Context: an optimization exercise on an open-source flow, tuned for small area. The choices shown serve that exercise and are no tape-out recipe.
RTL that was checked went through simulation tests only; none was proved equivalent to the original.
The series may have gaps, and a smaller design here may also do less where the tests do not look.
Function not checked in runs 3 to 5: the RTL went through the layout flow alone.
The clock cells of runs 7, 9 and 10 come from the design's own scripts or RTL, not from TritonCTS.
The clock port is modelled as an ideal driver, which makes a skipped or thinned clock tree look cheaper than it is; a real chip needs a root buffer or a tree.

==> flow/design.v <==
`timescale 1ns / 1ps
module block_controller(
	input clk,  
	input bright,
	input rst,
	input left, input right, input p2left, input p2right,
	input two_player,
	input ack,
	input [9:0] hCount, vCount,
	output reg [11:0] rgb,
	output reg [15:0] score,
	output reg [15:0] p2score,
	output reg[15:0] highscore
   );
	wire block_fill;
	wire paddle, paddle2;
	wire line_1, line_2, line_3, line_4, line_5, line_6, line_7, line_8, line_9;
	reg [9:0] xpos, ypos;
	reg [9:0] PL, PR, PC, PY;
	reg [9:0] P2L, P2R, P2Y;
	reg [1:0] game_state;
	reg [11:0] background;
	parameter RED   = 12'b1111_0000_0000;
	parameter BLUE  = 12'b0000_0000_1111;
	parameter GREEN  = 12'b0000_1111_0000;	
	parameter TURQOUISE = 12'b0000_1111_1111;
	parameter YELLOW = 12'b1111_1111_0000;
    localparam  
      INI   = 2'b00,
      START = 2'b01,
      DONE  = 2'b10,
      TWO = 2'b11,
      UNKN  = 2'bxx;
	localparam ball_width = 10;  
	localparam ball_height = 10; 
	localparam paddle_length = 50;
	localparam paddle_2_length = 50; 
	integer dx, dy;
	integer debounce;
	always@ (*) begin
    	if(~bright )	 
			rgb = 12'b0000_0000_0000;
		else if (paddle) 
			rgb = RED;
		else if (paddle2 & (game_state == TWO))
		    rgb = GREEN;
		else if(line_1 || line_2 || line_3 || line_4 || line_5 || line_6 || line_7 || line_8 || line_9)
				rgb = BLUE;
		else	
			rgb=background;
	end
	assign paddle =  vCount>=(PY) && vCount<=(PY + 10) && hCount>=(PL) && hCount<=(PR);
	assign paddle2 = vCount<=(P2Y) && vCount>=(P2Y - 10) && hCount>=(P2L) && hCount<=(P2R);
	assign line_1 = hCount == xpos && vCount == ypos+4;
	assign line_2 = hCount>=(xpos-2) && hCount<=(xpos+2)&& vCount==(ypos+3);
	assign line_3 = hCount>=(xpos-3) && hCount<=(xpos+3)&& vCount==(ypos+2);
	assign line_4 = hCount>=(xpos-4) && hCount<=(xpos+4)&& vCount==(ypos+1);
	assign line_5 = hCount>=(xpos-4) && hCount<=(xpos+4)&& vCount==(ypos);
	assign line_6 = hCount>=(xpos-4) && hCount<=(xpos+4)&& vCount==(ypos-1);
	assign line_7 = hCount>=(xpos-3) && hCount<=(xpos+3)&& vCount==(ypos-2);
	assign line_8 = hCount>=(xpos-2) && hCount<=(xpos+2)&& vCount==(ypos-3);
	assign line_9 = hCount == xpos && vCount == (ypos-4);
	always@(posedge clk, posedge rst) 
	begin
		if(rst)
		begin 
			game_state <= INI;
			background <= 12'b1111_1111_1111;
			score <= 0;
			highscore <=0;
			xpos<=450;
			ypos<=150;
			dx = 0;
			dy = 1;
		end
		else begin
			if (game_state == INI)
			begin
			if(two_player)
			     game_state <= TWO;
			else
			     game_state <= START;
			 score <= 0; 
			 p2score <=0;
			 xpos<=450;
			 ypos<=150;
			 PL <= 450 - paddle_length/2;
			 PR <= 450 + paddle_length/2;
			 PY <= 450;
			 P2L <= 450 - paddle_length/2;
			 P2R <= 450 + paddle_length/2;
			 P2Y <= 100;
			 debounce = 0;
			end
			else if (game_state == START)
				begin
				xpos <= xpos + dx;
				ypos <= ypos + dy;
				if(debounce !=0)
				begin
				debounce = debounce -1;
				end
				if (ypos <= (35 + ball_height/2)+1) 
				    begin
				    if (debounce ==0)
				       begin
					   dy = dy*-1;
					   end
				    debounce = 10;
				    end
				if (xpos <= (144 + ball_width/2)+1) 
				    begin
				    if (debounce ==0)
				       begin
					   dx = dx*-1;
					   end
				    debounce = 10;
				    end
				if (xpos >= (783 - ball_width/2)+1) 
				    begin
				    if (debounce ==0)
				       begin
					   dx = dx*-1;
					   end
					debounce = 10;
					end
				if( (ypos >= (PY- ball_height/2)) && ( xpos < PL || xpos > PR))
				    begin
					game_state <= DONE;
					end
				if( (ypos >= (PY- ball_height/2)) && ( xpos >= PL &&  xpos <= PR))
					begin
					if(debounce ==0)
					begin
					   score <= score +1;
					   background <= TURQOUISE;
					   if (background == TURQOUISE)
					       background <= YELLOW;
					end
					debounce = 10;
					if( PR - xpos > 40 && PR -xpos <= 50)
					begin
					   dy = -1;
					   dx = -2;
					end
					if( PR - xpos > 30 && PR -xpos <= 40)
					begin
					   dy = -1;
					   dx = -1;
					end
					if( PR - xpos >= 20 && PR -xpos <= 30)
					begin
					   dx = 0;
					   dy = -2;
					end
					if( PR - xpos >= 10 && PR -xpos < 20)
					begin
					   dx = 1;
					   dy = -1;
					end
					if( PR - xpos >= 0 && PR -xpos < 10)
					begin
					   dx = 2;
					   dy = -1;
					end
					end
				if(right) begin
					if(PR <= 793)  
					begin
						PR<=PR+2;
						PL<=PL+2;
					end
				end
				else if(left) begin
					if(PL >= 144)  
						begin
						PR<=PR-2;
						PL<=PL-2;
						end
				end
				end
				else if(game_state == TWO)
				begin
				xpos <= xpos + dx;
				ypos <= ypos + dy;
				if(debounce !=0)
				begin
				debounce = debounce -1;
				end
				if (xpos <= (144 + ball_width/2)+1) 
				    begin
				    if (debounce ==0)
				       begin
					   dx = dx*-1;
					   end
				    debounce = 10;
				    end
				if (xpos >= (783 - ball_width/2)+1) 
				    begin
				    if (debounce ==0)
				       begin
					   dx = dx*-1;
					   end
					debounce = 10;
					end
				if( (ypos >= (PY- ball_height/2)) && ( xpos < PL || xpos > PR))
				    begin
					game_state <= DONE;
					end
				else if( (ypos >= (PY- ball_height/2)) && ( xpos >= PL &&  xpos <= PR))
					begin
					if(debounce ==0)
					begin
					   background <= 12'b0000_1111_1111;
					   score <= score +1;
					end
					debounce = 10;
					if( PR - xpos > 40 && PR -xpos <= 50)
					begin
					   dy = -1;
					   dx = -2;
					end
					if( PR - xpos > 30 && PR -xpos <= 40)
					begin
					   dy = -1;
					   dx = -1;
					end
					if( PR - xpos >= 20 && PR -xpos <= 30)
					begin
					   dx = 0;
					   dy = -2;
					end
					if( PR - xpos >= 10 && PR -xpos < 20)
					begin
					   dx = 1;
					   dy = -1;
					end
					if( PR - xpos >= 0 && PR -xpos < 10)
					begin
					   dx = 2;
					   dy = -1;
					end
					end
				if( (ypos <= (P2Y + ball_height/2)) && ( xpos < P2L || xpos > P2R))
				    begin
					game_state <= DONE;
					end
				if( (ypos <= (P2Y + ball_height/2)) && ( xpos >= P2L &&  xpos <= P2R))
				    begin
					if(debounce ==0)
					begin
					   background <= 12'b1111_1111_0000;
					   score <= score +1;
					end
					debounce = 10;
					if( P2R - xpos > 40 && P2R -xpos <= 50)
					begin
					   dy = 1;
					   dx = -2;
					end
					if( P2R - xpos > 30 && P2R -xpos <= 40)
					begin
					   dy = 1;
					   dx = -1;
					end
					if( P2R - xpos >= 20 && P2R -xpos <= 30)
					begin
					   dx = 0;
					   dy = 2;
					end
					if( P2R - xpos >= 10 && P2R -xpos < 20)
					begin
					   dx = 1;
					   dy = 1;
					end
					if( P2R - xpos >= 0 && P2R -xpos < 10)
					begin
					   dx = 2;
					   dy = 1;
					end
					end
				if(right) begin
					if(PR <= 793)  
					begin
						PR<=PR+2;
						PL<=PL+2;
					end
				end
				else if(left) begin
					if(PL >= 144)  
						begin
						PR<=PR-2;
						PL<=PL-2;
						end
				end
				if(p2right) begin
				    if(P2R <= 793)  
					begin
						P2R<=P2R+2;
						P2L<=P2L+2;
					end
				end
				else if(p2left) begin
				    if(P2L >= 144)  
					begin
						P2R<=P2R-2;
						P2L<=P2L-2;
					end
				end
				end
				else if(game_state == DONE)
				begin
				    if (score > highscore)
				        highscore <= score;
				    if(ack)
				        game_state <= INI;
				end
		end
	end
endmodule
==> flow/run.sh <==
#!/bin/bash
# synth_recipe.tcl (not shown) runs the flow's synth.tcl, then flattens the netlist and writes it again
# the make line also repeats each setting of config.mk as NAME=value (left out here)
make -C /OpenROAD-flow-scripts/flow DESIGN_CONFIG=/design/flow/config.mk WORK_HOME=/design/flow/orfs CLKGATE_MAP_FILE= SYNTH_SCRIPT=/design/flow/synth_recipe.tcl finish
==> flow/config.mk <==
export PLATFORM = sky130hd
export DESIGN_NAME = block_controller
export DESIGN_NICKNAME = block_controller
export VERILOG_FILES = /design/flow/design.v
export SDC_FILE = /design/flow/constraint.sdc
export NUM_CORES = 4
export LEC_CHECK = 0
export CAP_MARGIN = 20
export CORE_MARGIN = 2
export CORE_UTILIZATION = 40
export SLEW_MARGIN = 20
==> flow/constraint.sdc <==
create_clock -name core_clock -period 10.0 [get_ports {clk}]
set_input_delay 2.0000 -clock core_clock [delete_from_list [all_inputs] [get_ports {clk}]]
set_output_delay 2.0000 -clock core_clock [all_outputs]
set_load 0.01 [all_outputs]
Fig. 1: run 1, power grid
The bar under the picture is 50 um long. Pins as bars on the die edge.
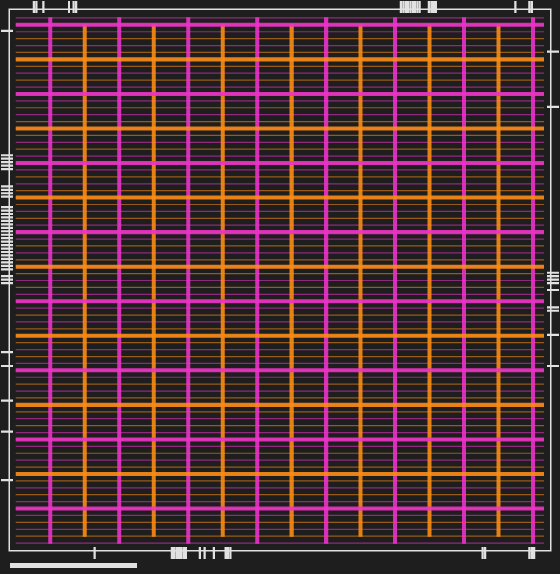
| colour | net |
|---|---|
| orange | VDD |
| magenta | VSS |
met5 straps: 15
signal pins: 89
met4 straps: 15
met1 rails: 77
rows: 76
die width: 212.6 um
Die H: 212.6 um

Fig. 2: run 1, the metal 3 layer
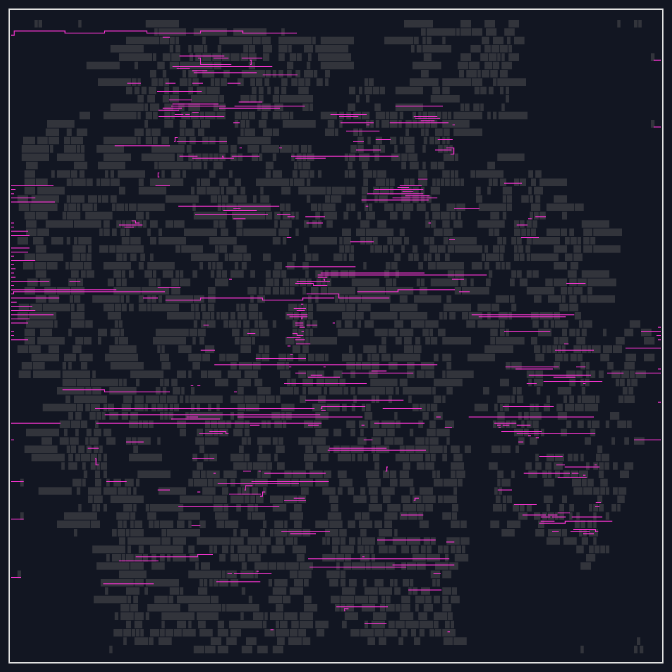
share of all routed wire: 5.5%
main direction: horizontal
nets with wire on the layer: 223
wire length on this layer: 2,970 um
longest straight run: 73.1 um
Detailed Route WL: 54,310 um
met3 Use GR: 3.663%
Vias: 16,560

==> summary.txt, run 1 <==
Run status
  – Status: finished clean

Clocking
  – Worst-path clk slew: 0.06 ns
  – Post-CTS Setup Inserts: 0
  – TritonCTS Buffers: 17
  – H-tree levels: 4
  – TritonCTS clock tree: built
  – Worst-case clock buffer depth: 2

Routing
  – Routed length per instance: 19.60 um
  – Final ANT Viol Nets: 0
  – DRC viols: 0
  – Met2 wire len: 25,340 um
  – Vias per cell: between 5 and 6
  – Initial DRC Count: 1,351

Global routing
  – Vias in the first global route: 15,780
  – First-pass GRT wire length: 86,600 um
  – Grt ovf: 0
  – Initial antenna violation count: 1

Synth
  – Syn Std Cell Area: 17,400 um2
  – Most area-consuming cells after synthesis: ha_1 (15%), edfxtp_1 (12%), dfrtp_1 (9.3%)
  – Yosys top cell by area: ha_1
  – Synth Area in Adders: 15.71%
  – Simple-Gate Fraction of Synth Area: around 22%
  – Top-area cell type share of the netlist area: 15.25%
  – Post-synthesis xor/xnor area fraction: 9.212%
  – Cells after Synth: 2,139
  – Largest family of logic cells by synthesized area: compound AO/OA/AOI/OAI gates
  – Avg Cell Area, Syn: 8.134 um2
  – Post-synth top cells: ha_1 (212), nor2_1 (191), nand2_1 (162), a21oi_1 (140), xnor2_1 (136)
  – EDFF count, synth: 68

Min path
  – Hold path depth: 2
  – Worst hold start: background[7]

Critical path
  – Slowest-stage cell, CP: clkdlybuf4s50_1
  – Crit Path Class: in2out
  – Crit-path max cell delay: ~0.76 ns
  – Required time of the worst setup path: 8.00 ns
  – CP Buf/Inv Count: 2
  – R2R depth: 17

Place
  – DP Area: 18,660 um2
  – Detailed placement HPWL: 41,240 um
  – Pre-CTS setup slack: 1.633 ns

Flow run
  – Max Cap Viol: 0

Finish
  – Final net count: 2,419
  – Seq/total area: 21.97%
  – FILL cells: 4,274
  – Signal buf overhead: 4.456%
  – FF/Latch Area: roughly 4200 um2
  – Area occupied by multi-input gates: roughly 12,000 um2
  – Leading cell kind: multi-input combinational cells
  – Clk tree area frac: 2.827%
  – Area added between synthesis and finish: 10.39%
  – Post-Layout Cell Count: 2,771
  – Final Instance Area: 19,210 um2
  – Diodes inserted: 0
  – Commonest non-fill, non-tap cell in the layout: ha_1

Timing
  – TNS Setup: 0 ns
  – Final slew viol count: 0
  – Min Hold Slack: 0.4802 ns
  – Setup Skew: 0.01384 ns
  – Crit share post-route: 84.24%
  – Crit path time final: 8.424 ns

Floorplan
  – Total core area: 42,980 um2
  – Site Rows: 76
  – Top Ports: 89
  – Tap Count: just under 600
  – Die area: 45,180 um2
  – Starting density of the core: 40.48%
Fig. 3: run 1, zoomed window
Window x 38 to 68, y 144 to 174 um. Cells in grey, sequential cells in the stronger grey; small squares are vias.
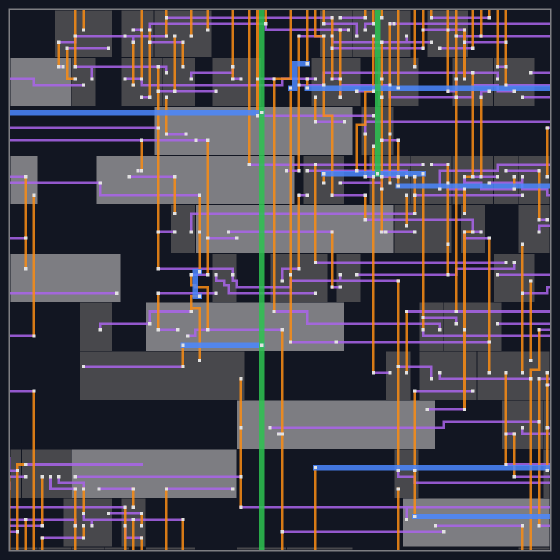
| colour | layer |
|---|---|
| purple | met1 |
| green | met4 |
| blue | met3 |
| orange | met2 |
cells with their middle in the window: 49
sequential cells in the window: 8
most frequent: nor2_1 (8), edfxtp_1 (6)
netlist names of flops here include: `debounce` (6), `score` (2)

Fig. 4: run 1, critical path on the layout
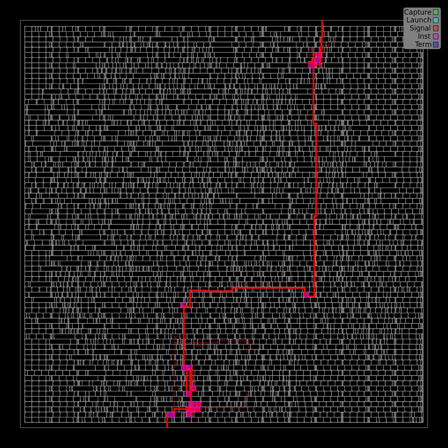

## Run 2: files that changed since run 1, shown whole
==> flow/design.v <==
`timescale 1ns / 1ps
module block_controller(
	input clk,
	input bright,
	input rst,
	input left, input right, input p2left, input p2right,
	input two_player,
	input ack,
	input [9:0] hCount, vCount,
	output [11:0] rgb,
	output reg [15:0] score,
	output [15:0] p2score,
	output reg [15:0] highscore
   );
	localparam INI = 2'b00, START = 2'b01, DONE = 2'b10, TWO = 2'b11;
	function [10:0] sub10;
		input [9:0] a, b;
		integer i; reg br;
		begin
			br = 1'b0;
			for (i = 0; i < 10; i = i + 1) begin
				sub10[i] = a[i] ^ b[i] ^ br;
				br = (~a[i] & b[i]) | (~(a[i] ^ b[i]) & br);
			end
			sub10[10] = br;
		end
	endfunction
	function [9:0] add10;
		input [9:0] a, b;
		integer i; reg c;
		begin
			c = 1'b0;
			for (i = 0; i < 10; i = i + 1) begin
				add10[i] = a[i] ^ b[i] ^ c;
				c = (a[i] & b[i]) | ((a[i] ^ b[i]) & c);
			end
		end
	endfunction
	function le10;
		input [9:0] a, k;
		integer i; reg r;
		begin
			r = 1'b1;
			for (i = 0; i < 10; i = i + 1)
				r = (~a[i] & k[i]) | (~(a[i] ^ k[i]) & r);
			le10 = r;
		end
	endfunction
	function gt16;
		input [15:0] a, b;
		integer i; reg r;
		begin
			r = 1'b0;
			for (i = 0; i < 16; i = i + 1)
				r = (a[i] & ~b[i]) | (~(a[i] ^ b[i]) & r);
			gt16 = r;
		end
	endfunction
	function [8:0] step9;
		input [8:0] p;
		input en, down;
		integer i; reg t;
		begin
			t = en;
			for (i = 0; i < 9; i = i + 1) begin
				step9[i] = p[i] ^ t;
				t = t & (p[i] ^ down);
			end
		end
	endfunction
	function [15:0] inc16;
		input [15:0] s;
		input en;
		integer i; reg t;
		begin
			t = en;
			for (i = 0; i < 16; i = i + 1) begin
				inc16[i] = s[i] ^ t;
				t = t & s[i];
			end
		end
	endfunction
	reg [1:0] game_state;
	reg [9:0] xpos, ypos;
	reg [8:0] p1, p2;           
	reg nbg_r, nbg_b;           
	reg dx_s;                   
	reg [1:0] dx_m;
	reg dy_s, dy_m;             
	reg [3:0] debounce;
	assign p2score = 16'd0;
	wire in_ini   = game_state == INI;
	wire in_start = game_state == START;
	wire in_two   = game_state == TWO;
	wire in_done  = game_state == DONE;
	wire in_play  = game_state[0];
	wire v_p1 = ~le10(vCount, 10'd449) & le10(vCount, 10'd460);
	wire v_p2 = ~le10(vCount, 10'd89)  & le10(vCount, 10'd100);
	wire [8:0] pr_sel = vCount[8] ? p1 : p2;
	wire [10:0] hq = sub10({1'b0, hCount[9:1]}, {1'b0, pr_sel});    
	wire h_pad = ~hq[10] & ~|hq[9:5] & le10({5'd0, hq[4:0]}, 10'd25) & (hCount[0] | |hq[4:0]);
	wire paddle  = v_p1 & h_pad;
	wire paddle2 = v_p2 & h_pad & in_two;
	wire [10:0] bh = sub10(hCount, xpos);
	wire [10:0] bv = sub10(vCount, ypos);
	wire h_in = bh[10] ? &bh[9:2] : (~|bh[9:3] & ~(bh[2] & (bh[1] | bh[0])));
	wire v_in = bv[10] ? &bv[9:2] : (~|bv[9:3] & ~(bv[2] & (bv[1] | bv[0])));
	wire [2:0] ah = {bh[10] ? ~(bh[1] | bh[0]) : bh[2], bh[1] ^ (bh[10] & bh[0]), bh[0]};
	wire [2:0] av = {bv[10] ? ~(bv[1] | bv[0]) : bv[2], bv[1] ^ (bv[10] & bv[0]), bv[0]};
	wire xge2 = |xpos[9:1];
	wire xge4 = |xpos[9:2];
	wire xge3 = xge4 | (xpos[1] & xpos[0]);
	reg shape;
	always @(*) begin
		case (av)
			3'd0, 3'd1: shape = xge4;
			3'd2: shape = ~(ah[2] & ~ah[1] & ~ah[0]) & xge3;
			3'd3: shape = ~ah[2] & ~(ah[1] & ah[0]) & xge2;
			default: shape = ah == 3'd0;
		endcase
	end
	wire ball = h_in & v_in & shape;
	wire r = paddle | (~paddle2 & ~ball & ~nbg_r);
	wire g = ~paddle & (paddle2 | ~ball);
	wire b = ~paddle & ~paddle2 & (ball | ~nbg_b);
	assign rgb = bright ? {{4{r}}, {4{g}}, {4{b}}} : 12'd0;
	wire db_ok = ~|debounce[3:1];                 
	wire db_b1 = ~debounce[0] & ~db_ok;
	wire db_b2 = db_b1 & ~debounce[1];
	wire db_b3 = db_b2 & ~debounce[2];
	wire [3:0] db_dec = {debounce[3] ^ db_b3, debounce[2] ^ db_b2, debounce[1] ^ db_b1,
	                     debounce[0] ^ (debounce[0] | ~db_ok)};
	wire top   = in_start & le10(ypos, 10'd41);
	wire wall  = le10(xpos, 10'd150) | ~le10(xpos, 10'd778);
	wire zone1 = ~le10(ypos, 10'd444);
	wire zone2 = in_two & le10(ypos, 10'd105);
	wire [8:0] pg_sel = zone1 ? p1 : p2;
	wire [10:0] gq = sub10({1'b0, xpos[9:1]}, {1'b0, pg_sel});      
	wire on_pad = ~gq[10] & ~|gq[9:5] & le10({5'd0, gq[4:0]}, 10'd25) & (xpos[0] | |gq[4:0]);
	wire hit  = (zone1 | zone2) & on_pad;
	wire miss = (zone1 | zone2) & ~on_pad;
	wire bump = db_ok & ~top & ~wall;             
	wire [9:0] u = {4'd0, gq[4:0], xpos[0]};
	wire r0 = le10(u, 10'd10);       
	wire r1 = le10(u, 10'd20);       
	wire r2 = le10(u, 10'd31);       
	wire r3 = le10(u, 10'd41);       
	wire nx_s = r1;
	wire [1:0] nx_m = {r0 | ~r3, r1 & ~r0 | r3 & ~r2};
	wire ny_m = r2 & ~r1;
	wire [9:0] dxv = {{8{dx_s & |dx_m}}, dx_m[1] | (dx_s & dx_m[0]), dx_m[0]};
	wire [9:0] dyv = {{8{dy_s}}, dy_m | dy_s, ~dy_m};
	wire p1_up = right & le10({1'b0, p1}, 10'd371);
	wire p1_dn = ~right & left & ~le10({1'b0, p1}, 10'd71);
	wire p2_up = p2right & le10({1'b0, p2}, 10'd371);
	wire p2_dn = ~p2right & p2left & ~le10({1'b0, p2}, 10'd71);
	always @(posedge clk, posedge rst) begin
		if (rst) begin
			game_state <= INI;
			nbg_r <= 1'b0; nbg_b <= 1'b0;
			score <= 16'd0;
			highscore <= 16'd0;
			dx_s <= 1'b0; dx_m <= 2'd0;
			dy_s <= 1'b0; dy_m <= 1'b0;
		end else begin
			case (game_state)
			INI: begin
				game_state <= two_player ? TWO : START;
				score <= 16'd0;
			end
			DONE: begin
				if (gt16(score, highscore)) highscore <= score;
				if (ack) game_state <= INI;
			end
			default: begin
				if (miss) game_state <= DONE;
				if (hit) begin
					dx_s <= nx_s; dx_m <= nx_m;
					dy_s <= zone1; dy_m <= ny_m;
				end else begin
					if (top & db_ok) dy_s <= ~dy_s;
					if (wall & db_ok & ~top) dx_s <= ~dx_s;
				end
				if (hit & bump) begin
					score <= inc16(score, 1'b1);
					if (in_start) begin
						nbg_r <= ~nbg_r; nbg_b <= nbg_r;
					end else begin
						nbg_r <= zone1; nbg_b <= ~zone1;
					end
				end
			end
			endcase
		end
	end
	always @(posedge clk) begin
		if (in_ini) begin
			xpos <= 10'd450;
			ypos <= 10'd150;
			p1 <= 9'd212;
			p2 <= 9'd212;
			debounce <= 4'd0;
		end else begin
			if (in_play) begin
				xpos <= add10(xpos, dxv);
				ypos <= add10(ypos, dyv);
				if (top | wall | hit) debounce <= 4'd10;
				else debounce <= db_dec;
				p1 <= step9(p1, p1_up | p1_dn, p1_dn);
			end
			p2 <= step9(p2, p2_up | p2_dn, p2_dn);
		end
	end
endmodule
Fig. 5: run 2, critical path on the layout
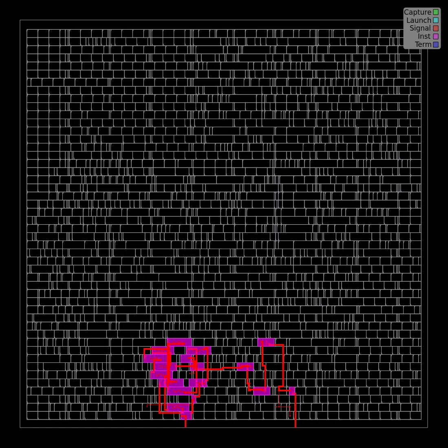
Layout Utilization: 47.35%
crit path time final: 9.739 ns
Post-Layout Cell Count: 1,037
post-route setup slack: 0.2615 ns
TNS Setup: 0 ns

==> summary.txt, run 2 <==
Run status
  – Status: finished clean

Finish
  – Leading cell kind: multi-input combinational cells
  – Area occupied by multi-input gates: 4668 um2
  – FF/Latch Area: 1867 um2
  – Logic inverters: 65
  – Fraction of area in multi-input gates: 57.20%
  – Multi-In Gates: 566
  – Seq/total area: between 20% and 30%
  – Signal buf overhead: under 10%
  – Non-Clock Buffer Count: 82
  – Final net count: 923
  – Clock buf count: 11
  – FILL cells: 1,597
  – Clk tree area frac: 3.741%
  – Final Instance Area: a little over 8000 um2
  – Commonest non-fill, non-tap cell in the layout: inv_1
  – Share of layout cells above drive strength 1: 8.867%
  – Area added between synthesis and finish: 16.30%
  – Diodes inserted: 0
  – Sequential cells: 83
  – Most frequent cells in the layout: inv_1 (64), nand2_1 (61), clkdlybuf4s50_1 (60)

Synth
  – Post-synthesis sequential area ratio: 26.60%
  – Synth Area in Compound Gates: a little under a fifth
  – Synth Area in Adders: a little over a fifth
  – Ys async rst share: between 40% and 50%
  – Syn Std Cell Area: 7018 um2
  – Most area-consuming cells after synthesis: dfrtp_1 (15%), fa_1 (14%), dfxtp_1 (12%)
  – Post-synthesis mux area share: 6.222%
  – Most common cell in the netlist: inv_1
  – Cells after Synth: 764
  – Yosys synthesis warning count: 1
  – Post-synth top cells: inv_1 (65), nand2_1 (61), fa_1 (50), nand3_1 (44), dfxtp_1 (42)
  – Synth Flop Type: dfxtp_1
  – Post-synthesis xor/xnor area fraction: 1.747%
  – EDFF count, synth: 0
  – Yosys top cell by area: dfrtp_1
  – Simple-Gate Fraction of Synth Area: 17.42%
  – Avg Cell Area, Syn: a little over 9 um2
  – Yosys cell types: 70
  – Top-area cell type share of the netlist area: around 15%
  – Flop and latch count out of synthesis: 83
  – Largest family of logic cells by synthesized area: adder cells

Timing
  – Min Hold Slack: 0.4999 ns
  – Achievable Freq: between 100 and 150 MHz
  – Relative slew margins: 33.90%
  – Setup violators final: 0
  – Fin. Hold Viols: 0
  – RSZ-0062 raised after global routing: false
  – Final slew viol count: 0
  – Worst Tran Pin Value: 0.9849 ns
  – Setup Skew: 0.009236 ns
  – Crit share post-route: 97.39%

Global routing
  – Vias in the first global route: 5,798
  – Largest net degree at the start of global routing: 45
  – Top Usage Layer GRT: met2
  – GR Layer Usage met1: 27.08%
  – Grt ovf: 0
  – GRT Total Usage: 20.23%
  – First-pass GRT wire length: 29,730 um
  – GR Util met2: between 30% and 40%
  – Initial antenna violation count: 0
  – Met3 Use GR: 3.095%

Routing
  – DRC viols: 0
  – Routed length per instance: 17.37 um
  – Detailed Route WL: 18,010 um
  – Drt first pass iters: 5
  – M1 wire length: 8190 um
  – Final ANT Viol Nets: 0
  – Vias per cell: 5.649
  – Met3 Wirelength: roughly 660 um
  – Met2 wire len: 8911 um
  – Top layer in use: met4
  – Vias: around 5,900
  – Initial DRC Count: 343

Critical path
  – Crit Path Class: in2out
  – Setup crit start: hCount[0]
  – CP Launch Type: primary input
  – CP endpoint: rgb[2]
  – Slowest-stage cell, CP: or4b_1
  – Worst endpoint data arrival time: 7.74 ns
  – Most common cell on crit path: fa_2
  – CP endpoint kind: primary output
  – Crit path max-delay family: adder cells
  – Reg2reg end: nbg_r
  – Crit-path max cell delay: 0.55 ns
  – CP max FO: 4
  – R2r startpoint: ypos[4]
  – Reg-to-reg slack, setup: between 4 and 5 ns
  – Worst path depth: 19
  – R2R depth: 23
  – Crit path cell chain: clkdlybuf4s50_1 > inv_1 > ha_1 > inv_1 > fa_2 > fa_2 > fa_2 > fa_2 > fa_1 > fa_1 > fa_2 > fa_1 > fa_1 > or4b_1 > a211oi_2 > o221ai_2 > nor4b_2 > o2bb2ai_2 > buf_2
  – Required time of the worst setup path: approximately 8 ns
  – CP Buf/Inv Count: 4

Clocking
  – Clock Latency Late Sink: 0.35 ns
  – TritonCTS Buffers: 9
  – Worst-case clock buffer depth: 2
  – Post-CTS resize count: 18
  – Root Buffer: clkbuf_16
  – H-tree levels: 3
  – TritonCTS clock tree: built
  – CTS sink count: 83
  – Worst-path clk slew: ~0.06 ns
  – Hold_buf cts: 0
  – Post-CTS Setup Inserts: 0

Place
  – Port bufs: about 70
  – Detailed placement HPWL: 13,550 um
  – Dpl cells: 1,020
  – Pre-CTS setup slack: -0.5562 ns
  – DP Area: 7794 um2
  – Final GP Congestion: 0.8768

Floorplan
  – Starting density of the core: between 40% and 50%
  – Die area: around 19,000 um2
  – Tap Count: about 230
  – Die H: 136.5 um
  – Top Ports: roughly 90
  – Total core area: approximately 17,000 um2
  – Die width: 136.5 um
  – Site Rows: 48

Min path
  – Hold Path End: debounce[2]
  – Worst hold start: debounce[2]
  – Worst Hold Class: reg2reg
  – Hold path depth: 1

Flow run
  – Max Cap Viol: 0
Fig. 6: run 2, power grid
The bar under the picture is 50 um long. Pins as bars on the die edge.
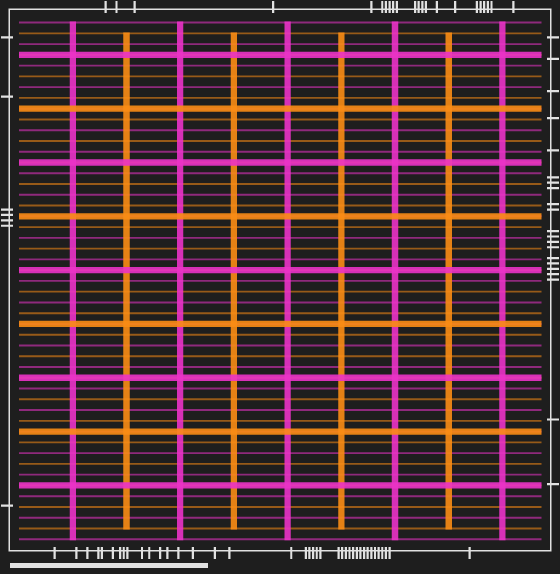
| colour | net |
|---|---|
| magenta | VSS |
| orange | VDD |
met1 rails: 49
met5 straps: 9
signal pins: 89
met4 straps: 9

Fig. 7: run 2, the metal 3 layer
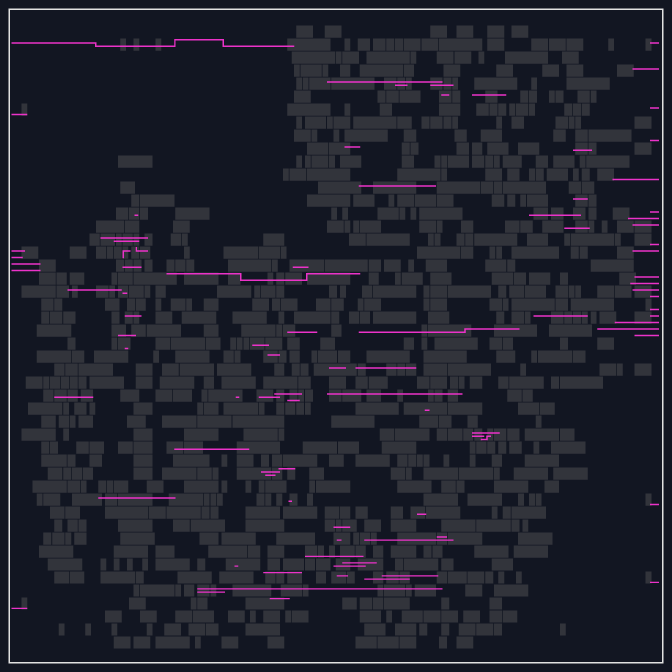

--- run 3 (changed files replaced; the others as in run 2) ---
removed: flow/run.sh
==> flow/design.v <==
`timescale 1ns / 1ps
module block_controller(
	input clk,
	input bright,
	input rst,
	input left, input right, input p2left, input p2right,
	input two_player,
	input ack,
	input [9:0] hCount, vCount,
	output [11:0] rgb,
	output reg [15:0] score,
	output [15:0] p2score,
	output reg [15:0] highscore
   );
	localparam INI = 2'b00, START = 2'b01, DONE = 2'b10, TWO = 2'b11;
	function [10:0] sub10;
		input [9:0] a, b;
		integer i; reg br;
		begin
			br = 1'b0;
			for (i = 0; i < 10; i = i + 1) begin
				sub10[i] = a[i] ^ b[i] ^ br;
				br = (~a[i] & b[i]) | (~(a[i] ^ b[i]) & br);
			end
			sub10[10] = br;
		end
	endfunction
	function [10:0] addc10;
		input [9:0] a, b;
		input cin;
		integer i; reg c;
		begin
			c = cin;
			for (i = 0; i < 10; i = i + 1) begin
				addc10[i] = a[i] ^ b[i] ^ c;
				c = (a[i] & b[i]) | ((a[i] ^ b[i]) & c);
			end
			addc10[10] = c;
		end
	endfunction
	function [9:0] add10;
		input [9:0] a, b;
		integer i; reg c;
		begin
			c = 1'b0;
			for (i = 0; i < 10; i = i + 1) begin
				add10[i] = a[i] ^ b[i] ^ c;
				c = (a[i] & b[i]) | ((a[i] ^ b[i]) & c);
			end
		end
	endfunction
	function le10;
		input [9:0] a, k;
		integer i; reg r;
		begin
			r = 1'b1;
			for (i = 0; i < 10; i = i + 1)
				r = (~a[i] & k[i]) | (~(a[i] ^ k[i]) & r);
			le10 = r;
		end
	endfunction
	function gt16;
		input [15:0] a, b;
		integer i; reg r;
		begin
			r = 1'b0;
			for (i = 0; i < 16; i = i + 1)
				r = (a[i] & ~b[i]) | (~(a[i] ^ b[i]) & r);
			gt16 = r;
		end
	endfunction
	function [8:0] step9;
		input [8:0] p;
		input en, down;
		integer i; reg t;
		begin
			t = en;
			for (i = 0; i < 9; i = i + 1) begin
				step9[i] = p[i] ^ t;
				t = t & (p[i] ^ down);
			end
		end
	endfunction
	function [15:0] inc16;
		input [15:0] s;
		input en;
		integer i; reg t;
		begin
			t = en;
			for (i = 0; i < 16; i = i + 1) begin
				inc16[i] = s[i] ^ t;
				t = t & s[i];
			end
		end
	endfunction
	reg [1:0] game_state;
	reg [9:0] nx, ny;           
	reg [8:0] p1, p2;           
	reg nbg_r, nbg_b;           
	reg dx_s;                   
	reg [1:0] dx_m;
	reg dy_s, dy_m;             
	reg [3:0] debounce;
	assign p2score = 16'd0;
	wire in_ini   = game_state == INI;
	wire in_start = game_state == START;
	wire in_two   = game_state == TWO;
	wire in_done  = game_state == DONE;
	wire in_play  = game_state[0];
	wire v_p1 = ~le10(vCount, 10'd449) & le10(vCount, 10'd460);
	wire v_p2 = ~le10(vCount, 10'd89)  & le10(vCount, 10'd100);
	wire [8:0] npr_sel = ~(vCount[8] ? p1 : p2);
	wire [10:0] hq = addc10({1'b0, hCount[9:1]}, {1'b1, npr_sel}, 1'b1);    
	wire h_pad = ~hq[9] & ~|hq[8:5] & le10({5'd0, hq[4:0]}, 10'd25) & (hCount[0] | |hq[4:0]);
	wire paddle  = v_p1 & h_pad;
	wire paddle2 = v_p2 & h_pad & in_two;
	wire [10:0] ch = addc10(hCount, nx, 1'b1);    
	wire [10:0] cv = addc10(vCount, ny, 1'b1);    
	wire [10:0] bh = {~ch[10], ch[9:0]};
	wire [10:0] bv = {~cv[10], cv[9:0]};
	wire h_in = bh[10] ? &bh[9:2] : (~|bh[9:3] & ~(bh[2] & (bh[1] | bh[0])));
	wire v_in = bv[10] ? &bv[9:2] : (~|bv[9:3] & ~(bv[2] & (bv[1] | bv[0])));
	wire [2:0] ah = {bh[10] ? ~(bh[1] | bh[0]) : bh[2], bh[1] ^ (bh[10] & bh[0]), bh[0]};
	wire [2:0] av = {bv[10] ? ~(bv[1] | bv[0]) : bv[2], bv[1] ^ (bv[10] & bv[0]), bv[0]};
	wire xge2 = ~&nx[9:1];
	wire xge4 = ~&nx[9:2];
	wire xge3 = ~(&nx[9:2] & (nx[1] | nx[0]));
	reg shape;
	always @(*) begin
		case (av)
			3'd0, 3'd1: shape = xge4;
			3'd2: shape = ~(ah[2] & ~ah[1] & ~ah[0]) & xge3;
			3'd3: shape = ~ah[2] & ~(ah[1] & ah[0]) & xge2;
			default: shape = ah == 3'd0;
		endcase
	end
	wire ball = h_in & v_in & shape;
	wire r = paddle | (~paddle2 & ~ball & ~nbg_r);
	wire g = ~paddle & (paddle2 | ~ball);
	wire b = ~paddle & ~paddle2 & (ball | ~nbg_b);
	assign rgb = bright ? {{4{r}}, {4{g}}, {4{b}}} : 12'd0;
	wire db_ok = ~|debounce[3:1];                 
	wire db_b1 = ~debounce[0] & ~db_ok;
	wire db_b2 = db_b1 & ~debounce[1];
	wire db_b3 = db_b2 & ~debounce[2];
	wire [3:0] db_dec = {debounce[3] ^ db_b3, debounce[2] ^ db_b2, debounce[1] ^ db_b1,
	                     debounce[0] ^ (debounce[0] | ~db_ok)};
	wire x0    = ~nx[0];
	wire top   = in_start & ~le10(ny, 10'd981);       
	wire wall  = ~le10(nx, 10'd872) | le10(nx, 10'd244);   
	wire zone1 = le10(ny, 10'd578);                   
	wire zone2 = in_two & ~le10(ny, 10'd917);         
	wire [8:0] pg_sel = zone1 ? p1 : p2;
	wire [10:0] gf = addc10({1'b0, pg_sel}, {1'b1, nx[9:1]}, 1'b1);
	wire f_zero = ~|gf[8:0];
	wire [4:0] gq5 = ~gf[4:0] + 5'd1;
	wire on_pad = (f_zero & x0) | (gf[9] & &gf[8:5] & le10({5'd0, gq5}, 10'd25));
	wire hit  = (zone1 | zone2) & on_pad;
	wire miss = (zone1 | zone2) & ~on_pad;
	wire bump = db_ok & ~top & ~wall;             
	wire [9:0] u = {4'd0, gq5, x0};
	wire r0 = le10(u, 10'd10);       
	wire r1 = le10(u, 10'd20);       
	wire r2 = le10(u, 10'd31);       
	wire r3 = le10(u, 10'd41);       
	wire nx_s = r1;
	wire [1:0] nx_m = {r0 | ~r3, r1 & ~r0 | r3 & ~r2};
	wire ny_m = r2 & ~r1;
	wire [9:0] ndxv = {{8{~dx_s & |dx_m}}, dx_m[1] | (~dx_s & dx_m[0]), dx_m[0]};
	wire [9:0] ndyv = {{8{~dy_s}}, dy_m | ~dy_s, ~dy_m};
	wire p1_up = right & le10({1'b0, p1}, 10'd371);
	wire p1_dn = ~right & left & ~le10({1'b0, p1}, 10'd71);
	wire p2_up = p2right & le10({1'b0, p2}, 10'd371);
	wire p2_dn = ~p2right & p2left & ~le10({1'b0, p2}, 10'd71);
	always @(posedge clk, posedge rst) begin
		if (rst) begin
			game_state <= INI;
			nbg_r <= 1'b0; nbg_b <= 1'b0;
			score <= 16'd0;
			highscore <= 16'd0;
			dx_s <= 1'b0; dx_m <= 2'd0;
			dy_s <= 1'b0; dy_m <= 1'b0;
		end else begin
			case (game_state)
			INI: begin
				game_state <= two_player ? TWO : START;
				score <= 16'd0;
			end
			DONE: begin
				if (gt16(score, highscore)) highscore <= score;
				if (ack) game_state <= INI;
			end
			default: begin
				if (miss) game_state <= DONE;
				if (hit) begin
					dx_s <= nx_s; dx_m <= nx_m;
					dy_s <= zone1; dy_m <= ny_m;
				end else begin
					if (top & db_ok) dy_s <= ~dy_s;
					if (wall & db_ok & ~top) dx_s <= ~dx_s;
				end
				if (hit & bump) begin
					score <= inc16(score, 1'b1);
					if (in_start) begin
						nbg_r <= ~nbg_r; nbg_b <= nbg_r;
					end else begin
						nbg_r <= zone1; nbg_b <= ~zone1;
					end
				end
			end
			endcase
		end
	end
	always @(posedge clk) begin
		if (in_ini) begin
			nx <= ~10'd450;
			ny <= ~10'd150;
			p1 <= 9'd212;
			p2 <= 9'd212;
			debounce <= 4'd0;
		end else begin
			if (in_play) begin
				nx <= add10(nx, ndxv);
				ny <= add10(ny, ndyv);
				if (top | wall | hit) debounce <= 4'd10;
				else debounce <= db_dec;
				p1 <= step9(p1, p1_up | p1_dn, p1_dn);
			end
			p2 <= step9(p2, p2_up | p2_dn, p2_dn);
		end
	end
endmodule
==> flow/flow/run.sh <==
#!/bin/bash
# Own layout flow: the standard flow (standard.sh: standard synthesis, floorplan, power grid,
# placement, CTS, routing), with these changes to how the layout is made:
#  - the buffers that ABC inserted during synthesis are removed at floorplan,
#  - every input and output port still gets its own buffer, but a sky130_fd_sc_hd__buf_1,
#  - CTS builds the tree from small clock buffers and adds no dummy loads.
# Each step's full output goes to a log file of its own in this folder.
set -euo pipefail
bash standard.sh synth > log_synth.txt 2>&1
bash standard.sh \
  REMOVE_ABC_BUFFERS=1 \
  "BUFFER_PORTS_ARGS=-buffer_cell sky130_fd_sc_hd__buf_1" \
  "CTS_ARGS=-sink_clustering_enable -repair_clock_nets -dont_use_dummy_load -buf_list sky130_fd_sc_hd__clkbuf_8" \
  finish > log_layout.txt 2>&1
==> flow/standard.sh <==
#!/bin/bash
# synth_recipe.tcl (not shown) runs the flow's synth.tcl, then flattens the netlist and writes it again
# the make line also repeats each setting of config.mk as NAME=value (left out here)
make -C /OpenROAD-flow-scripts/flow DESIGN_CONFIG=/design/flow/config.mk WORK_HOME=/design/flow/orfs CLKGATE_MAP_FILE= SYNTH_SCRIPT=/design/flow/synth_recipe.tcl "${@:-finish}"
==> flow/config.mk <==
export PLATFORM = sky130hd
export DESIGN_NAME = block_controller
export DESIGN_NICKNAME = block_controller
export VERILOG_FILES = /design/flow/design.v
export SDC_FILE = /design/flow/constraint.sdc
export NUM_CORES = 4
export LEC_CHECK = 0
export CAP_MARGIN = 20
export CORE_MARGIN = 2
export CORE_UTILIZATION = 60
export SLEW_MARGIN = 20
Fig. 8: run 3, the metal 3 layer
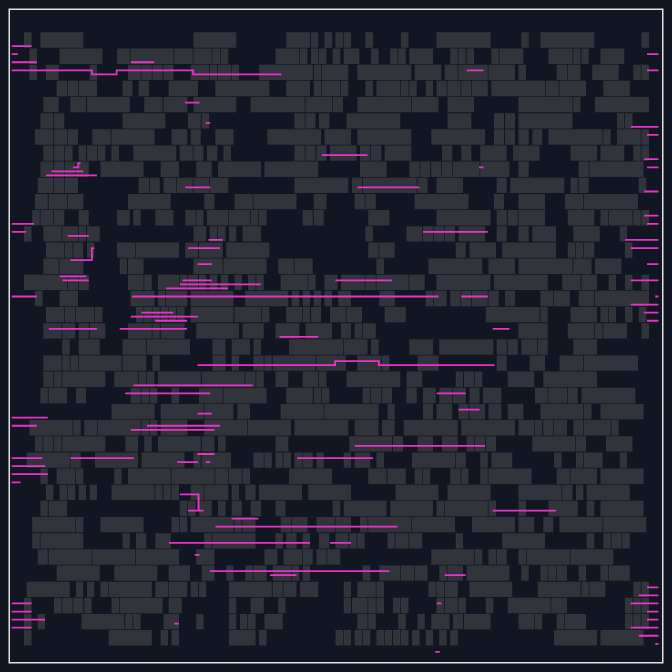
share of all routed wire: 4.6%
main direction: horizontal
longest straight run: 51.3 um
wire length on this layer: 680 um

==> summary.txt, run 3 <==
Run status
  – Status: finished clean

Clocking
  – H-tree levels: 3
  – Post-CTS resize count: 0
  – TritonCTS Buffers: 9
  – Post-CTS Setup Inserts: 0
  – Hold_buf cts: 0

Finish
  – Post-Layout Cell Count: ~940
  – Logic inverters: 80
  – Clk tree area frac: 1.757%
  – Clock buf count: 9
  – FILL cells: 949
  – Most frequent cells in the layout: inv_1 (79), buf_1 (72), nand2_1 (65)
  – FF/Latch Area: 1867 um2
  – Commonest non-fill, non-tap cell in the layout: inv_1
  – Fraction of area in multi-input gates: 60.34%
  – Non-Clock Buffer Count: 80
  – Seq/total area: a little over a quarter
  – Final Instance Area: 7051 um2
  – Area added between synthesis and finish: 5.013%

Floorplan
  – Total core area: ~11,000 um2
  – Die width: 109.8 um
  – Die area: around 12,000 um2
  – Die H: 109.8 um

Routing
  – Vias: 5,450
  – M1 wire length: 6564 um
  – Vias per cell: 5.810
  – Routed length per instance: 15.83 um
  – DRC viols: 0
  – Met3 Wirelength: between 600 and 700 um

Critical path
  – CP endpoint kind: primary output
  – CP Launch Type: primary input
  – Setup crit start: vCount[0]
  – Most common cell on crit path: fa_1
  – R2R depth: 21
  – Reg-to-reg slack, setup: 3.09 ns
  – Worst endpoint data arrival time: 7.45 ns
  – CP Buf/Inv Count: 6
  – Crit Path Class: in2out

Global routing
  – GR Util met2: between 40 and 50%
  – GRT Total Usage: 26.34%
  – Vias in the first global route: 5,168

Timing
  – Crit path time final: 9.453 ns
  – TNS Setup: 0 ns
  – Crit share post-route: between 90% and 100%
  – Final slew viol count: 0
  – Min Hold Slack: 0.4800 ns
  – RSZ-0062 raised after global routing: false
  – Setup Skew: 0.01395 ns

Synth
  – Most common cell in the netlist: inv_1
  – Ys async rst share: 49.40%
  – Most area-consuming cells after synthesis: dfrtp_1 (15%), fa_1 (15%), dfxtp_1 (13%)
  – Top-area cell type share of the netlist area: 15.28%
  – Yosys top cell by area: dfrtp_1
  – Post-synthesis xor/xnor area fraction: under 10%
  – Largest family of logic cells by synthesized area: adder cells
  – Yosys cell types: 64
  – EDFF count, synth: 0
  – Simple-Gate Fraction of Synth Area: between 15 and 20%
  – Post-synthesis sequential area ratio: 27.80%

Place
  – Final GP Congestion: 0.8945
  – Dpl cells: a little over 900
  – Pre-CTS setup slack: ~0.54 ns
  – Detailed placement HPWL: 11,420 um

Min path
  – Worst Hold Class: reg2reg
  – Hold Path End: ny[4]
  – Hold path depth: 2
Fig. 9: run 3, power grid
The bar under the picture is 20 um long. Pins as bars on the die edge.
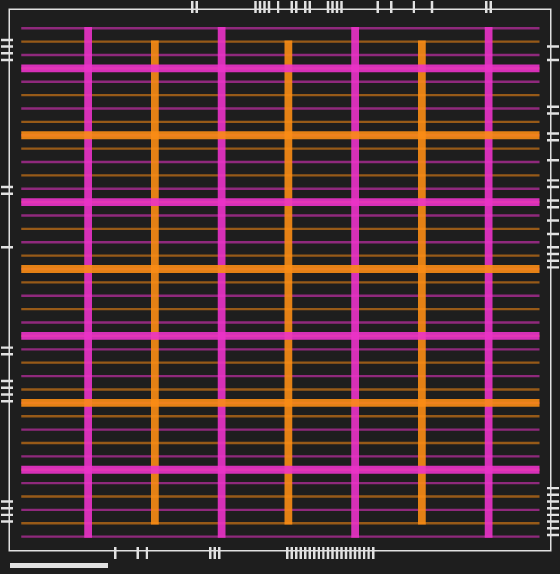
| colour | net |
|---|---|
| orange | VDD |
| magenta | VSS |
signal pins: 89
met1 rails: 39
met5 straps: 7

Fig. 10: run 3, clock distribution
The bar under the picture is 20 um long.
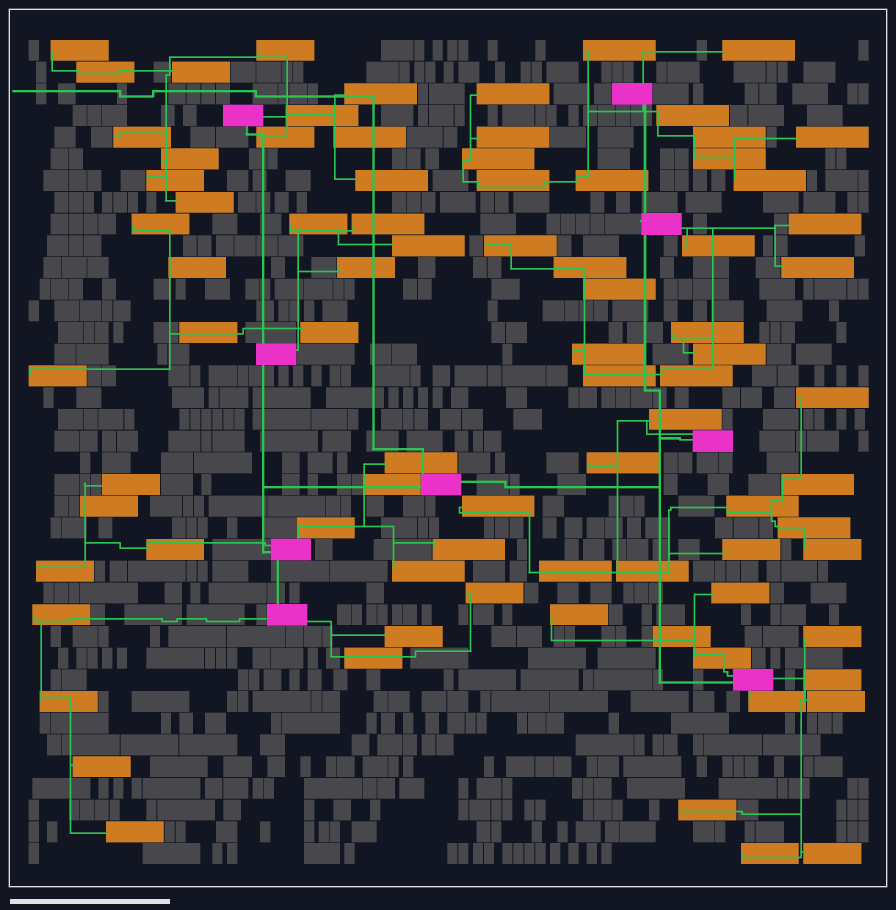

--- run 4 (diff from run 3) ---
==> flow/flow/run.sh (replaced) <==
#!/bin/bash
# Own layout flow: the standard flow (standard.sh) with these changes to how the layout is made:
#  - after the standard synthesis, the logic between the registers is re-mapped by ABC for area
#    (remap.tcl, area.abc); registers keep the standard synthesis's names and cell types,
#  - the buffers that ABC inserted during synthesis are removed at floorplan,
#  - every input and output port still gets its own buffer, but a sky130_fd_sc_hd__buf_1,
#  - CTS builds the tree from small clock buffers and adds no dummy loads.
# Each step's full output goes to a log file of its own in this folder.
set -euo pipefail
RES=orfs/results/$FLOW_PLATFORM/block_controller/base
bash standard.sh synth > log_synth.txt 2>&1
cp $RES/1_2_yosys.v $RES/1_2_yosys.std.v
export REMAP_DONT_USE="$(grep -o -- '-dont_use [A-Za-z0-9_]*' orfs/logs/$FLOW_PLATFORM/block_controller/base/1_2_yosys.log | awk '{print $2}' | sort -u | tr '\n' ' ')"
yosys -c flow/remap.tcl > log_remap.txt 2>&1
touch $RES/1_2_yosys.v
bash standard.sh \
  REMOVE_ABC_BUFFERS=1 \
  "BUFFER_PORTS_ARGS=-buffer_cell sky130_fd_sc_hd__buf_1" \
  "CTS_ARGS=-sink_clustering_enable -repair_clock_nets -dont_use_dummy_load -buf_list sky130_fd_sc_hd__clkbuf_8" \
  finish > log_layout.txt 2>&1
==> flow/flow/area.abc (new file) <==
strash
dch -f
amap
topo
==> flow/flow/remap.tcl (new file) <==
# Re-map the combinational logic of the standard synthesis netlist for area.
# The registers (instance names, cell types and connections) are left exactly as the standard
# synthesis made them; only the logic between them is re-mapped by ABC with an area script.
yosys -import
set lib $::env(FLOW_HOME)/platforms/$::env(FLOW_PLATFORM)/lib/sky130_fd_sc_hd__tt_025C_1v80.lib
set res orfs/results/$::env(FLOW_PLATFORM)/block_controller/base
set dont_use {}
foreach c $::env(REMAP_DONT_USE) { lappend dont_use -dont_use $c }
read_liberty -ignore_miss_func -ignore_miss_dir $lib
read_verilog $res/1_2_yosys.std.v
hierarchy -top $::env(FLOW_TOP)
setattr -mod -set keep_hierarchy 1 sky130_fd_sc_hd__df* sky130_fd_sc_hd__edf* sky130_fd_sc_hd__sdf*
flatten
opt -purge
abc -liberty $lib -script flow/area.abc {*}$dont_use
opt_clean -purge
hilomap -singleton -hicell sky130_fd_sc_hd__conb_1 HI -locell sky130_fd_sc_hd__conb_1 LO
opt_clean -purge
stat -liberty $lib
select $::env(FLOW_TOP)
write_verilog -noattr -noexpr -nohex -nodec -selected $res/1_2_yosys.v
Fig. 11: run 4, clock distribution
The bar under the picture is 20 um long.
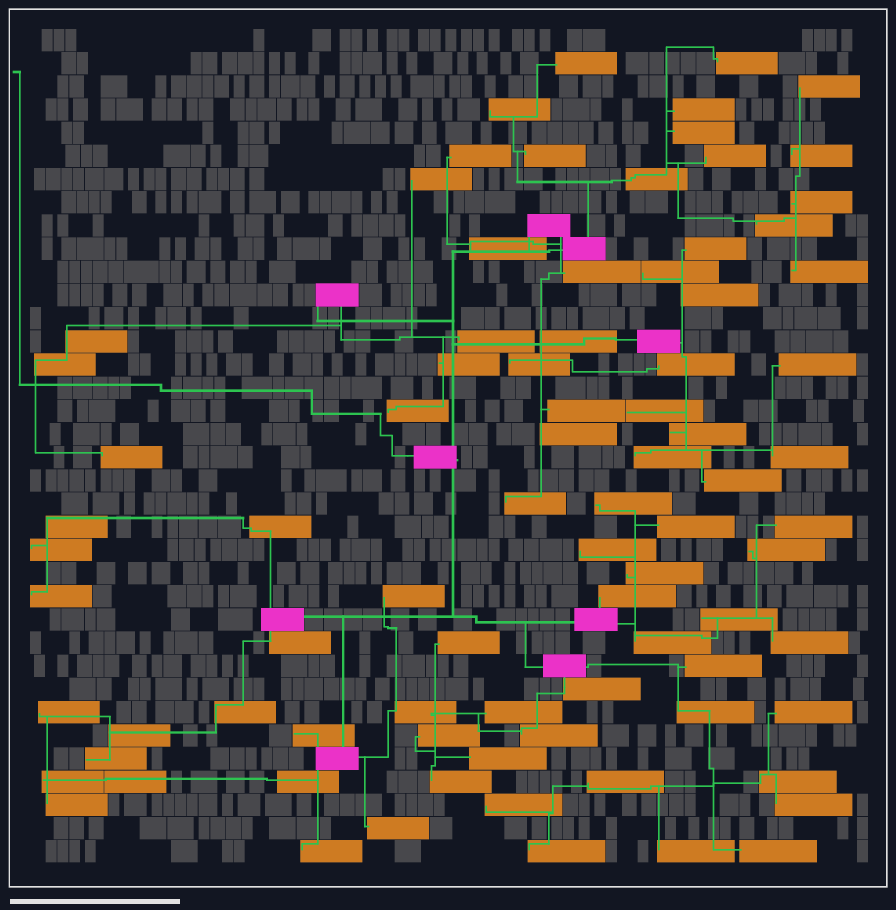
[orange] flip-flops | count: 83
[magenta] cells driving clock nets | count: 9
[green] clock wires | length: 1,100 um
flops lie: widely spread

==> summary.txt, run 4 <==
Critical path
  – CP Launch Type: primary input
  – Crit path cell chain: buf_1 > clkinv_1 > o22ai_1 > o22ai_1 > a222oi_1 > o22ai_1 > a222oi_1 > nor2_1 > nor2_1 > nor2_1 > a21oi_1 > nor2_1 > nor2_1 > o21ai_0 > nor3_1 > nand3_1 > nor3_1 > a21oi_1 > nor3_1 > clkinv_1 > nor2b_1 > clkinv_1 > a211oi_1 > buf_1
  – CP endpoint: rgb[0]
  – CP Buf/Inv Count: 5
  – Reg2reg end: score[15]
  – Most common cell on crit path: nor2_1
  – Worst endpoint data arrival time: 6.41 ns
  – Slowest-stage cell, CP: a222oi_1
  – Reg-to-reg slack, setup: 3.49 ns
  – Worst path depth: 24
  – Required time of the worst setup path: 8.00 ns
  – Crit path max-delay family: compound AO/OA/AOI/OAI gates
  – Crit-path max cell delay: 0.45 ns
  – R2R depth: 31
  – CP endpoint kind: primary output

Finish
  – Sequential cells: 83
  – FF/Latch Area: between 1500 and 2000 um2
  – Leading cell kind: multi-input combinational cells
  – Layout Utilization: 67.64%
  – Area added between synthesis and finish: 11.30%
  – Diodes inserted: 0
  – Share of layout cells above drive strength 1: under 10%
  – Multi-In Gates: about 700
  – Signal buf overhead: 4.836%
  – Final Instance Area: 6520 um2
  – Most frequent cells in the layout: nor2_1 (209), clkinv_1 (125), o21ai_0 (77)
  – Final net count: 1,025
  – Fraction of area in multi-input gates: roughly 55%

Timing
  – Min Hold Slack: 0.4739 ns
  – Final slew viol count: 0
  – RSZ-0062 raised after global routing: false
  – Setup Skew: 0.03555 ns
  – Crit share post-route: 84.09%
  – TNS Setup: 0 ns
  – Worst Tran Pin Value: roughly 0.83 ns
  – Post-route setup slack: 1.591 ns
  – Setup violators final: 0

Global routing
  – Met3 Use GR: 4.610%
  – Largest net degree at the start of global routing: 42
  – First-pass GRT wire length: 26,470 um
  – Grt ovf: 0
  – Top Usage Layer GRT: met2
  – Initial antenna violation count: 0
  – GR Layer Usage met1: 42.66%
  – GR Util met2: 51.23%

Floorplan
  – Die width: 102.8 um
  – Top Ports: slightly below 90
  – Die H: 102.8 um
  – Site Rows: 36
  – Tap Count: 133
  – Starting density of the core: around three fifths

Synth
  – Syn Std Cell Area: about 5900 um2
  – Cells after Synth: between 800 and 900
  – Avg Cell Area, Syn: about 6.6 um2
  – Yosys synthesis warning count: 1

Routing
  – Vias per cell: 6.093
  – Vias: between 6,000 and 7,000
  – Met3 Wirelength: 1317 um
  – Met2 wire len: 7683 um
  – Initial DRC Count: between 400 and 500
  – M1 wire length: between 7000 and 8000 um
  – Detailed Route WL: 16,750 um
  – Drt first pass iters: 5
  – Top layer in use: met4

Place
  – Pre-CTS setup slack: between 1.5 and 2 ns
  – Dpl cells: 1,118
  – DP Area: 6396 um2

Clocking
  – CTS sink count: 83
  – Worst-path clk slew: 0.06 ns
  – Worst-case clock buffer depth: 2
  – Post-CTS resize count: 0
  – Post-CTS Setup Inserts: 0
  – Root Buffer: clkbuf_8
  – Clock Latency Late Sink: 0.37 ns
  – Hold_buf cts: 0
  – TritonCTS clock tree: built
  – H-tree levels: 3

Min path
  – Hold path depth: 2
  – Hold Path End: debounce[3]
  – Worst Hold Class: reg2reg

Run status
  – Status: finished clean
Fig. 12: run 4, zoomed window
Window x 11 to 41, y 62 to 92 um. Cells in grey, sequential cells in the stronger grey; small squares are vias.
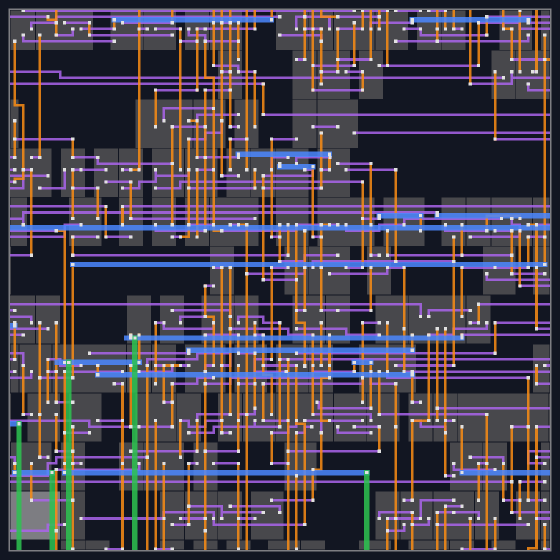
| colour | layer |
|---|---|
| purple | met1 |
| green | met4 |
| orange | met2 |
| blue | met3 |
cells with their middle in the window: 104
most frequent: nor2_1 (26), a21oi_1 (13)
sequential cells in the window: 0

Fig. 13: run 4, critical path on the layout
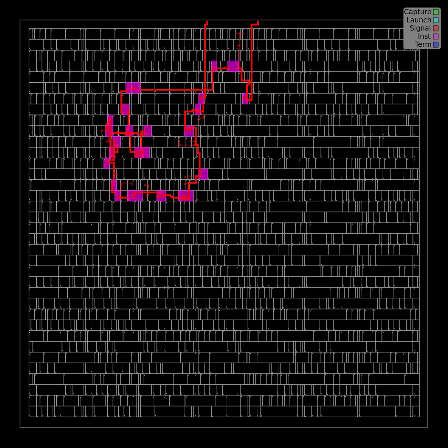

--- run 5 (diff from run 4) ---
--- a/flow/flow/run.sh
+++ b/flow/flow/run.sh
@@ -4,7 +4,8 @@
 #    (remap.tcl, area.abc); registers keep the standard synthesis's names and cell types,
 #  - the buffers that ABC inserted during synthesis are removed at floorplan,
 #  - every input and output port still gets its own buffer, but a sky130_fd_sc_hd__buf_1,
-#  - CTS builds the tree from small clock buffers and adds no dummy loads.
+#  - CTS builds the tree from a few clock buffers and adds no dummy loads,
+#  - the constant outputs share one tie cell.
 # Each step's full output goes to a log file of its own in this folder.
 set -euo pipefail
 RES=orfs/results/$FLOW_PLATFORM/block_controller/base
@@ -16,5 +17,6 @@
 bash standard.sh \
   REMOVE_ABC_BUFFERS=1 \
   "BUFFER_PORTS_ARGS=-buffer_cell sky130_fd_sc_hd__buf_1" \
-  "CTS_ARGS=-sink_clustering_enable -repair_clock_nets -dont_use_dummy_load -buf_list sky130_fd_sc_hd__clkbuf_8" \
+  "CTS_ARGS=-sink_clustering_enable -repair_clock_nets -dont_use_dummy_load -buf_list sky130_fd_sc_hd__clkbuf_16 -sink_clustering_size 30 -sink_clustering_max_diameter 150" \
+  SKIP_REPAIR_TIE_FANOUT=1 \
   finish > log_layout.txt 2>&1
==> flow/flow/area.abc (replaced) <==
strash
&get -n
&deepsyn -T 60
&put
dch -f
amap
topo
Fig. 14: run 5, critical path on the layout
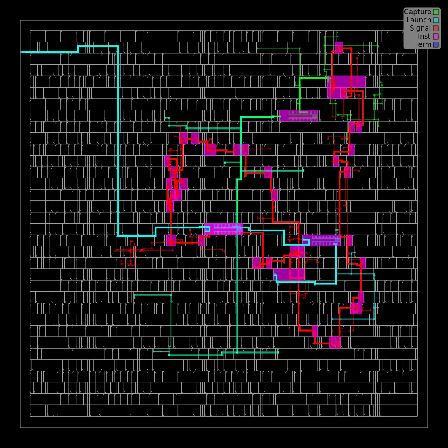
Layout Utilization: 68.78%
crit path time final: 7.874 ns
post-route setup slack: 2.126 ns
Post-Layout Cell Count: 954

Fig. 15: run 5, power grid
The bar under the picture is 20 um long. Pins as bars on the die edge.
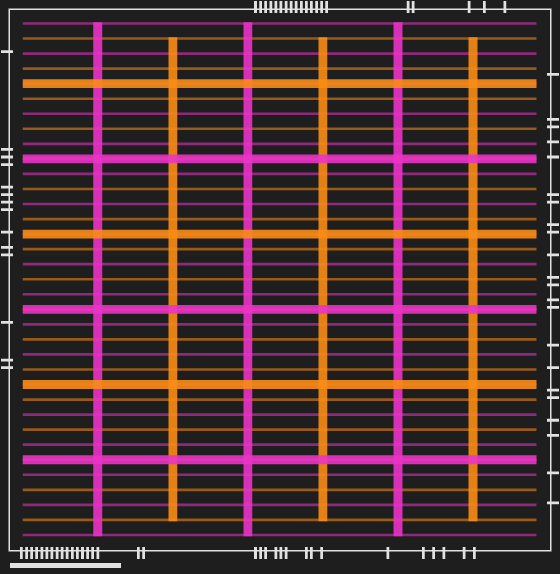
| colour | net |
|---|---|
| magenta | VSS |
| orange | VDD |
signal pins: 89
met5 straps: 6
met4 straps: 6
met1 rails: 35
rows: 34

==> summary.txt, run 5 <==
Critical path
  – R2r startpoint: ny[1]
  – Setup crit start: ny[1]
  – CP max FO: 13
  – CP endpoint: score[15]
  – CP Launch Type: flop
  – CP endpoint kind: flop
  – Crit Path Class: reg2reg
  – Reg-to-reg slack, setup: around 2.1 ns
  – Slowest-stage cell, CP: a21oi_1
  – Crit path max-delay family: simple AND/OR/NAND/NOR gates
  – Worst path depth: 36
  – Worst endpoint data arrival time: roughly 8.1 ns
  – Required time of the worst setup path: ~10 ns
  – CP Buf/Inv Count: 5
  – R2R depth: 36
  – Reg2reg end: score[15]
  – Crit-path max cell delay: 0.77 ns

Global routing
  – Top Usage Layer GRT: met2
  – Initial antenna violation count: 0
  – First-pass GRT wire length: between 20,000 and 30,000 um
  – Vias in the first global route: 5,582
  – Largest net degree at the start of global routing: 41
  – GRT Total Usage: around a third
  – Met3 Use GR: 5.468%
  – Grt ovf: 0
  – GR Layer Usage met1: between 30% and 40%
  – GR Util met2: a little over half

Finish
  – Clk tree area frac: 3.810%
  – Area occupied by multi-input gates: 2944 um2
  – Sequential cells: 83
  – Non-Clock Buffer Count: 74
  – Fraction of area in multi-input gates: 49.81%
  – Logic inverters: 121
  – Final net count: 877
  – Multi-In Gates: 559
  – Commonest non-fill, non-tap cell in the layout: nor2_1
  – Most frequent cells in the layout: nor2_1 (159), clkinv_1 (121), a21oi_1 (74)
  – Diodes inserted: 0
  – Clock buf count: 9
  – Signal buf overhead: between 4 and 5%
  – FILL cells: roughly 780
  – Final Instance Area: 5911 um2
  – Share of layout cells above drive strength 1: 1.418%
  – Area added between synthesis and finish: 12.34%
  – FF/Latch Area: 1867 um2
  – Seq/total area: 31.58%
  – Leading cell kind: multi-input combinational cells

Routing
  – Drt first pass iters: 5
  – Final ANT Viol Nets: 0
  – Met2 wire len: 7178 um
  – DRC viols: 0
  – Detailed Route WL: 14,770 um
  – M1 wire length: 6036 um
  – Routed length per instance: 15.48 um
  – Vias: 5,889
  – Initial DRC Count: 393
  – Met3 Wirelength: 952 um
  – Vias per cell: between 6 and 7
  – Top layer in use: met4

Place
  – Pre-CTS setup slack: 2.317 ns
  – Port bufs: just over 70
  – DP Area: approximately 5700 um2
  – Dpl cells: 945
  – Final GP Congestion: 0.9936
  – Detailed placement HPWL: 11,310 um

Clocking
  – Worst-path clk slew: 0.06 ns
  – Hold_buf cts: 0
  – Post-CTS Setup Inserts: 0
  – Root Buffer: clkbuf_16
  – CTS sink count: 83
  – Post-CTS resize count: 0
  – TritonCTS Buffers: 9
  – TritonCTS clock tree: built
  – H-tree levels: 3
  – Worst-case clock buffer depth: 2
  – Clock Latency Late Sink: 0.34 ns

Run status
  – Status: finished clean

Floorplan
  – Starting density of the core: roughly three fifths
  – Total core area: 8593 um2
  – Die area: roughly 9500 um2
  – Die width: 97.64 um
  – Top Ports: just under 90
  – Tap Count: roughly 110
  – Die H: 97.64 um
  – Site Rows: 34

Min path
  – Hold Path End: debounce[0]
  – Worst Hold Class: reg2reg
  – Worst hold start: debounce[0]
  – Hold path depth: 2

Timing
  – Crit share post-route: 78.74%
  – Worst Tran Pin Value: 0.9586 ns
  – RSZ-0062 raised after global routing: false
  – Setup Skew: between 0.015 and 0.02 ns
  – Setup violators final: 0
  – TNS Setup: 0 ns
  – Relative slew margins: a little over a third
  – Min Hold Slack: 0.4911 ns
  – Final slew viol count: 0
  – Achievable Freq: 127.0 MHz
  – Fin. Hold Viols: 0

Synth
  – Syn Std Cell Area: 5261 um2
  – Avg Cell Area, Syn: 6.896 um2
  – Cells after Synth: approximately 760
  – Yosys synthesis warning count: 1

Flow run
  – Max Cap Viol: 0
Fig. 16: run 5, zoomed window
Window x 9 to 39, y 58 to 88 um. Cells in grey, sequential cells in the stronger grey; small squares are vias.
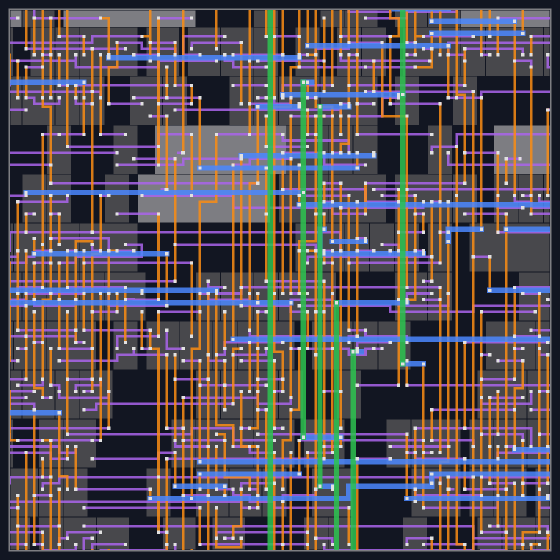

--- run 6 (diff from run 5) ---
--- a/flow/design.v
+++ b/flow/design.v
@@ -97,9 +97,8 @@
 	reg [9:0] nx, ny;           
 	reg [8:0] p1, p2;           
 	reg nbg_r, nbg_b;           
-	reg dx_s;                   
-	reg [1:0] dx_m;
-	reg dy_s, dy_m;             
+	reg dx_s, dy_s;             
+	reg [1:0] dm;
 	reg [3:0] debounce;
 	assign p2score = 16'd0;
 	wire in_ini   = game_state == INI;
@@ -164,8 +163,9 @@
 	wire r2 = le10(u, 10'd31);       
 	wire r3 = le10(u, 10'd41);       
 	wire nx_s = r1;
-	wire [1:0] nx_m = {r0 | ~r3, r1 & ~r0 | r3 & ~r2};
-	wire ny_m = r2 & ~r1;
+	wire [1:0] n_dm = {r0 | ~r3 | (r2 & ~r1), (r1 & ~r0) | (r3 & ~r2) | (r2 & ~r1)};
+	wire [1:0] dx_m = {dm[1] & ~dm[0], dm[0] & ~dm[1]};
+	wire dy_m = &dm;
 	wire [9:0] ndxv = {{8{~dx_s & |dx_m}}, dx_m[1] | (~dx_s & dx_m[0]), dx_m[0]};
 	wire [9:0] ndyv = {{8{~dy_s}}, dy_m | ~dy_s, ~dy_m};
 	wire p1_up = right & le10({1'b0, p1}, 10'd371);
@@ -178,8 +178,7 @@
 			nbg_r <= 1'b0; nbg_b <= 1'b0;
 			score <= 16'd0;
 			highscore <= 16'd0;
-			dx_s <= 1'b0; dx_m <= 2'd0;
-			dy_s <= 1'b0; dy_m <= 1'b0;
+			dx_s <= 1'b0; dy_s <= 1'b0; dm <= 2'd0;
 		end else begin
 			case (game_state)
 			INI: begin
@@ -193,8 +192,7 @@
 			default: begin
 				if (miss) game_state <= DONE;
 				if (hit) begin
-					dx_s <= nx_s; dx_m <= nx_m;
-					dy_s <= zone1; dy_m <= ny_m;
+					dx_s <= nx_s; dy_s <= zone1; dm <= n_dm;
 				end else begin
 					if (top & db_ok) dy_s <= ~dy_s;
 					if (wall & db_ok & ~top) dx_s <= ~dx_s;
--- a/flow/flow/run.sh
+++ b/flow/flow/run.sh
@@ -17,6 +17,6 @@
 bash standard.sh \
   REMOVE_ABC_BUFFERS=1 \
   "BUFFER_PORTS_ARGS=-buffer_cell sky130_fd_sc_hd__buf_1" \
-  "CTS_ARGS=-sink_clustering_enable -repair_clock_nets -dont_use_dummy_load -buf_list sky130_fd_sc_hd__clkbuf_16 -sink_clustering_size 30 -sink_clustering_max_diameter 150" \
+  "CTS_ARGS=-sink_clustering_enable -repair_clock_nets -dont_use_dummy_load -buf_list sky130_fd_sc_hd__clkbuf_8" \
   SKIP_REPAIR_TIE_FANOUT=1 \
   finish > log_layout.txt 2>&1
Fig. 17: run 6, zoomed window
Window x 10 to 40, y 59 to 89 um. Cells in grey, sequential cells in the stronger grey; small squares are vias.
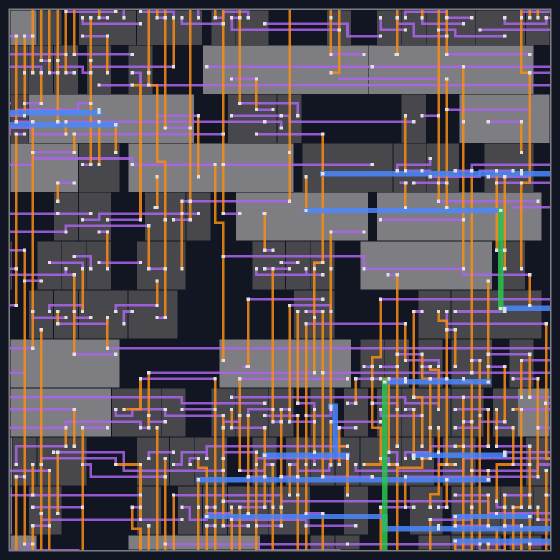
| colour | layer |
|---|---|
| blue | met3 |
| green | met4 |
| orange | met2 |
| purple | met1 |
cells with their middle in the window: 93
sequential cells in the window: 11
netlist names of flops here include: `nx` (4), `score` (4), `highscore` (3)
most frequent: nor2_1 (21), clkinv_1 (12), nand2_1 (11)

Fig. 18: run 6, critical path on the layout
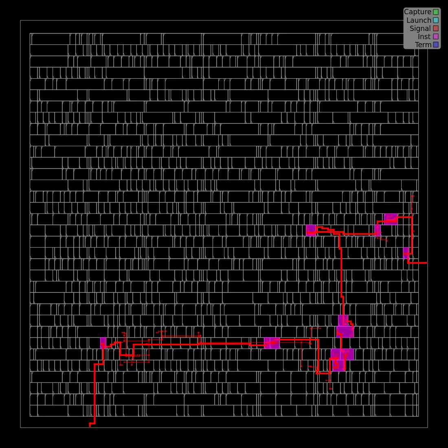
crit path time final: 8.105 ns
post-route setup slack: 1.895 ns
Post-Layout Cell Count: 974

==> summary.txt, run 6 <==
Run status
  – Status: finished clean

Global routing
  – GR Util met2: between 40% and 50%
  – Top Usage Layer GRT: met2
  – Initial antenna violation count: 0
  – GR Layer Usage met1: 43.24%
  – Largest net degree at the start of global routing: between 40 and 50
  – Vias in the first global route: 5,352
  – First-pass GRT wire length: approximately 25,000 um

Timing
  – Worst Tran Pin Value: just under 1 ns
  – Fin. Hold Viols: 0
  – RSZ-0062 raised after global routing: false
  – Final slew viol count: 0
  – Setup violators final: 0
  – Setup Skew: ~0.031 ns
  – Relative slew margins: 33.90%
  – Crit share post-route: 81.05%
  – Achievable Freq: 123.4 MHz

Flow run
  – Max Cap Viol: 0

Critical path
  – CP endpoint kind: primary output
  – CP max FO: 13
  – Crit-path max cell delay: 0.83 ns
  – Crit Path Class: in2out
  – CP Buf/Inv Count: 4
  – CP endpoint: rgb[3]
  – R2r startpoint: ny[1]
  – Required time of the worst setup path: 8.00 ns
  – R2R depth: 36
  – Reg2reg end: score[15]
  – Crit path max-delay family: compound AO/OA/AOI/OAI gates

Finish
  – Logic inverters: 126
  – Non-Clock Buffer Count: 75
  – Multi-In Gates: 574
  – Area occupied by multi-input gates: about 3000 um2
  – Final net count: around 900
  – FF/Latch Area: 1842 um2
  – Seq/total area: between 30% and 40%
  – Layout Utilization: 67.92%
  – Final Instance Area: roughly 5900 um2
  – FILL cells: a little under 800
  – Sequential cells: 82
  – Commonest non-fill, non-tap cell in the layout: nor2_1
  – Area added between synthesis and finish: 10.38%

Routing
  – Detailed Route WL: 15,070 um
  – Drt first pass iters: 6
  – DRC viols: 0
  – Top layer in use: met4
  – Met3 Wirelength: 1325 um
  – Vias: 5,991
  – Vias per cell: 6.151
  – Initial DRC Count: about 460
  – Met2 wire len: a little under 7000 um

Place
  – Pre-CTS setup slack: 2.011 ns
  – DP Area: about 5800 um2
  – Dpl cells: 965
  – Port bufs: 72
  – Detailed placement HPWL: ~12,000 um

Synth
  – Yosys synthesis warning count: 1
  – Cells after Synth: slightly below 800
  – Avg Cell Area, Syn: 6.829 um2

Floorplan
  – Tap Count: 108
  – Total core area: 8678 um2
  – Die H: 98.34 um
  – Site Rows: 34
  – Starting density of the core: between 60% and 70%
  – Die width: 98.34 um
  – Die area: between 9000 and 10,000 um2

Clocking
  – TritonCTS clock tree: built
  – Post-CTS resize count: 0
  – CTS sink count: just over 80
  – Root Buffer: clkbuf_8
  – Worst-case clock buffer depth: 2
  – Clock Latency Late Sink: 0.36 ns
  – TritonCTS Buffers: 9
  – Hold_buf cts: 0

Min path
  – Hold path depth: 1
Fig. 19: run 6, clock distribution
The bar under the picture is 20 um long.
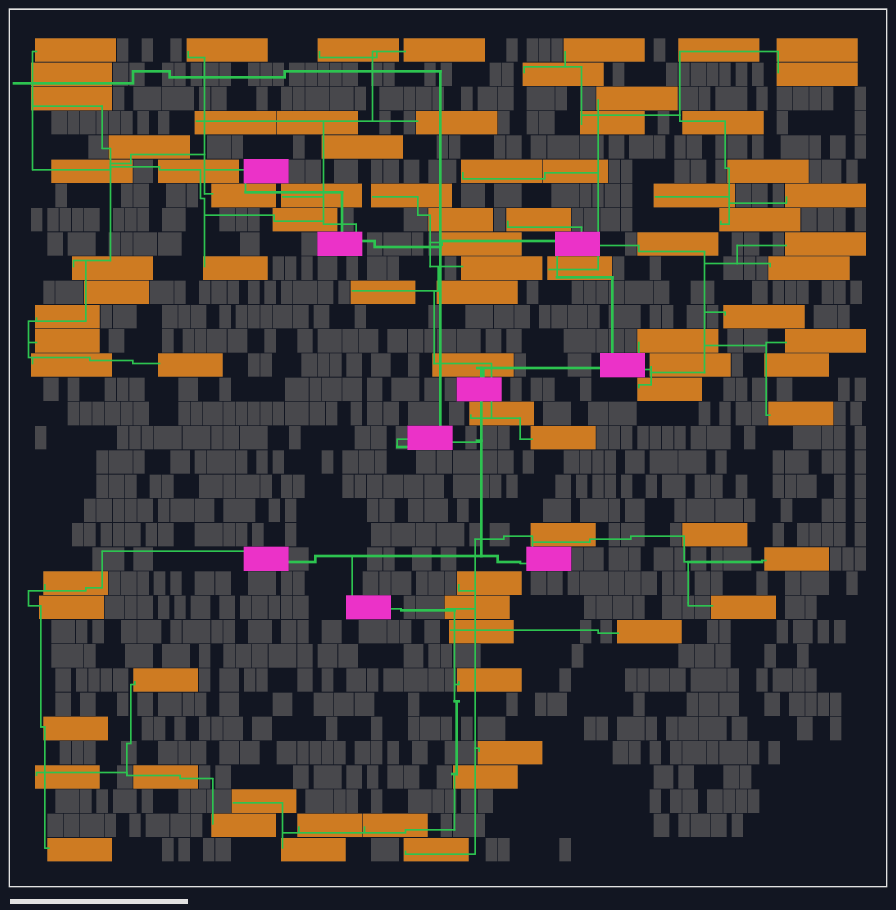

--- run 7 (diff from run 6) ---
==> flow/flow/run.sh (replaced) <==
#!/bin/bash
# Own layout flow: the standard flow (standard.sh) with these changes to how the layout is made:
#  - after the standard synthesis, the logic between the registers is re-mapped by ABC for area
#    (remap.tcl): four runs of ABC's deep synthesis with different seeds, then an area mapping;
#    the smallest result is kept. Registers keep the standard synthesis's names and cell types,
#  - the buffers that ABC inserted during synthesis are removed at floorplan,
#  - every input and output port still gets its own buffer, but a sky130_fd_sc_hd__buf_1,
#  - the clock tree is a root buffer and six clock buffers (cts_tree.tcl), each
#    driving one group of nearby registers, in place of TritonCTS,
#  - the constant outputs share one tie cell.
# Each step's full output goes to a log file of its own in this folder.
set -euo pipefail
RES=orfs/results/$FLOW_PLATFORM/block_controller/base
export CLK_COLS=3 CLK_ROWS=2 CLK_BUF=sky130_fd_sc_hd__clkbuf_8 CLK_ROOT=sky130_fd_sc_hd__clkbuf_4
bash standard.sh synth > log_synth.txt 2>&1
cp $RES/1_2_yosys.v $RES/1_2_yosys.std.v
export REMAP_DONT_USE="$(grep -o -- '-dont_use [A-Za-z0-9_]*' orfs/logs/$FLOW_PLATFORM/block_controller/base/1_2_yosys.log | awk '{print $2}' | sort -u | tr '\n' ' ')"
mkdir -p remap
for s in 1 2 3 4; do
  printf 'strash\n&get -n\n&deepsyn -T 180 -S %s\n&put\ndch -f\namap\ntopo\n' $s > remap/area_$s.abc
  REMAP_SCRIPT=remap/area_$s.abc REMAP_OUT=remap/net_$s.v yosys -c flow/remap.tcl > log_remap_$s.txt 2>&1 &
done
wait
best=""; best_area=""
for s in 1 2 3 4; do
  a=$(grep "Chip area for top module" remap/net_$s.v.stat | awk '{print $NF}')
  echo "seed $s: $a" >> log_remap_pick.txt
  if [[ -z "$best" ]] || python3 -c "import sys; sys.exit(0 if $a < $best_area else 1)"; then best=$s; best_area=$a; fi
done
echo "kept seed $best ($best_area)" >> log_remap_pick.txt
cp remap/net_$best.v $RES/1_2_yosys.v
touch $RES/1_2_yosys.v
bash standard.sh \
  REMOVE_ABC_BUFFERS=1 \
  "BUFFER_PORTS_ARGS=-buffer_cell sky130_fd_sc_hd__buf_1" \
  PRE_CTS_TCL=$PWD/flow/cts_tree.tcl \
  SKIP_REPAIR_TIE_FANOUT=1 \
  finish > log_layout.txt 2>&1
==> flow/flow/cts_tree.tcl (new file) <==
# Simple balanced clock tree, used in place of TritonCTS for this small design:
# the registers are split by position into a grid of groups of about equal size, each group is
# driven by one clock buffer placed at its centre, and a root buffer at the centre drives those
# buffers from the clock port.
# Every register gets its clock through exactly one buffer of the same type.
proc my_small_clock_tree { } {
  set bufname [expr { [info exists ::env(CLK_BUF)] ? $::env(CLK_BUF) : "sky130_fd_sc_hd__clkbuf_8" }]
  set block [ord::get_db_block]
  set clknet [$block findNet clk]
  set master [[ord::get_db] findMaster $bufname]
  set sinks {}
  set sink_iterms [$clknet getITerms]
  set root_net $clknet
  if { [info exists ::env(CLK_ROOT)] && $::env(CLK_ROOT) != "" } {
    set rinst [odb::dbInst_create $block [[ord::get_db] findMaster $::env(CLK_ROOT)] "clkbuf_tree_root"]
    set root_net [odb::dbNet_create $block "clknet_tree_root"]
    $root_net setSigType CLOCK
    [$rinst findITerm A] connect $clknet
    [$rinst findITerm X] connect $root_net
  }
  set rx 0; set ry 0
  foreach it $sink_iterms {
    set inst [$it getInst]
    set loc [$inst getLocation]
    lappend sinks [list [lindex $loc 0] [lindex $loc 1] $it]
  }
  # split into a grid of CLK_COLS x CLK_ROWS groups of about equal count
  set cols [expr { [info exists ::env(CLK_COLS)] ? $::env(CLK_COLS) : 2 }]
  set rows [expr { [info exists ::env(CLK_ROWS)] ? $::env(CLK_ROWS) : 2 }]
  set sinks [lsort -integer -index 0 $sinks]
  set n [llength $sinks]
  set g 0
  for { set c 0 } { $c < $cols } { incr c } {
    set col [lsort -integer -index 1 [lrange $sinks [expr { $c * $n / $cols }] [expr { ($c + 1) * $n / $cols - 1 }]]]
    set m [llength $col]
    for { set r 0 } { $r < $rows } { incr r } {
      set part [lrange $col [expr { $r * $m / $rows }] [expr { ($r + 1) * $m / $rows - 1 }]]
      set sx 0; set sy 0
      foreach s $part { incr sx [lindex $s 0]; incr sy [lindex $s 1] }
      set cx [expr { $sx / [llength $part] }]
      set cy [expr { $sy / [llength $part] }]
      set inst [odb::dbInst_create $block $master "clkbuf_tree_$g"]
      set net [odb::dbNet_create $block "clknet_tree_$g"]
      $net setSigType CLOCK
      [$inst findITerm A] connect $root_net
      [$inst findITerm X] connect $net
      foreach s $part {
        set it [lindex $s 2]
        $it disconnect
        $it connect $net
      }
      $inst setLocation $cx $cy
      $inst setPlacementStatus PLACED
      incr g
      incr rx $cx; incr ry $cy
    }
  }
  if { [info exists rinst] } {
    $rinst setLocation [expr { $rx / $g }] [expr { $ry / $g }]
    $rinst setPlacementStatus PLACED
  }
  set_propagated_clock [all_clocks]
}
rename clock_tree_synthesis orig_clock_tree_synthesis
proc clock_tree_synthesis { args } { my_small_clock_tree }
==> flow/flow/remap.tcl (replaced) <==
# Re-map the combinational logic of the standard synthesis netlist for area.
# The registers (instance names, cell types and connections) are left exactly as the standard
# synthesis made them; only the logic between them is re-mapped by ABC with an area script
# (REMAP_SCRIPT), and the result is written to REMAP_OUT.
yosys -import
set lib $::env(FLOW_HOME)/platforms/$::env(FLOW_PLATFORM)/lib/sky130_fd_sc_hd__tt_025C_1v80.lib
set res orfs/results/$::env(FLOW_PLATFORM)/block_controller/base
set dont_use {}
foreach c $::env(REMAP_DONT_USE) { lappend dont_use -dont_use $c }
read_liberty -ignore_miss_func -ignore_miss_dir $lib
read_verilog $res/1_2_yosys.std.v
hierarchy -top $::env(FLOW_TOP)
setattr -mod -set keep_hierarchy 1 sky130_fd_sc_hd__df* sky130_fd_sc_hd__edf* sky130_fd_sc_hd__sdf*
flatten
opt -purge
abc -liberty $lib -script $::env(REMAP_SCRIPT) {*}$dont_use
opt_clean -purge
hilomap -singleton -hicell sky130_fd_sc_hd__conb_1 HI -locell sky130_fd_sc_hd__conb_1 LO
opt_clean -purge
tee -o $::env(REMAP_OUT).stat stat -liberty $lib
select $::env(FLOW_TOP)
write_verilog -noattr -noexpr -nohex -nodec -selected $::env(REMAP_OUT)
removed: flow/flow/area.abc
Fig. 20: run 7, clock distribution
The bar under the picture is 20 um long.
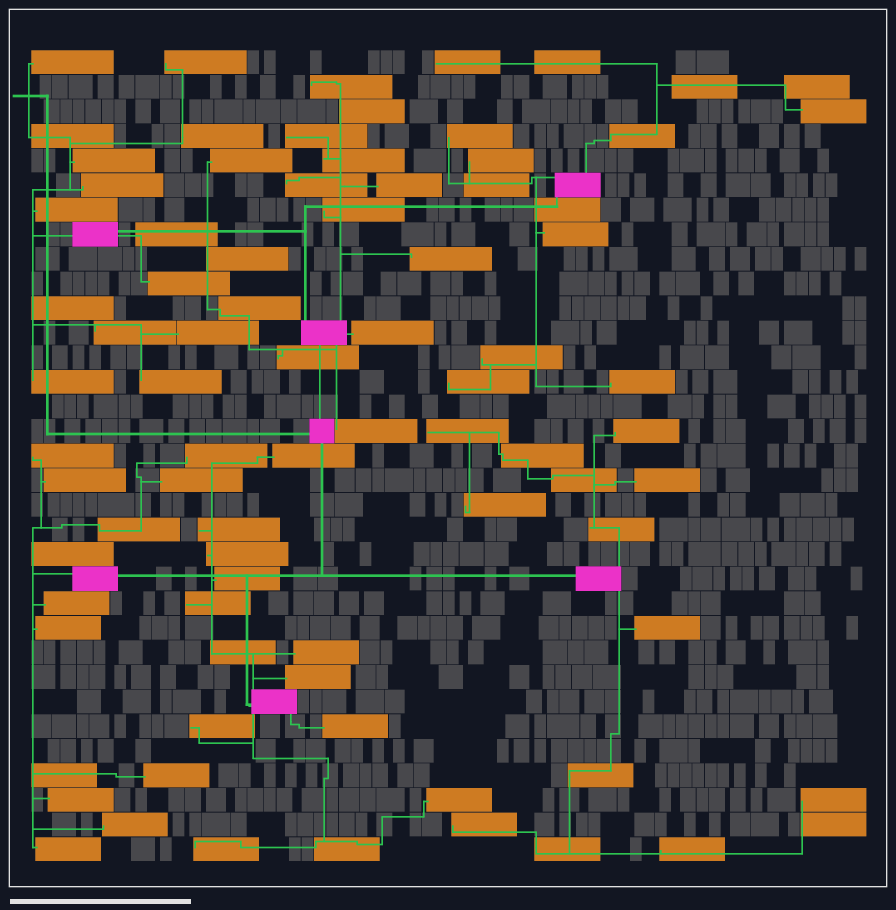
[orange] flip-flops | count: 82
[green] clock wires | length: 981 um
[magenta] cells driving clock nets | count: 7
flops lie: widely spread
Setup Skew: 0.01219 ns
Clock Latency Late Sink: 0.42 ns

Fig. 21: run 7, power grid
The bar under the picture is 20 um long. Pins as bars on the die edge.
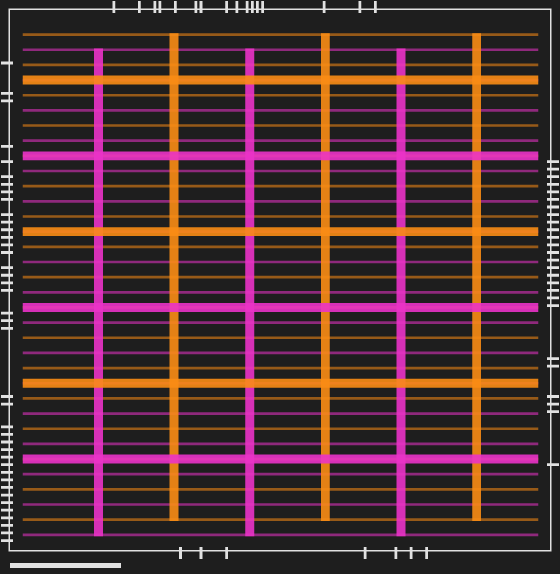
| colour | net |
|---|---|
| magenta | VSS |
| orange | VDD |
signal pins: 89
met1 rails: 34
met5 straps: 6
Die H: 96.89 um
die width: 96.89 um

==> summary.txt, run 7 <==
Timing
  – Worst Tran Pin Value: 0.9100 ns
  – Final slew viol count: 0
  – Setup violators final: 0
  – Crit share post-route: 81.53%
  – Min Hold Slack: 0.5211 ns
  – Fin. Hold Viols: 0
  – TNS Setup: 0 ns
  – Crit path time final: approximately 8.2 ns
  – RSZ-0062 raised after global routing: false
  – Relative slew margins: about two fifths

Critical path
  – Reg-to-reg slack, setup: 2.35 ns
  – Required time of the worst setup path: 8.00 ns
  – Crit Path Class: in2out
  – Setup crit start: vCount[8]
  – CP endpoint: rgb[6]
  – R2R depth: 42
  – Crit-path max cell delay: 0.59 ns
  – CP Buf/Inv Count: 3
  – Worst endpoint data arrival time: slightly above 6 ns
  – Slowest-stage cell, CP: or4_1
  – CP endpoint kind: primary output
  – Crit path max-delay family: simple AND/OR/NAND/NOR gates

Routing
  – Routed length per instance: 15.37 um
  – Met3 Wirelength: 1119 um
  – Vias per cell: 6.129
  – Detailed Route WL: 14,310 um
  – Met2 wire len: about 6500 um
  – Initial DRC Count: 386

Finish
  – Fraction of area in multi-input gates: 52.23%
  – Sequential cells: about 80
  – Area occupied by multi-input gates: 2970 um2
  – Area added between synthesis and finish: 9.836%
  – Logic inverters: 98
  – Post-Layout Cell Count: slightly above 900
  – Share of layout cells above drive strength 1: between 1 and 1.5%
  – Leading cell kind: multi-input combinational cells
  – Final net count: about 860

Global routing
  – GR Util met2: around half
  – Vias in the first global route: 5,100
  – First-pass GRT wire length: 23,930 um
  – Initial antenna violation count: 0
  – Met3 Use GR: 3.035%

Min path
  – Worst Hold Class: reg2reg
  – Hold path depth: 1
  – Hold Path End: ny[4]

Floorplan
  – Top Ports: 89
  – Die area: 9388 um2
  – Total core area: 8299 um2

Synth
  – Yosys synthesis warning count: 1
  – Avg Cell Area, Syn: 6.950 um2

Flow run
  – Max Cap Viol: 0

Clocking
  – Hold_buf cts: 0
  – Post-CTS resize count: 0
  – Worst-path clk slew: 0.09 ns

Place
  – Port bufs: 72
  – DP Area: ~5600 um2

Run status
  – Status: finished clean
--- run 8 (diff from run 7) ---
--- a/flow/design.v
+++ b/flow/design.v
@@ -57,6 +57,16 @@
 			for (i = 0; i < 10; i = i + 1)
 				r = (~a[i] & k[i]) | (~(a[i] ^ k[i]) & r);
 			le10 = r;
+		end
+	endfunction
+	function le11;
+		input [10:0] a, k;
+		integer i; reg r;
+		begin
+			r = 1'b1;
+			for (i = 0; i < 11; i = i + 1)
+				r = (~a[i] & k[i]) | (~(a[i] ^ k[i]) & r);
+			le11 = r;
 		end
 	endfunction
 	function gt16;
@@ -113,24 +123,22 @@
 	wire h_pad = ~hq[9] & ~|hq[8:5] & le10({5'd0, hq[4:0]}, 10'd25) & (hCount[0] | |hq[4:0]);
 	wire paddle  = v_p1 & h_pad;
 	wire paddle2 = v_p2 & h_pad & in_two;
-	wire [10:0] ch = addc10(hCount, nx, 1'b1);    
-	wire [10:0] cv = addc10(vCount, ny, 1'b1);    
-	wire [10:0] bh = {~ch[10], ch[9:0]};
-	wire [10:0] bv = {~cv[10], cv[9:0]};
-	wire h_in = bh[10] ? &bh[9:2] : (~|bh[9:3] & ~(bh[2] & (bh[1] | bh[0])));
-	wire v_in = bv[10] ? &bv[9:2] : (~|bv[9:3] & ~(bv[2] & (bv[1] | bv[0])));
-	wire [2:0] ah = {bh[10] ? ~(bh[1] | bh[0]) : bh[2], bh[1] ^ (bh[10] & bh[0]), bh[0]};
-	wire [2:0] av = {bv[10] ? ~(bv[1] | bv[0]) : bv[2], bv[1] ^ (bv[10] & bv[0]), bv[0]};
-	wire xge2 = ~&nx[9:1];
-	wire xge4 = ~&nx[9:2];
-	wire xge3 = ~(&nx[9:2] & (nx[1] | nx[0]));
+	wire xge4 = |nx[9:2];
+	wire yge4 = |ny[9:2];
+	wire xge3 = xge4 | ~|nx[1:0];
+	wire xge2 = xge4 | ~nx[1];
+	wire [10:0] sh = addc10(hCount, nx, 1'b1);
+	wire [10:0] sv = addc10(vCount, ny, 1'b1);
+	wire h_in = (sh[10] == xge4) & ~|sh[9:4] & ~(sh[3] & |sh[2:0]);
+	wire v_in = (sv[10] == yge4) & ~|sv[9:4] & ~(sv[3] & |sv[2:0]);
+	wire [3:0] a = sh[3:0];
 	reg shape;
 	always @(*) begin
-		case (av)
-			3'd0, 3'd1: shape = xge4;
-			3'd2: shape = ~(ah[2] & ~ah[1] & ~ah[0]) & xge3;
-			3'd3: shape = ~ah[2] & ~(ah[1] & ah[0]) & xge2;
-			default: shape = ah == 3'd0;
+		case (sv[3:0])
+			4'd0, 4'd8: shape = a == 4'd4;
+			4'd1, 4'd7: shape = ~le10({6'd0, a}, 10'd1) & le10({6'd0, a}, 10'd6) & xge2;
+			4'd2, 4'd6: shape = a != 4'd0 & a != 4'd8 & xge3;
+			default: shape = xge4;
 		endcase
 	end
 	wire ball = h_in & v_in & shape;
@@ -144,24 +152,21 @@
 	wire db_b3 = db_b2 & ~debounce[2];
 	wire [3:0] db_dec = {debounce[3] ^ db_b3, debounce[2] ^ db_b2, debounce[1] ^ db_b1,
 	                     debounce[0] ^ (debounce[0] | ~db_ok)};
-	wire x0    = ~nx[0];
-	wire top   = in_start & ~le10(ny, 10'd981);       
-	wire wall  = ~le10(nx, 10'd872) | le10(nx, 10'd244);   
-	wire zone1 = le10(ny, 10'd578);                   
-	wire zone2 = in_two & ~le10(ny, 10'd917);         
+	wire top   = in_start & (~yge4 | ~le10(ny, 10'd985));       
+	wire wall  = ~xge4 | ~le10(nx, 10'd876) | le10(nx, 10'd248);   
+	wire zone1 = yge4 & le10(ny, 10'd582);                      
+	wire zone2 = in_two & (~yge4 | ~le10(ny, 10'd921));         
 	wire [8:0] pg_sel = zone1 ? p1 : p2;
-	wire [10:0] gf = addc10({1'b0, pg_sel}, {1'b1, nx[9:1]}, 1'b1);
-	wire f_zero = ~|gf[8:0];
-	wire [4:0] gq5 = ~gf[4:0] + 5'd1;
-	wire on_pad = (f_zero & x0) | (gf[9] & &gf[8:5] & le10({5'd0, gq5}, 10'd25));
+	wire [9:0] tq = addc10({1'b0, pg_sel}, {1'b0, nx[9:1]}, 1'b0);
+	wire [10:0] t = {tq, nx[0]};
+	wire on_pad = ~le11(t, 11'd975) & le11(t, 11'd1026);
 	wire hit  = (zone1 | zone2) & on_pad;
 	wire miss = (zone1 | zone2) & ~on_pad;
 	wire bump = db_ok & ~top & ~wall;             
-	wire [9:0] u = {4'd0, gq5, x0};
-	wire r0 = le10(u, 10'd10);       
-	wire r1 = le10(u, 10'd20);       
-	wire r2 = le10(u, 10'd31);       
-	wire r3 = le10(u, 10'd41);       
+	wire r0 = ~le11(t, 11'd1016);    
+	wire r1 = ~le11(t, 11'd1006);    
+	wire r2 = ~le11(t, 11'd995);     
+	wire r3 = ~le11(t, 11'd985);     
 	wire nx_s = r1;
 	wire [1:0] n_dm = {r0 | ~r3 | (r2 & ~r1), (r1 & ~r0) | (r3 & ~r2) | (r2 & ~r1)};
 	wire [1:0] dx_m = {dm[1] & ~dm[0], dm[0] & ~dm[1]};
@@ -211,8 +216,8 @@
 	end
 	always @(posedge clk) begin
 		if (in_ini) begin
-			nx <= ~10'd450;
-			ny <= ~10'd150;
+			nx <= 10'd577;
+			ny <= 10'd877;
 			p1 <= 9'd212;
 			p2 <= 9'd212;
 			debounce <= 4'd0;
--- a/flow/config.mk
+++ b/flow/config.mk
@@ -7,5 +7,5 @@
 export LEC_CHECK = 0
 export CAP_MARGIN = 20
 export CORE_MARGIN = 2
-export CORE_UTILIZATION = 60
+export CORE_UTILIZATION = 80
 export SLEW_MARGIN = 20
==> summary.txt, run 8 <==
Run status
  – Status: aborted with a tool error
  – Fail Step: 3_3_place_gp
  – First Err: [ERROR GPL-0301] Utilization 101.390 % exceeds 100%.

Floorplan
  – Die width: 83.84 um
  – Top Ports: 89
  – Site Rows: 29
  – Starting density of the core: 81.72%
  – Die H: 83.84 um

Place
  – Port bufs: 72

Synth
  – Yosys synthesis warning count: 1
  – Avg Cell Area, Syn: ~7.0 um2
  – Syn Std Cell Area: just over 5000 um2
  – Cells after Synth: 732
--- run 9 (diff from run 8) ---
--- a/flow/config.mk
+++ b/flow/config.mk
@@ -7,5 +7,5 @@
 export LEC_CHECK = 0
 export CAP_MARGIN = 20
 export CORE_MARGIN = 2
-export CORE_UTILIZATION = 80
+export CORE_UTILIZATION = 60
 export SLEW_MARGIN = 20
Fig. 22: run 9, the metal 3 layer
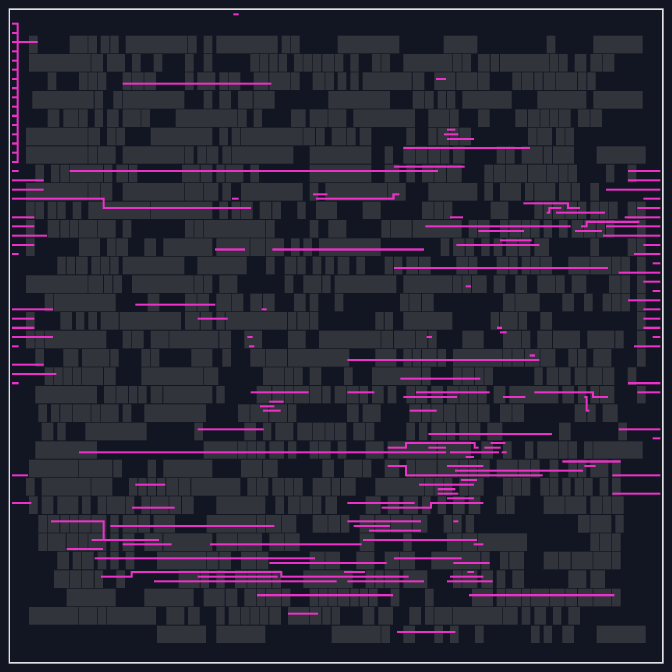
longest straight run: 54.1 um
main direction: horizontal
wire length on this layer: 1,170 um
share of all routed wire: 8.3%
nets with wire on the layer: 116

==> summary.txt, run 9 <==
Finish
  – Post-Layout Cell Count: 919
  – Commonest non-fill, non-tap cell in the layout: nor2_1
  – Area occupied by multi-input gates: ~2900 um2
  – Sequential cells: 82
  – FILL cells: slightly above 700
  – Diodes inserted: 0
  – Layout Utilization: between 60% and 70%
  – Most frequent cells in the layout: nor2_1 (147), clkinv_1 (104), a21oi_1 (72), buf_1 (72), o21ai_0 (61)
  – Leading cell kind: multi-input combinational cells
  – Multi-In Gates: 546

Run status
  – Status: finished clean

Critical path
  – Crit Path Class: reg2reg
  – CP max FO: 11
  – R2R depth: 41
  – Required time of the worst setup path: slightly above 10 ns
  – Slowest-stage cell, CP: nor3_1
  – Worst path depth: 41
  – Reg2reg end: score[15]
  – Most common cell on crit path: nand2_1
  – Worst endpoint data arrival time: 8.58 ns
  – CP Buf/Inv Count: 7
  – CP Launch Type: flop

Global routing
  – Met3 Use GR: 3.524%
  – Grt ovf: 0
  – GR Util met2: 50.00%
  – Largest net degree at the start of global routing: 41
  – GR Layer Usage met1: around two fifths
  – First-pass GRT wire length: 22,330 um
  – GRT Total Usage: 29.85%

Routing
  – DRC viols: 0
  – M1 wire length: just over 6000 um
  – Met3 Wirelength: 1171 um
  – Drt first pass iters: 5
  – Initial DRC Count: 339

Synth
  – Yosys synthesis warning count: 1
  – Syn Std Cell Area: 5100 um2
  – Avg Cell Area, Syn: 6.967 um2
  – Cells after Synth: between 700 and 800

Timing
  – TNS Setup: 0 ns
  – Crit path time final: 8.223 ns
  – Setup Skew: 0.02437 ns
  – RSZ-0062 raised after global routing: false
  – Post-route setup slack: 1.777 ns
  – Achievable Freq: 121.6 MHz
  – Relative slew margins: 35.17%
  – Crit share post-route: 82.23%
  – Min Hold Slack: 0.4931 ns
  – Fin. Hold Viols: 0
  – Worst Tran Pin Value: 0.9679 ns

Min path
  – Hold Path End: debounce[0]
  – Worst Hold Class: reg2reg
  – Hold path depth: 1

Floorplan
  – Tap Count: 105
  – Die H: slightly below 100 um
  – Starting density of the core: 62.07%
  – Site Rows: 33
  – Total core area: 8217 um2

Clocking
  – Worst-path clk slew: 0.09 ns
  – Clock Latency Late Sink: 0.44 ns

Place
  – Detailed placement HPWL: 10,840 um
Fig. 23: run 9, clock distribution
The bar under the picture is 20 um long.
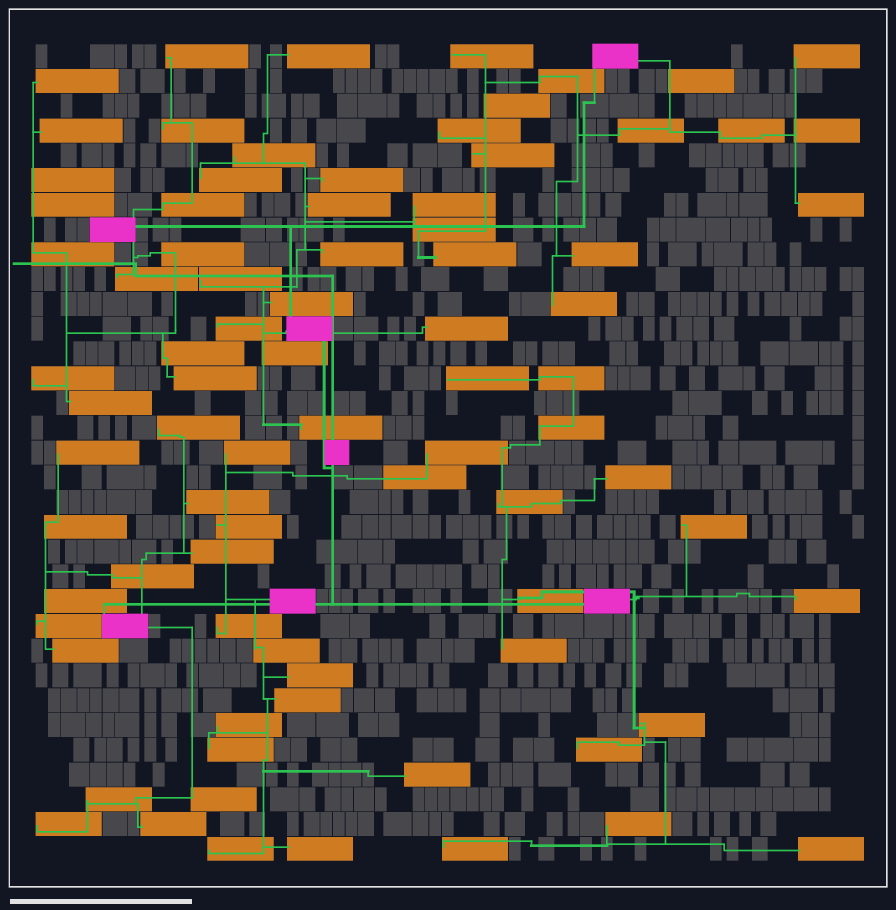
[green] clock wires | length: 1,040 um
[magenta] cells driving clock nets | count: 7
[orange] flip-flops | count: 82
flops lie: widely spread

Fig. 24: run 9, critical path on the layout
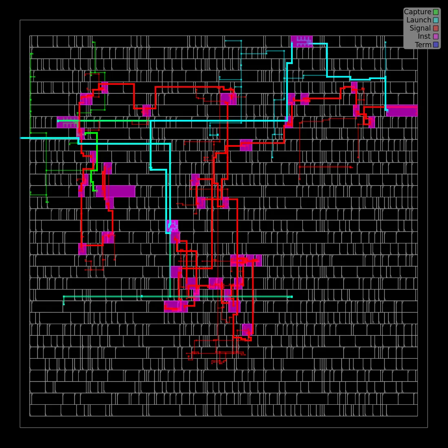

--- run 10 (diff from run 9) ---
--- a/flow/design.v
+++ b/flow/design.v
@@ -59,6 +59,43 @@
 			le10 = r;
 		end
 	endfunction
+	function upper_zero6;
+		input [5:0] a, b;
+		input c;
+		integer i; reg r;
+		begin
+			r = (a[0] ^ b[0]) == c;
+			for (i = 1; i < 6; i = i + 1)
+				r = r & ((a[i] ^ b[i]) == (a[i-1] | b[i-1]));
+			upper_zero6 = r;
+		end
+	endfunction
+	function [1:0] upper_k6;
+		input [5:0] a, b;
+		input c;
+		integer i; reg r; reg ci; reg [5:0] k;
+		begin
+			k = 6'b000011;
+			ci = c;
+			r = 1'b1;
+			for (i = 0; i < 6; i = i + 1) begin
+				r = r & ((a[i] ^ b[i] ^ k[i]) == ci);
+				ci = (a[i] & b[i]) | ((a[i] ^ b[i]) & ~k[i]);
+			end
+			upper_k6 = {ci, r};
+		end
+	endfunction
+	function upper_zero5;
+		input [3:0] a, b;
+		input c;
+		integer i; reg r;
+		begin
+			r = (a[0] ^ b[0]) == c;
+			for (i = 1; i < 4; i = i + 1)
+				r = r & ((a[i] ^ b[i]) == (a[i-1] | b[i-1]));
+			upper_zero5 = r;
+		end
+	endfunction
 	function le11;
 		input [10:0] a, k;
 		integer i; reg r;
@@ -119,18 +156,22 @@
 	wire v_p1 = ~le10(vCount, 10'd449) & le10(vCount, 10'd460);
 	wire v_p2 = ~le10(vCount, 10'd89)  & le10(vCount, 10'd100);
 	wire [8:0] npr_sel = ~(vCount[8] ? p1 : p2);
-	wire [10:0] hq = addc10({1'b0, hCount[9:1]}, {1'b1, npr_sel}, 1'b1);    
-	wire h_pad = ~hq[9] & ~|hq[8:5] & le10({5'd0, hq[4:0]}, 10'd25) & (hCount[0] | |hq[4:0]);
+	wire [10:0] hql = addc10({5'd0, hCount[5:1]}, {5'd0, npr_sel[4:0]}, 1'b1);
+	wire hq_hi0 = upper_zero5(hCount[9:6], npr_sel[8:5], hql[5]) & (hCount[9] | npr_sel[8]);
+	wire h_pad = hq_hi0 & le10({5'd0, hql[4:0]}, 10'd25) & (hCount[0] | |hql[4:0]);
 	wire paddle  = v_p1 & h_pad;
 	wire paddle2 = v_p2 & h_pad & in_two;
-	wire xge4 = |nx[9:2];
+	wire xin48 = ~|nx[9:6] & (nx[5:2] == 4'b1100);    
+	wire xge4 = ~xin48;
+	wire xge52 = ~le10(nx, 10'd51);
 	wire yge4 = |ny[9:2];
-	wire xge3 = xge4 | ~|nx[1:0];
-	wire xge2 = xge4 | ~nx[1];
-	wire [10:0] sh = addc10(hCount, nx, 1'b1);
-	wire [10:0] sv = addc10(vCount, ny, 1'b1);
-	wire h_in = (sh[10] == xge4) & ~|sh[9:4] & ~(sh[3] & |sh[2:0]);
-	wire v_in = (sv[10] == yge4) & ~|sv[9:4] & ~(sv[3] & |sv[2:0]);
+	wire xge3 = ~(xin48 & |nx[1:0]);
+	wire xge2 = ~(xin48 & nx[1]);
+	wire [10:0] sh = addc10({6'd0, hCount[3:0]}, {6'd0, nx[3:0]}, 1'b1);
+	wire [10:0] sv = addc10({6'd0, vCount[3:0]}, {6'd0, ny[3:0]}, 1'b1);
+	wire [1:0] h_up = upper_k6(hCount[9:4], nx[9:4], sh[4]);
+	wire h_in = h_up[0] & (h_up[1] == xge52) & ~(sh[3] & |sh[2:0]);
+	wire v_in = upper_zero6(vCount[9:4], ny[9:4], sv[4]) & ((vCount[9] | ny[9]) == yge4) & ~(sv[3] & |sv[2:0]);
 	wire [3:0] a = sh[3:0];
 	reg shape;
 	always @(*) begin
@@ -153,20 +194,20 @@
 	wire [3:0] db_dec = {debounce[3] ^ db_b3, debounce[2] ^ db_b2, debounce[1] ^ db_b1,
 	                     debounce[0] ^ (debounce[0] | ~db_ok)};
 	wire top   = in_start & (~yge4 | ~le10(ny, 10'd985));       
-	wire wall  = ~xge4 | ~le10(nx, 10'd876) | le10(nx, 10'd248);   
+	wire wall  = ~xge52 | ~le10(nx, 10'd924) | le10(nx, 10'd296);   
 	wire zone1 = yge4 & le10(ny, 10'd582);                      
 	wire zone2 = in_two & (~yge4 | ~le10(ny, 10'd921));         
 	wire [8:0] pg_sel = zone1 ? p1 : p2;
-	wire [9:0] tq = addc10({1'b0, pg_sel}, {1'b0, nx[9:1]}, 1'b0);
-	wire [10:0] t = {tq, nx[0]};
-	wire on_pad = ~le11(t, 11'd975) & le11(t, 11'd1026);
+	wire [10:0] tl = addc10({5'd0, pg_sel[4:0]}, {5'd0, nx[5:1]}, 1'b0);
+	wire [5:0] t6 = {tl[4:0], nx[0]};
+	wire on_pad = upper_zero5(pg_sel[8:5], nx[9:6], tl[5]) & (pg_sel[8] | nx[9]) & le10({4'd0, t6}, 10'd50);
 	wire hit  = (zone1 | zone2) & on_pad;
 	wire miss = (zone1 | zone2) & ~on_pad;
 	wire bump = db_ok & ~top & ~wall;             
-	wire r0 = ~le11(t, 11'd1016);    
-	wire r1 = ~le11(t, 11'd1006);    
-	wire r2 = ~le11(t, 11'd995);     
-	wire r3 = ~le11(t, 11'd985);     
+	wire r0 = ~le10({4'd0, t6}, 10'd40);    
+	wire r1 = ~le10({4'd0, t6}, 10'd30);    
+	wire r2 = ~le10({4'd0, t6}, 10'd19);    
+	wire r3 = ~le10({4'd0, t6}, 10'd9);     
 	wire nx_s = r1;
 	wire [1:0] n_dm = {r0 | ~r3 | (r2 & ~r1), (r1 & ~r0) | (r3 & ~r2) | (r2 & ~r1)};
 	wire [1:0] dx_m = {dm[1] & ~dm[0], dm[0] & ~dm[1]};
@@ -216,7 +257,7 @@
 	end
 	always @(posedge clk) begin
 		if (in_ini) begin
-			nx <= 10'd577;
+			nx <= 10'd625;
 			ny <= 10'd877;
 			p1 <= 9'd212;
 			p2 <= 9'd212;
--- a/flow/flow/run.sh
+++ b/flow/flow/run.sh
@@ -5,19 +5,19 @@
 #    the smallest result is kept. Registers keep the standard synthesis's names and cell types,
 #  - the buffers that ABC inserted during synthesis are removed at floorplan,
 #  - every input and output port still gets its own buffer, but a sky130_fd_sc_hd__buf_1,
-#  - the clock tree is a root buffer and six clock buffers (cts_tree.tcl), each
+#  - the clock tree is a root buffer and eight clock buffers (cts_tree.tcl), each
 #    driving one group of nearby registers, in place of TritonCTS,
 #  - the constant outputs share one tie cell.
 # Each step's full output goes to a log file of its own in this folder.
 set -euo pipefail
 RES=orfs/results/$FLOW_PLATFORM/block_controller/base
-export CLK_COLS=3 CLK_ROWS=2 CLK_BUF=sky130_fd_sc_hd__clkbuf_8 CLK_ROOT=sky130_fd_sc_hd__clkbuf_4
+export CLK_COLS=4 CLK_ROWS=2 CLK_BUF=sky130_fd_sc_hd__clkbuf_8 CLK_ROOT=sky130_fd_sc_hd__clkbuf_4
 bash standard.sh synth > log_synth.txt 2>&1
 cp $RES/1_2_yosys.v $RES/1_2_yosys.std.v
 export REMAP_DONT_USE="$(grep -o -- '-dont_use [A-Za-z0-9_]*' orfs/logs/$FLOW_PLATFORM/block_controller/base/1_2_yosys.log | awk '{print $2}' | sort -u | tr '\n' ' ')"
 mkdir -p remap
 for s in 1 2 3 4; do
-  printf 'strash\n&get -n\n&deepsyn -T 180 -S %s\n&put\ndch -f\namap\ntopo\n' $s > remap/area_$s.abc
+  printf 'strash\n&get -n\n&deepsyn -T 300 -S %s\n&put\ndch -f\namap\ntopo\n' $s > remap/area_$s.abc
   REMAP_SCRIPT=remap/area_$s.abc REMAP_OUT=remap/net_$s.v yosys -c flow/remap.tcl > log_remap_$s.txt 2>&1 &
 done
 wait
Fig. 25: run 10, critical path on the layout
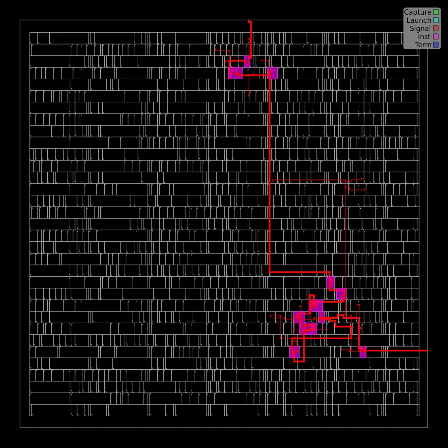
post-route setup slack: 2.347 ns
Post-Layout Cell Count: 908
Layout Utilization: 68.09%

Fig. 26: run 10, the metal 3 layer
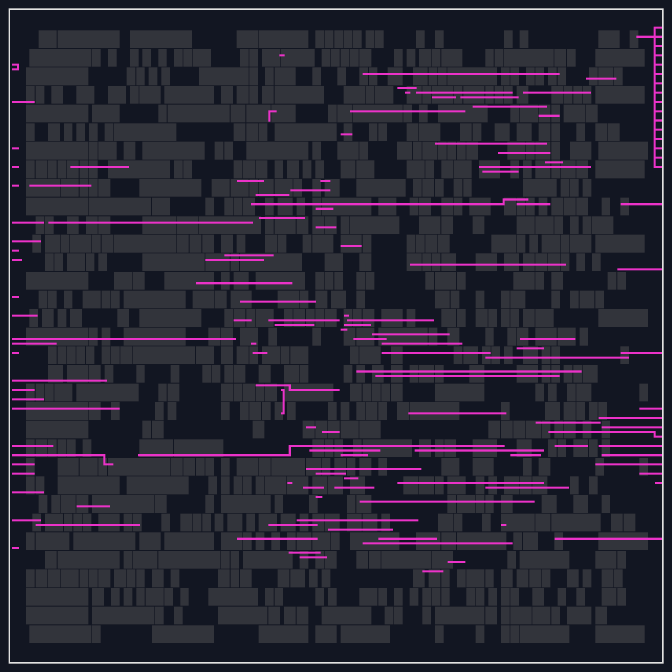
share of all routed wire: 8.0%
nets with wire on the layer: 106
main direction: horizontal
longest straight run: 36.8 um
wire length on this layer: 1,120 um
Vias: 5,465
met3 Use GR: 4.111%
Detailed Route WL: 13,880 um

==> summary.txt, run 10 <==
Min path
  – Hold Path End: debounce[0]
  – Hold path depth: 2
  – Worst hold start: debounce[0]
  – Worst Hold Class: reg2reg

Global routing
  – Largest net degree at the start of global routing: between 40 and 50
  – Grt ovf: 0
  – Top Usage Layer GRT: met2
  – GR Layer Usage met1: 40.96%
  – Vias in the first global route: 4,874
  – Initial antenna violation count: 0
  – First-pass GRT wire length: 22,370 um
  – GRT Total Usage: 30.38%
  – GR Util met2: a little over half

Routing
  – Initial DRC Count: approximately 450
  – Final ANT Viol Nets: 0
  – Vias per cell: 6.019
  – Routed length per instance: 15.28 um
  – Met3 Wirelength: between 1000 and 1500 um
  – Drt first pass iters: 5
  – DRC viols: 0
  – Top layer in use: met4
  – M1 wire length: 6002 um
  – Met2 wire len: 6462 um

Finish
  – FF/Latch Area: 1842 um2
  – Share of layout cells above drive strength 1: 1.868%
  – Most frequent cells in the layout: nor2_1 (154), clkinv_1 (110), buf_1 (72)
  – Final net count: 834
  – Diodes inserted: 0
  – Leading cell kind: multi-input combinational cells
  – Fraction of area in multi-input gates: 49.63%
  – Seq/total area: about a third
  – Commonest non-fill, non-tap cell in the layout: nor2_1
  – FILL cells: 741
  – Area added between synthesis and finish: 11.09%
  – Sequential cells: 82
  – Final Instance Area: 5567 um2
  – Area occupied by multi-input gates: 2763 um2
  – Logic inverters: 110
  – Multi-In Gates: about 530

Critical path
  – CP Buf/Inv Count: 3
  – Worst path depth: 12
  – Worst endpoint data arrival time: 5.65 ns
  – Crit path cell chain: buf_1 > clkinv_1 > o22ai_1 > nand2_1 > o21a_1 > a21boi_0 > a2111oi_0 > a31oi_1 > o21ai_0 > nor4_1 > a2111oi_0 > buf_1
  – R2R depth: 40
  – Slowest-stage cell, CP: a2111oi_0
  – Crit Path Class: in2out
  – Required time of the worst setup path: 8.00 ns
  – CP max FO: 13
  – Reg2reg end: score[15]
  – Reg-to-reg slack, setup: approximately 2.6 ns
  – Crit-path max cell delay: 0.82 ns
  – R2r startpoint: ny[1]
  – CP endpoint kind: primary output
  – Crit path max-delay family: compound AO/OA/AOI/OAI gates
  – CP Launch Type: primary input
  – CP endpoint: rgb[3]
  – Setup crit start: vCount[8]

Place
  – Port bufs: 72
  – Detailed placement HPWL: 10,510 um
  – Final GP Congestion: 0.9229
  – Dpl cells: 899
  – Pre-CTS setup slack: 2.444 ns
  – DP Area: between 5000 and 6000 um2

Floorplan
  – Top Ports: 89
  – Die area: 9098 um2
  – Tap Count: approximately 110
  – Site Rows: 33
  – Die H: 95.39 um
  – Die width: 95.39 um
  – Total core area: 8175 um2
  – Starting density of the core: 61.29%

Timing
  – TNS Setup: 0 ns
  – RSZ-0062 raised after global routing: false
  – Fin. Hold Viols: 0
  – Setup violators final: 0
  – Relative slew margins: 37.97%
  – Min Hold Slack: 0.4898 ns
  – Crit path time final: 7.653 ns
  – Setup Skew: 0.01759 ns
  – Achievable Freq: approximately 130 MHz
  – Final slew viol count: 0
  – Worst Tran Pin Value: around 0.91 ns
  – Crit share post-route: 76.53%

Synth
  – Syn Std Cell Area: ~5000 um2
  – Cells after Synth: 718
  – Avg Cell Area, Syn: around 7.0 um2
  – Yosys synthesis warning count: 1

Clocking
  – Hold_buf cts: 0
  – Post-CTS resize count: 0
  – Clock Latency Late Sink: 0.48 ns
  – Post-CTS Setup Inserts: 0
  – Worst-path clk slew: approximately 0.07 ns

Run status
  – Status: finished clean

Flow run
  – Max Cap Viol: 0

==> notes/layouts.md <==
Pictures saved along the way, in no particular order.

The metal 3 layer.
(a)
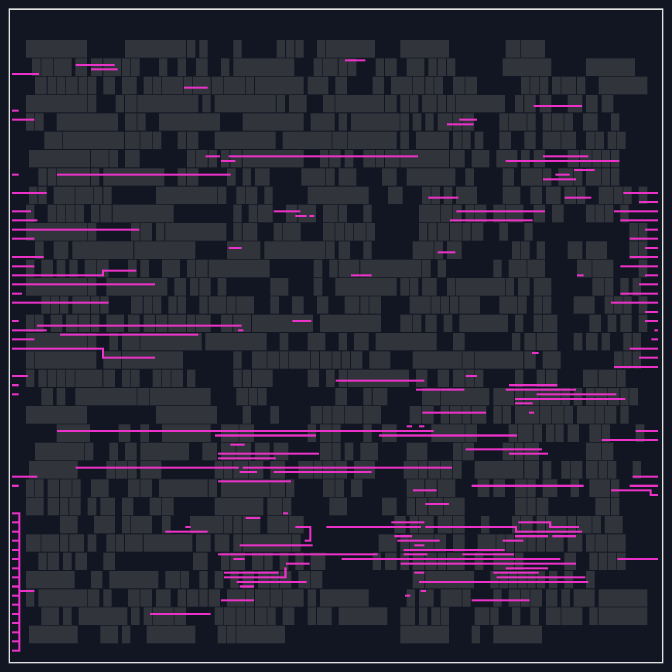
(b)
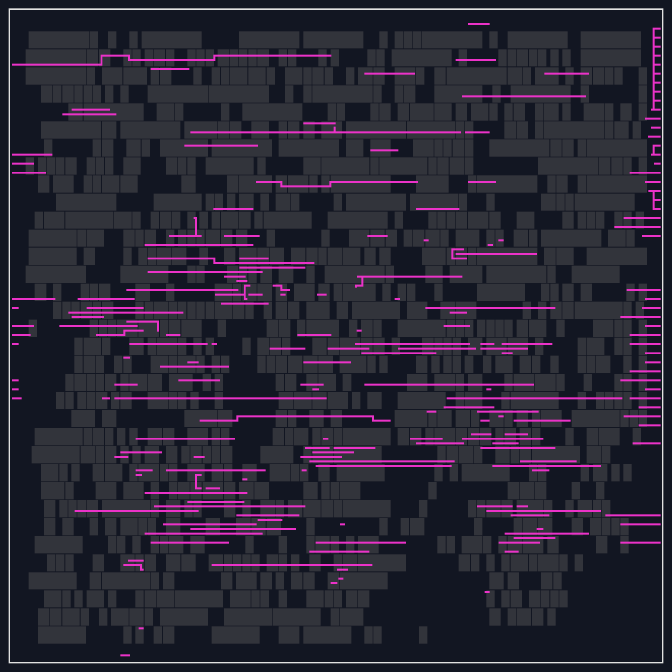
(c)
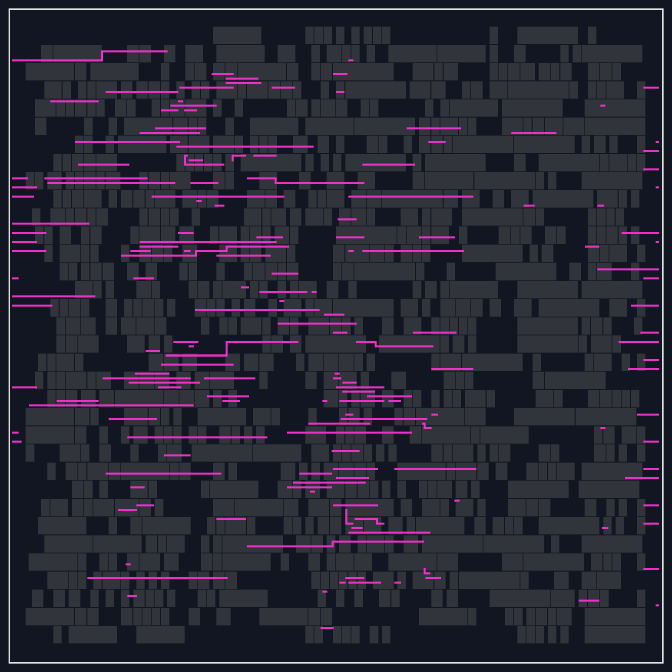
(d)
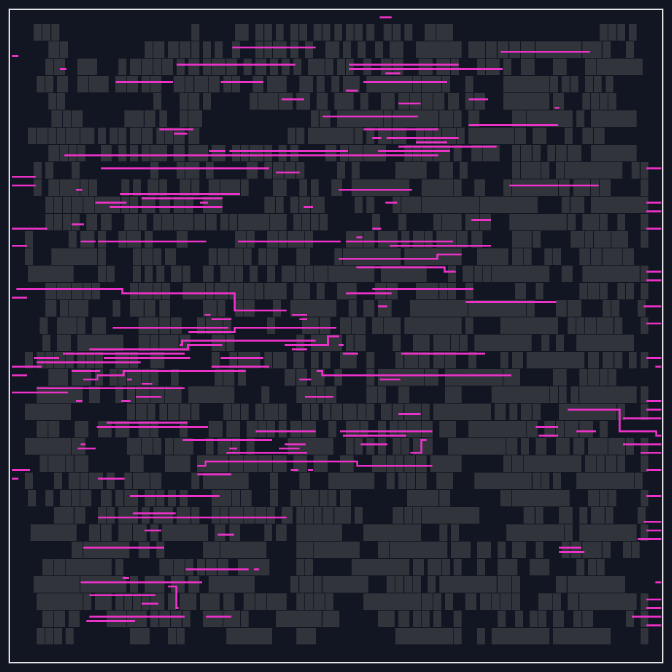
Run 6 is (b).
Run 7 is (a).
Run 4 is (d).
Run 5 is (c).

Key to (a):
nets with wire on the layer: 130
longest straight run: 55.7 um

static timing again, ports no longer ideal:
Ports are ideal in the flow. The routed layouts listed here were re-timed in OpenROAD.
Step 1 sets driving cells, clkbuf_16 on the clock port and buf_2 on the other inputs (assumed; they add their load-dependent delay and slew).
Step 2 also shifts input and output timing later by t, the mid clock arrival at the registers, as if the neighbouring blocks saw the same clock.
Slacks: ideal ports / drivers / drivers and shift; pairs: ideal ports / drivers.
run | t (ns) | slack for setup (ns) | hold slack, ns | latest minus earliest clock arrival (ns) | worst data-port slew with drivers (ns)
run 1 | 0.505 | 1.576 / 1.553 / 1.553 | 0.480 / 0.480 / 0.480 | 0.014 / 0.014 | 0.08
run 2 | 0.387 | 0.261 / 0.241 / 0.241 | 0.500 / 0.500 / 0.500 | 0.010 / 0.010 | 0.04
run 3 | 0.397 | 0.547 / 0.515 / 0.515 | 0.480 / 0.480 / 0.480 | 0.014 / 0.014 | 0.04
run 4 | 0.387 | 1.591 / 1.554 / 1.554 | 0.474 / 0.474 / 0.474 | 0.036 / 0.035 | 0.07
run 5 | 0.371 | 2.126 / 2.126 / 2.126 | 0.491 / 0.491 / 0.491 | 0.016 / 0.016 | 0.04
run 6 | 0.379 | 1.895 / 1.851 / 1.851 | 0.487 / 0.487 / 0.487 | 0.031 / 0.032 | 0.05
run 7 | 0.443 | 1.847 / 1.822 / 1.822 | 0.521 / 0.521 / 0.521 | 0.013 / 0.012 | 0.03
run 9 | 0.458 | 1.777 / 1.777 / 1.777 | 0.493 / 0.493 / 0.493 | 0.025 / 0.025 | 0.04
run 10 | 0.496 | 2.347 / 2.313 / 2.313 | 0.490 / 0.490 / 0.490 | 0.017 / 0.017 | 0.04
After both steps setup and hold are still met in every run listed. The setup slack of run 6, which loses most, moves by -0.044 ns with the drivers and by -0.044 ns with both steps.
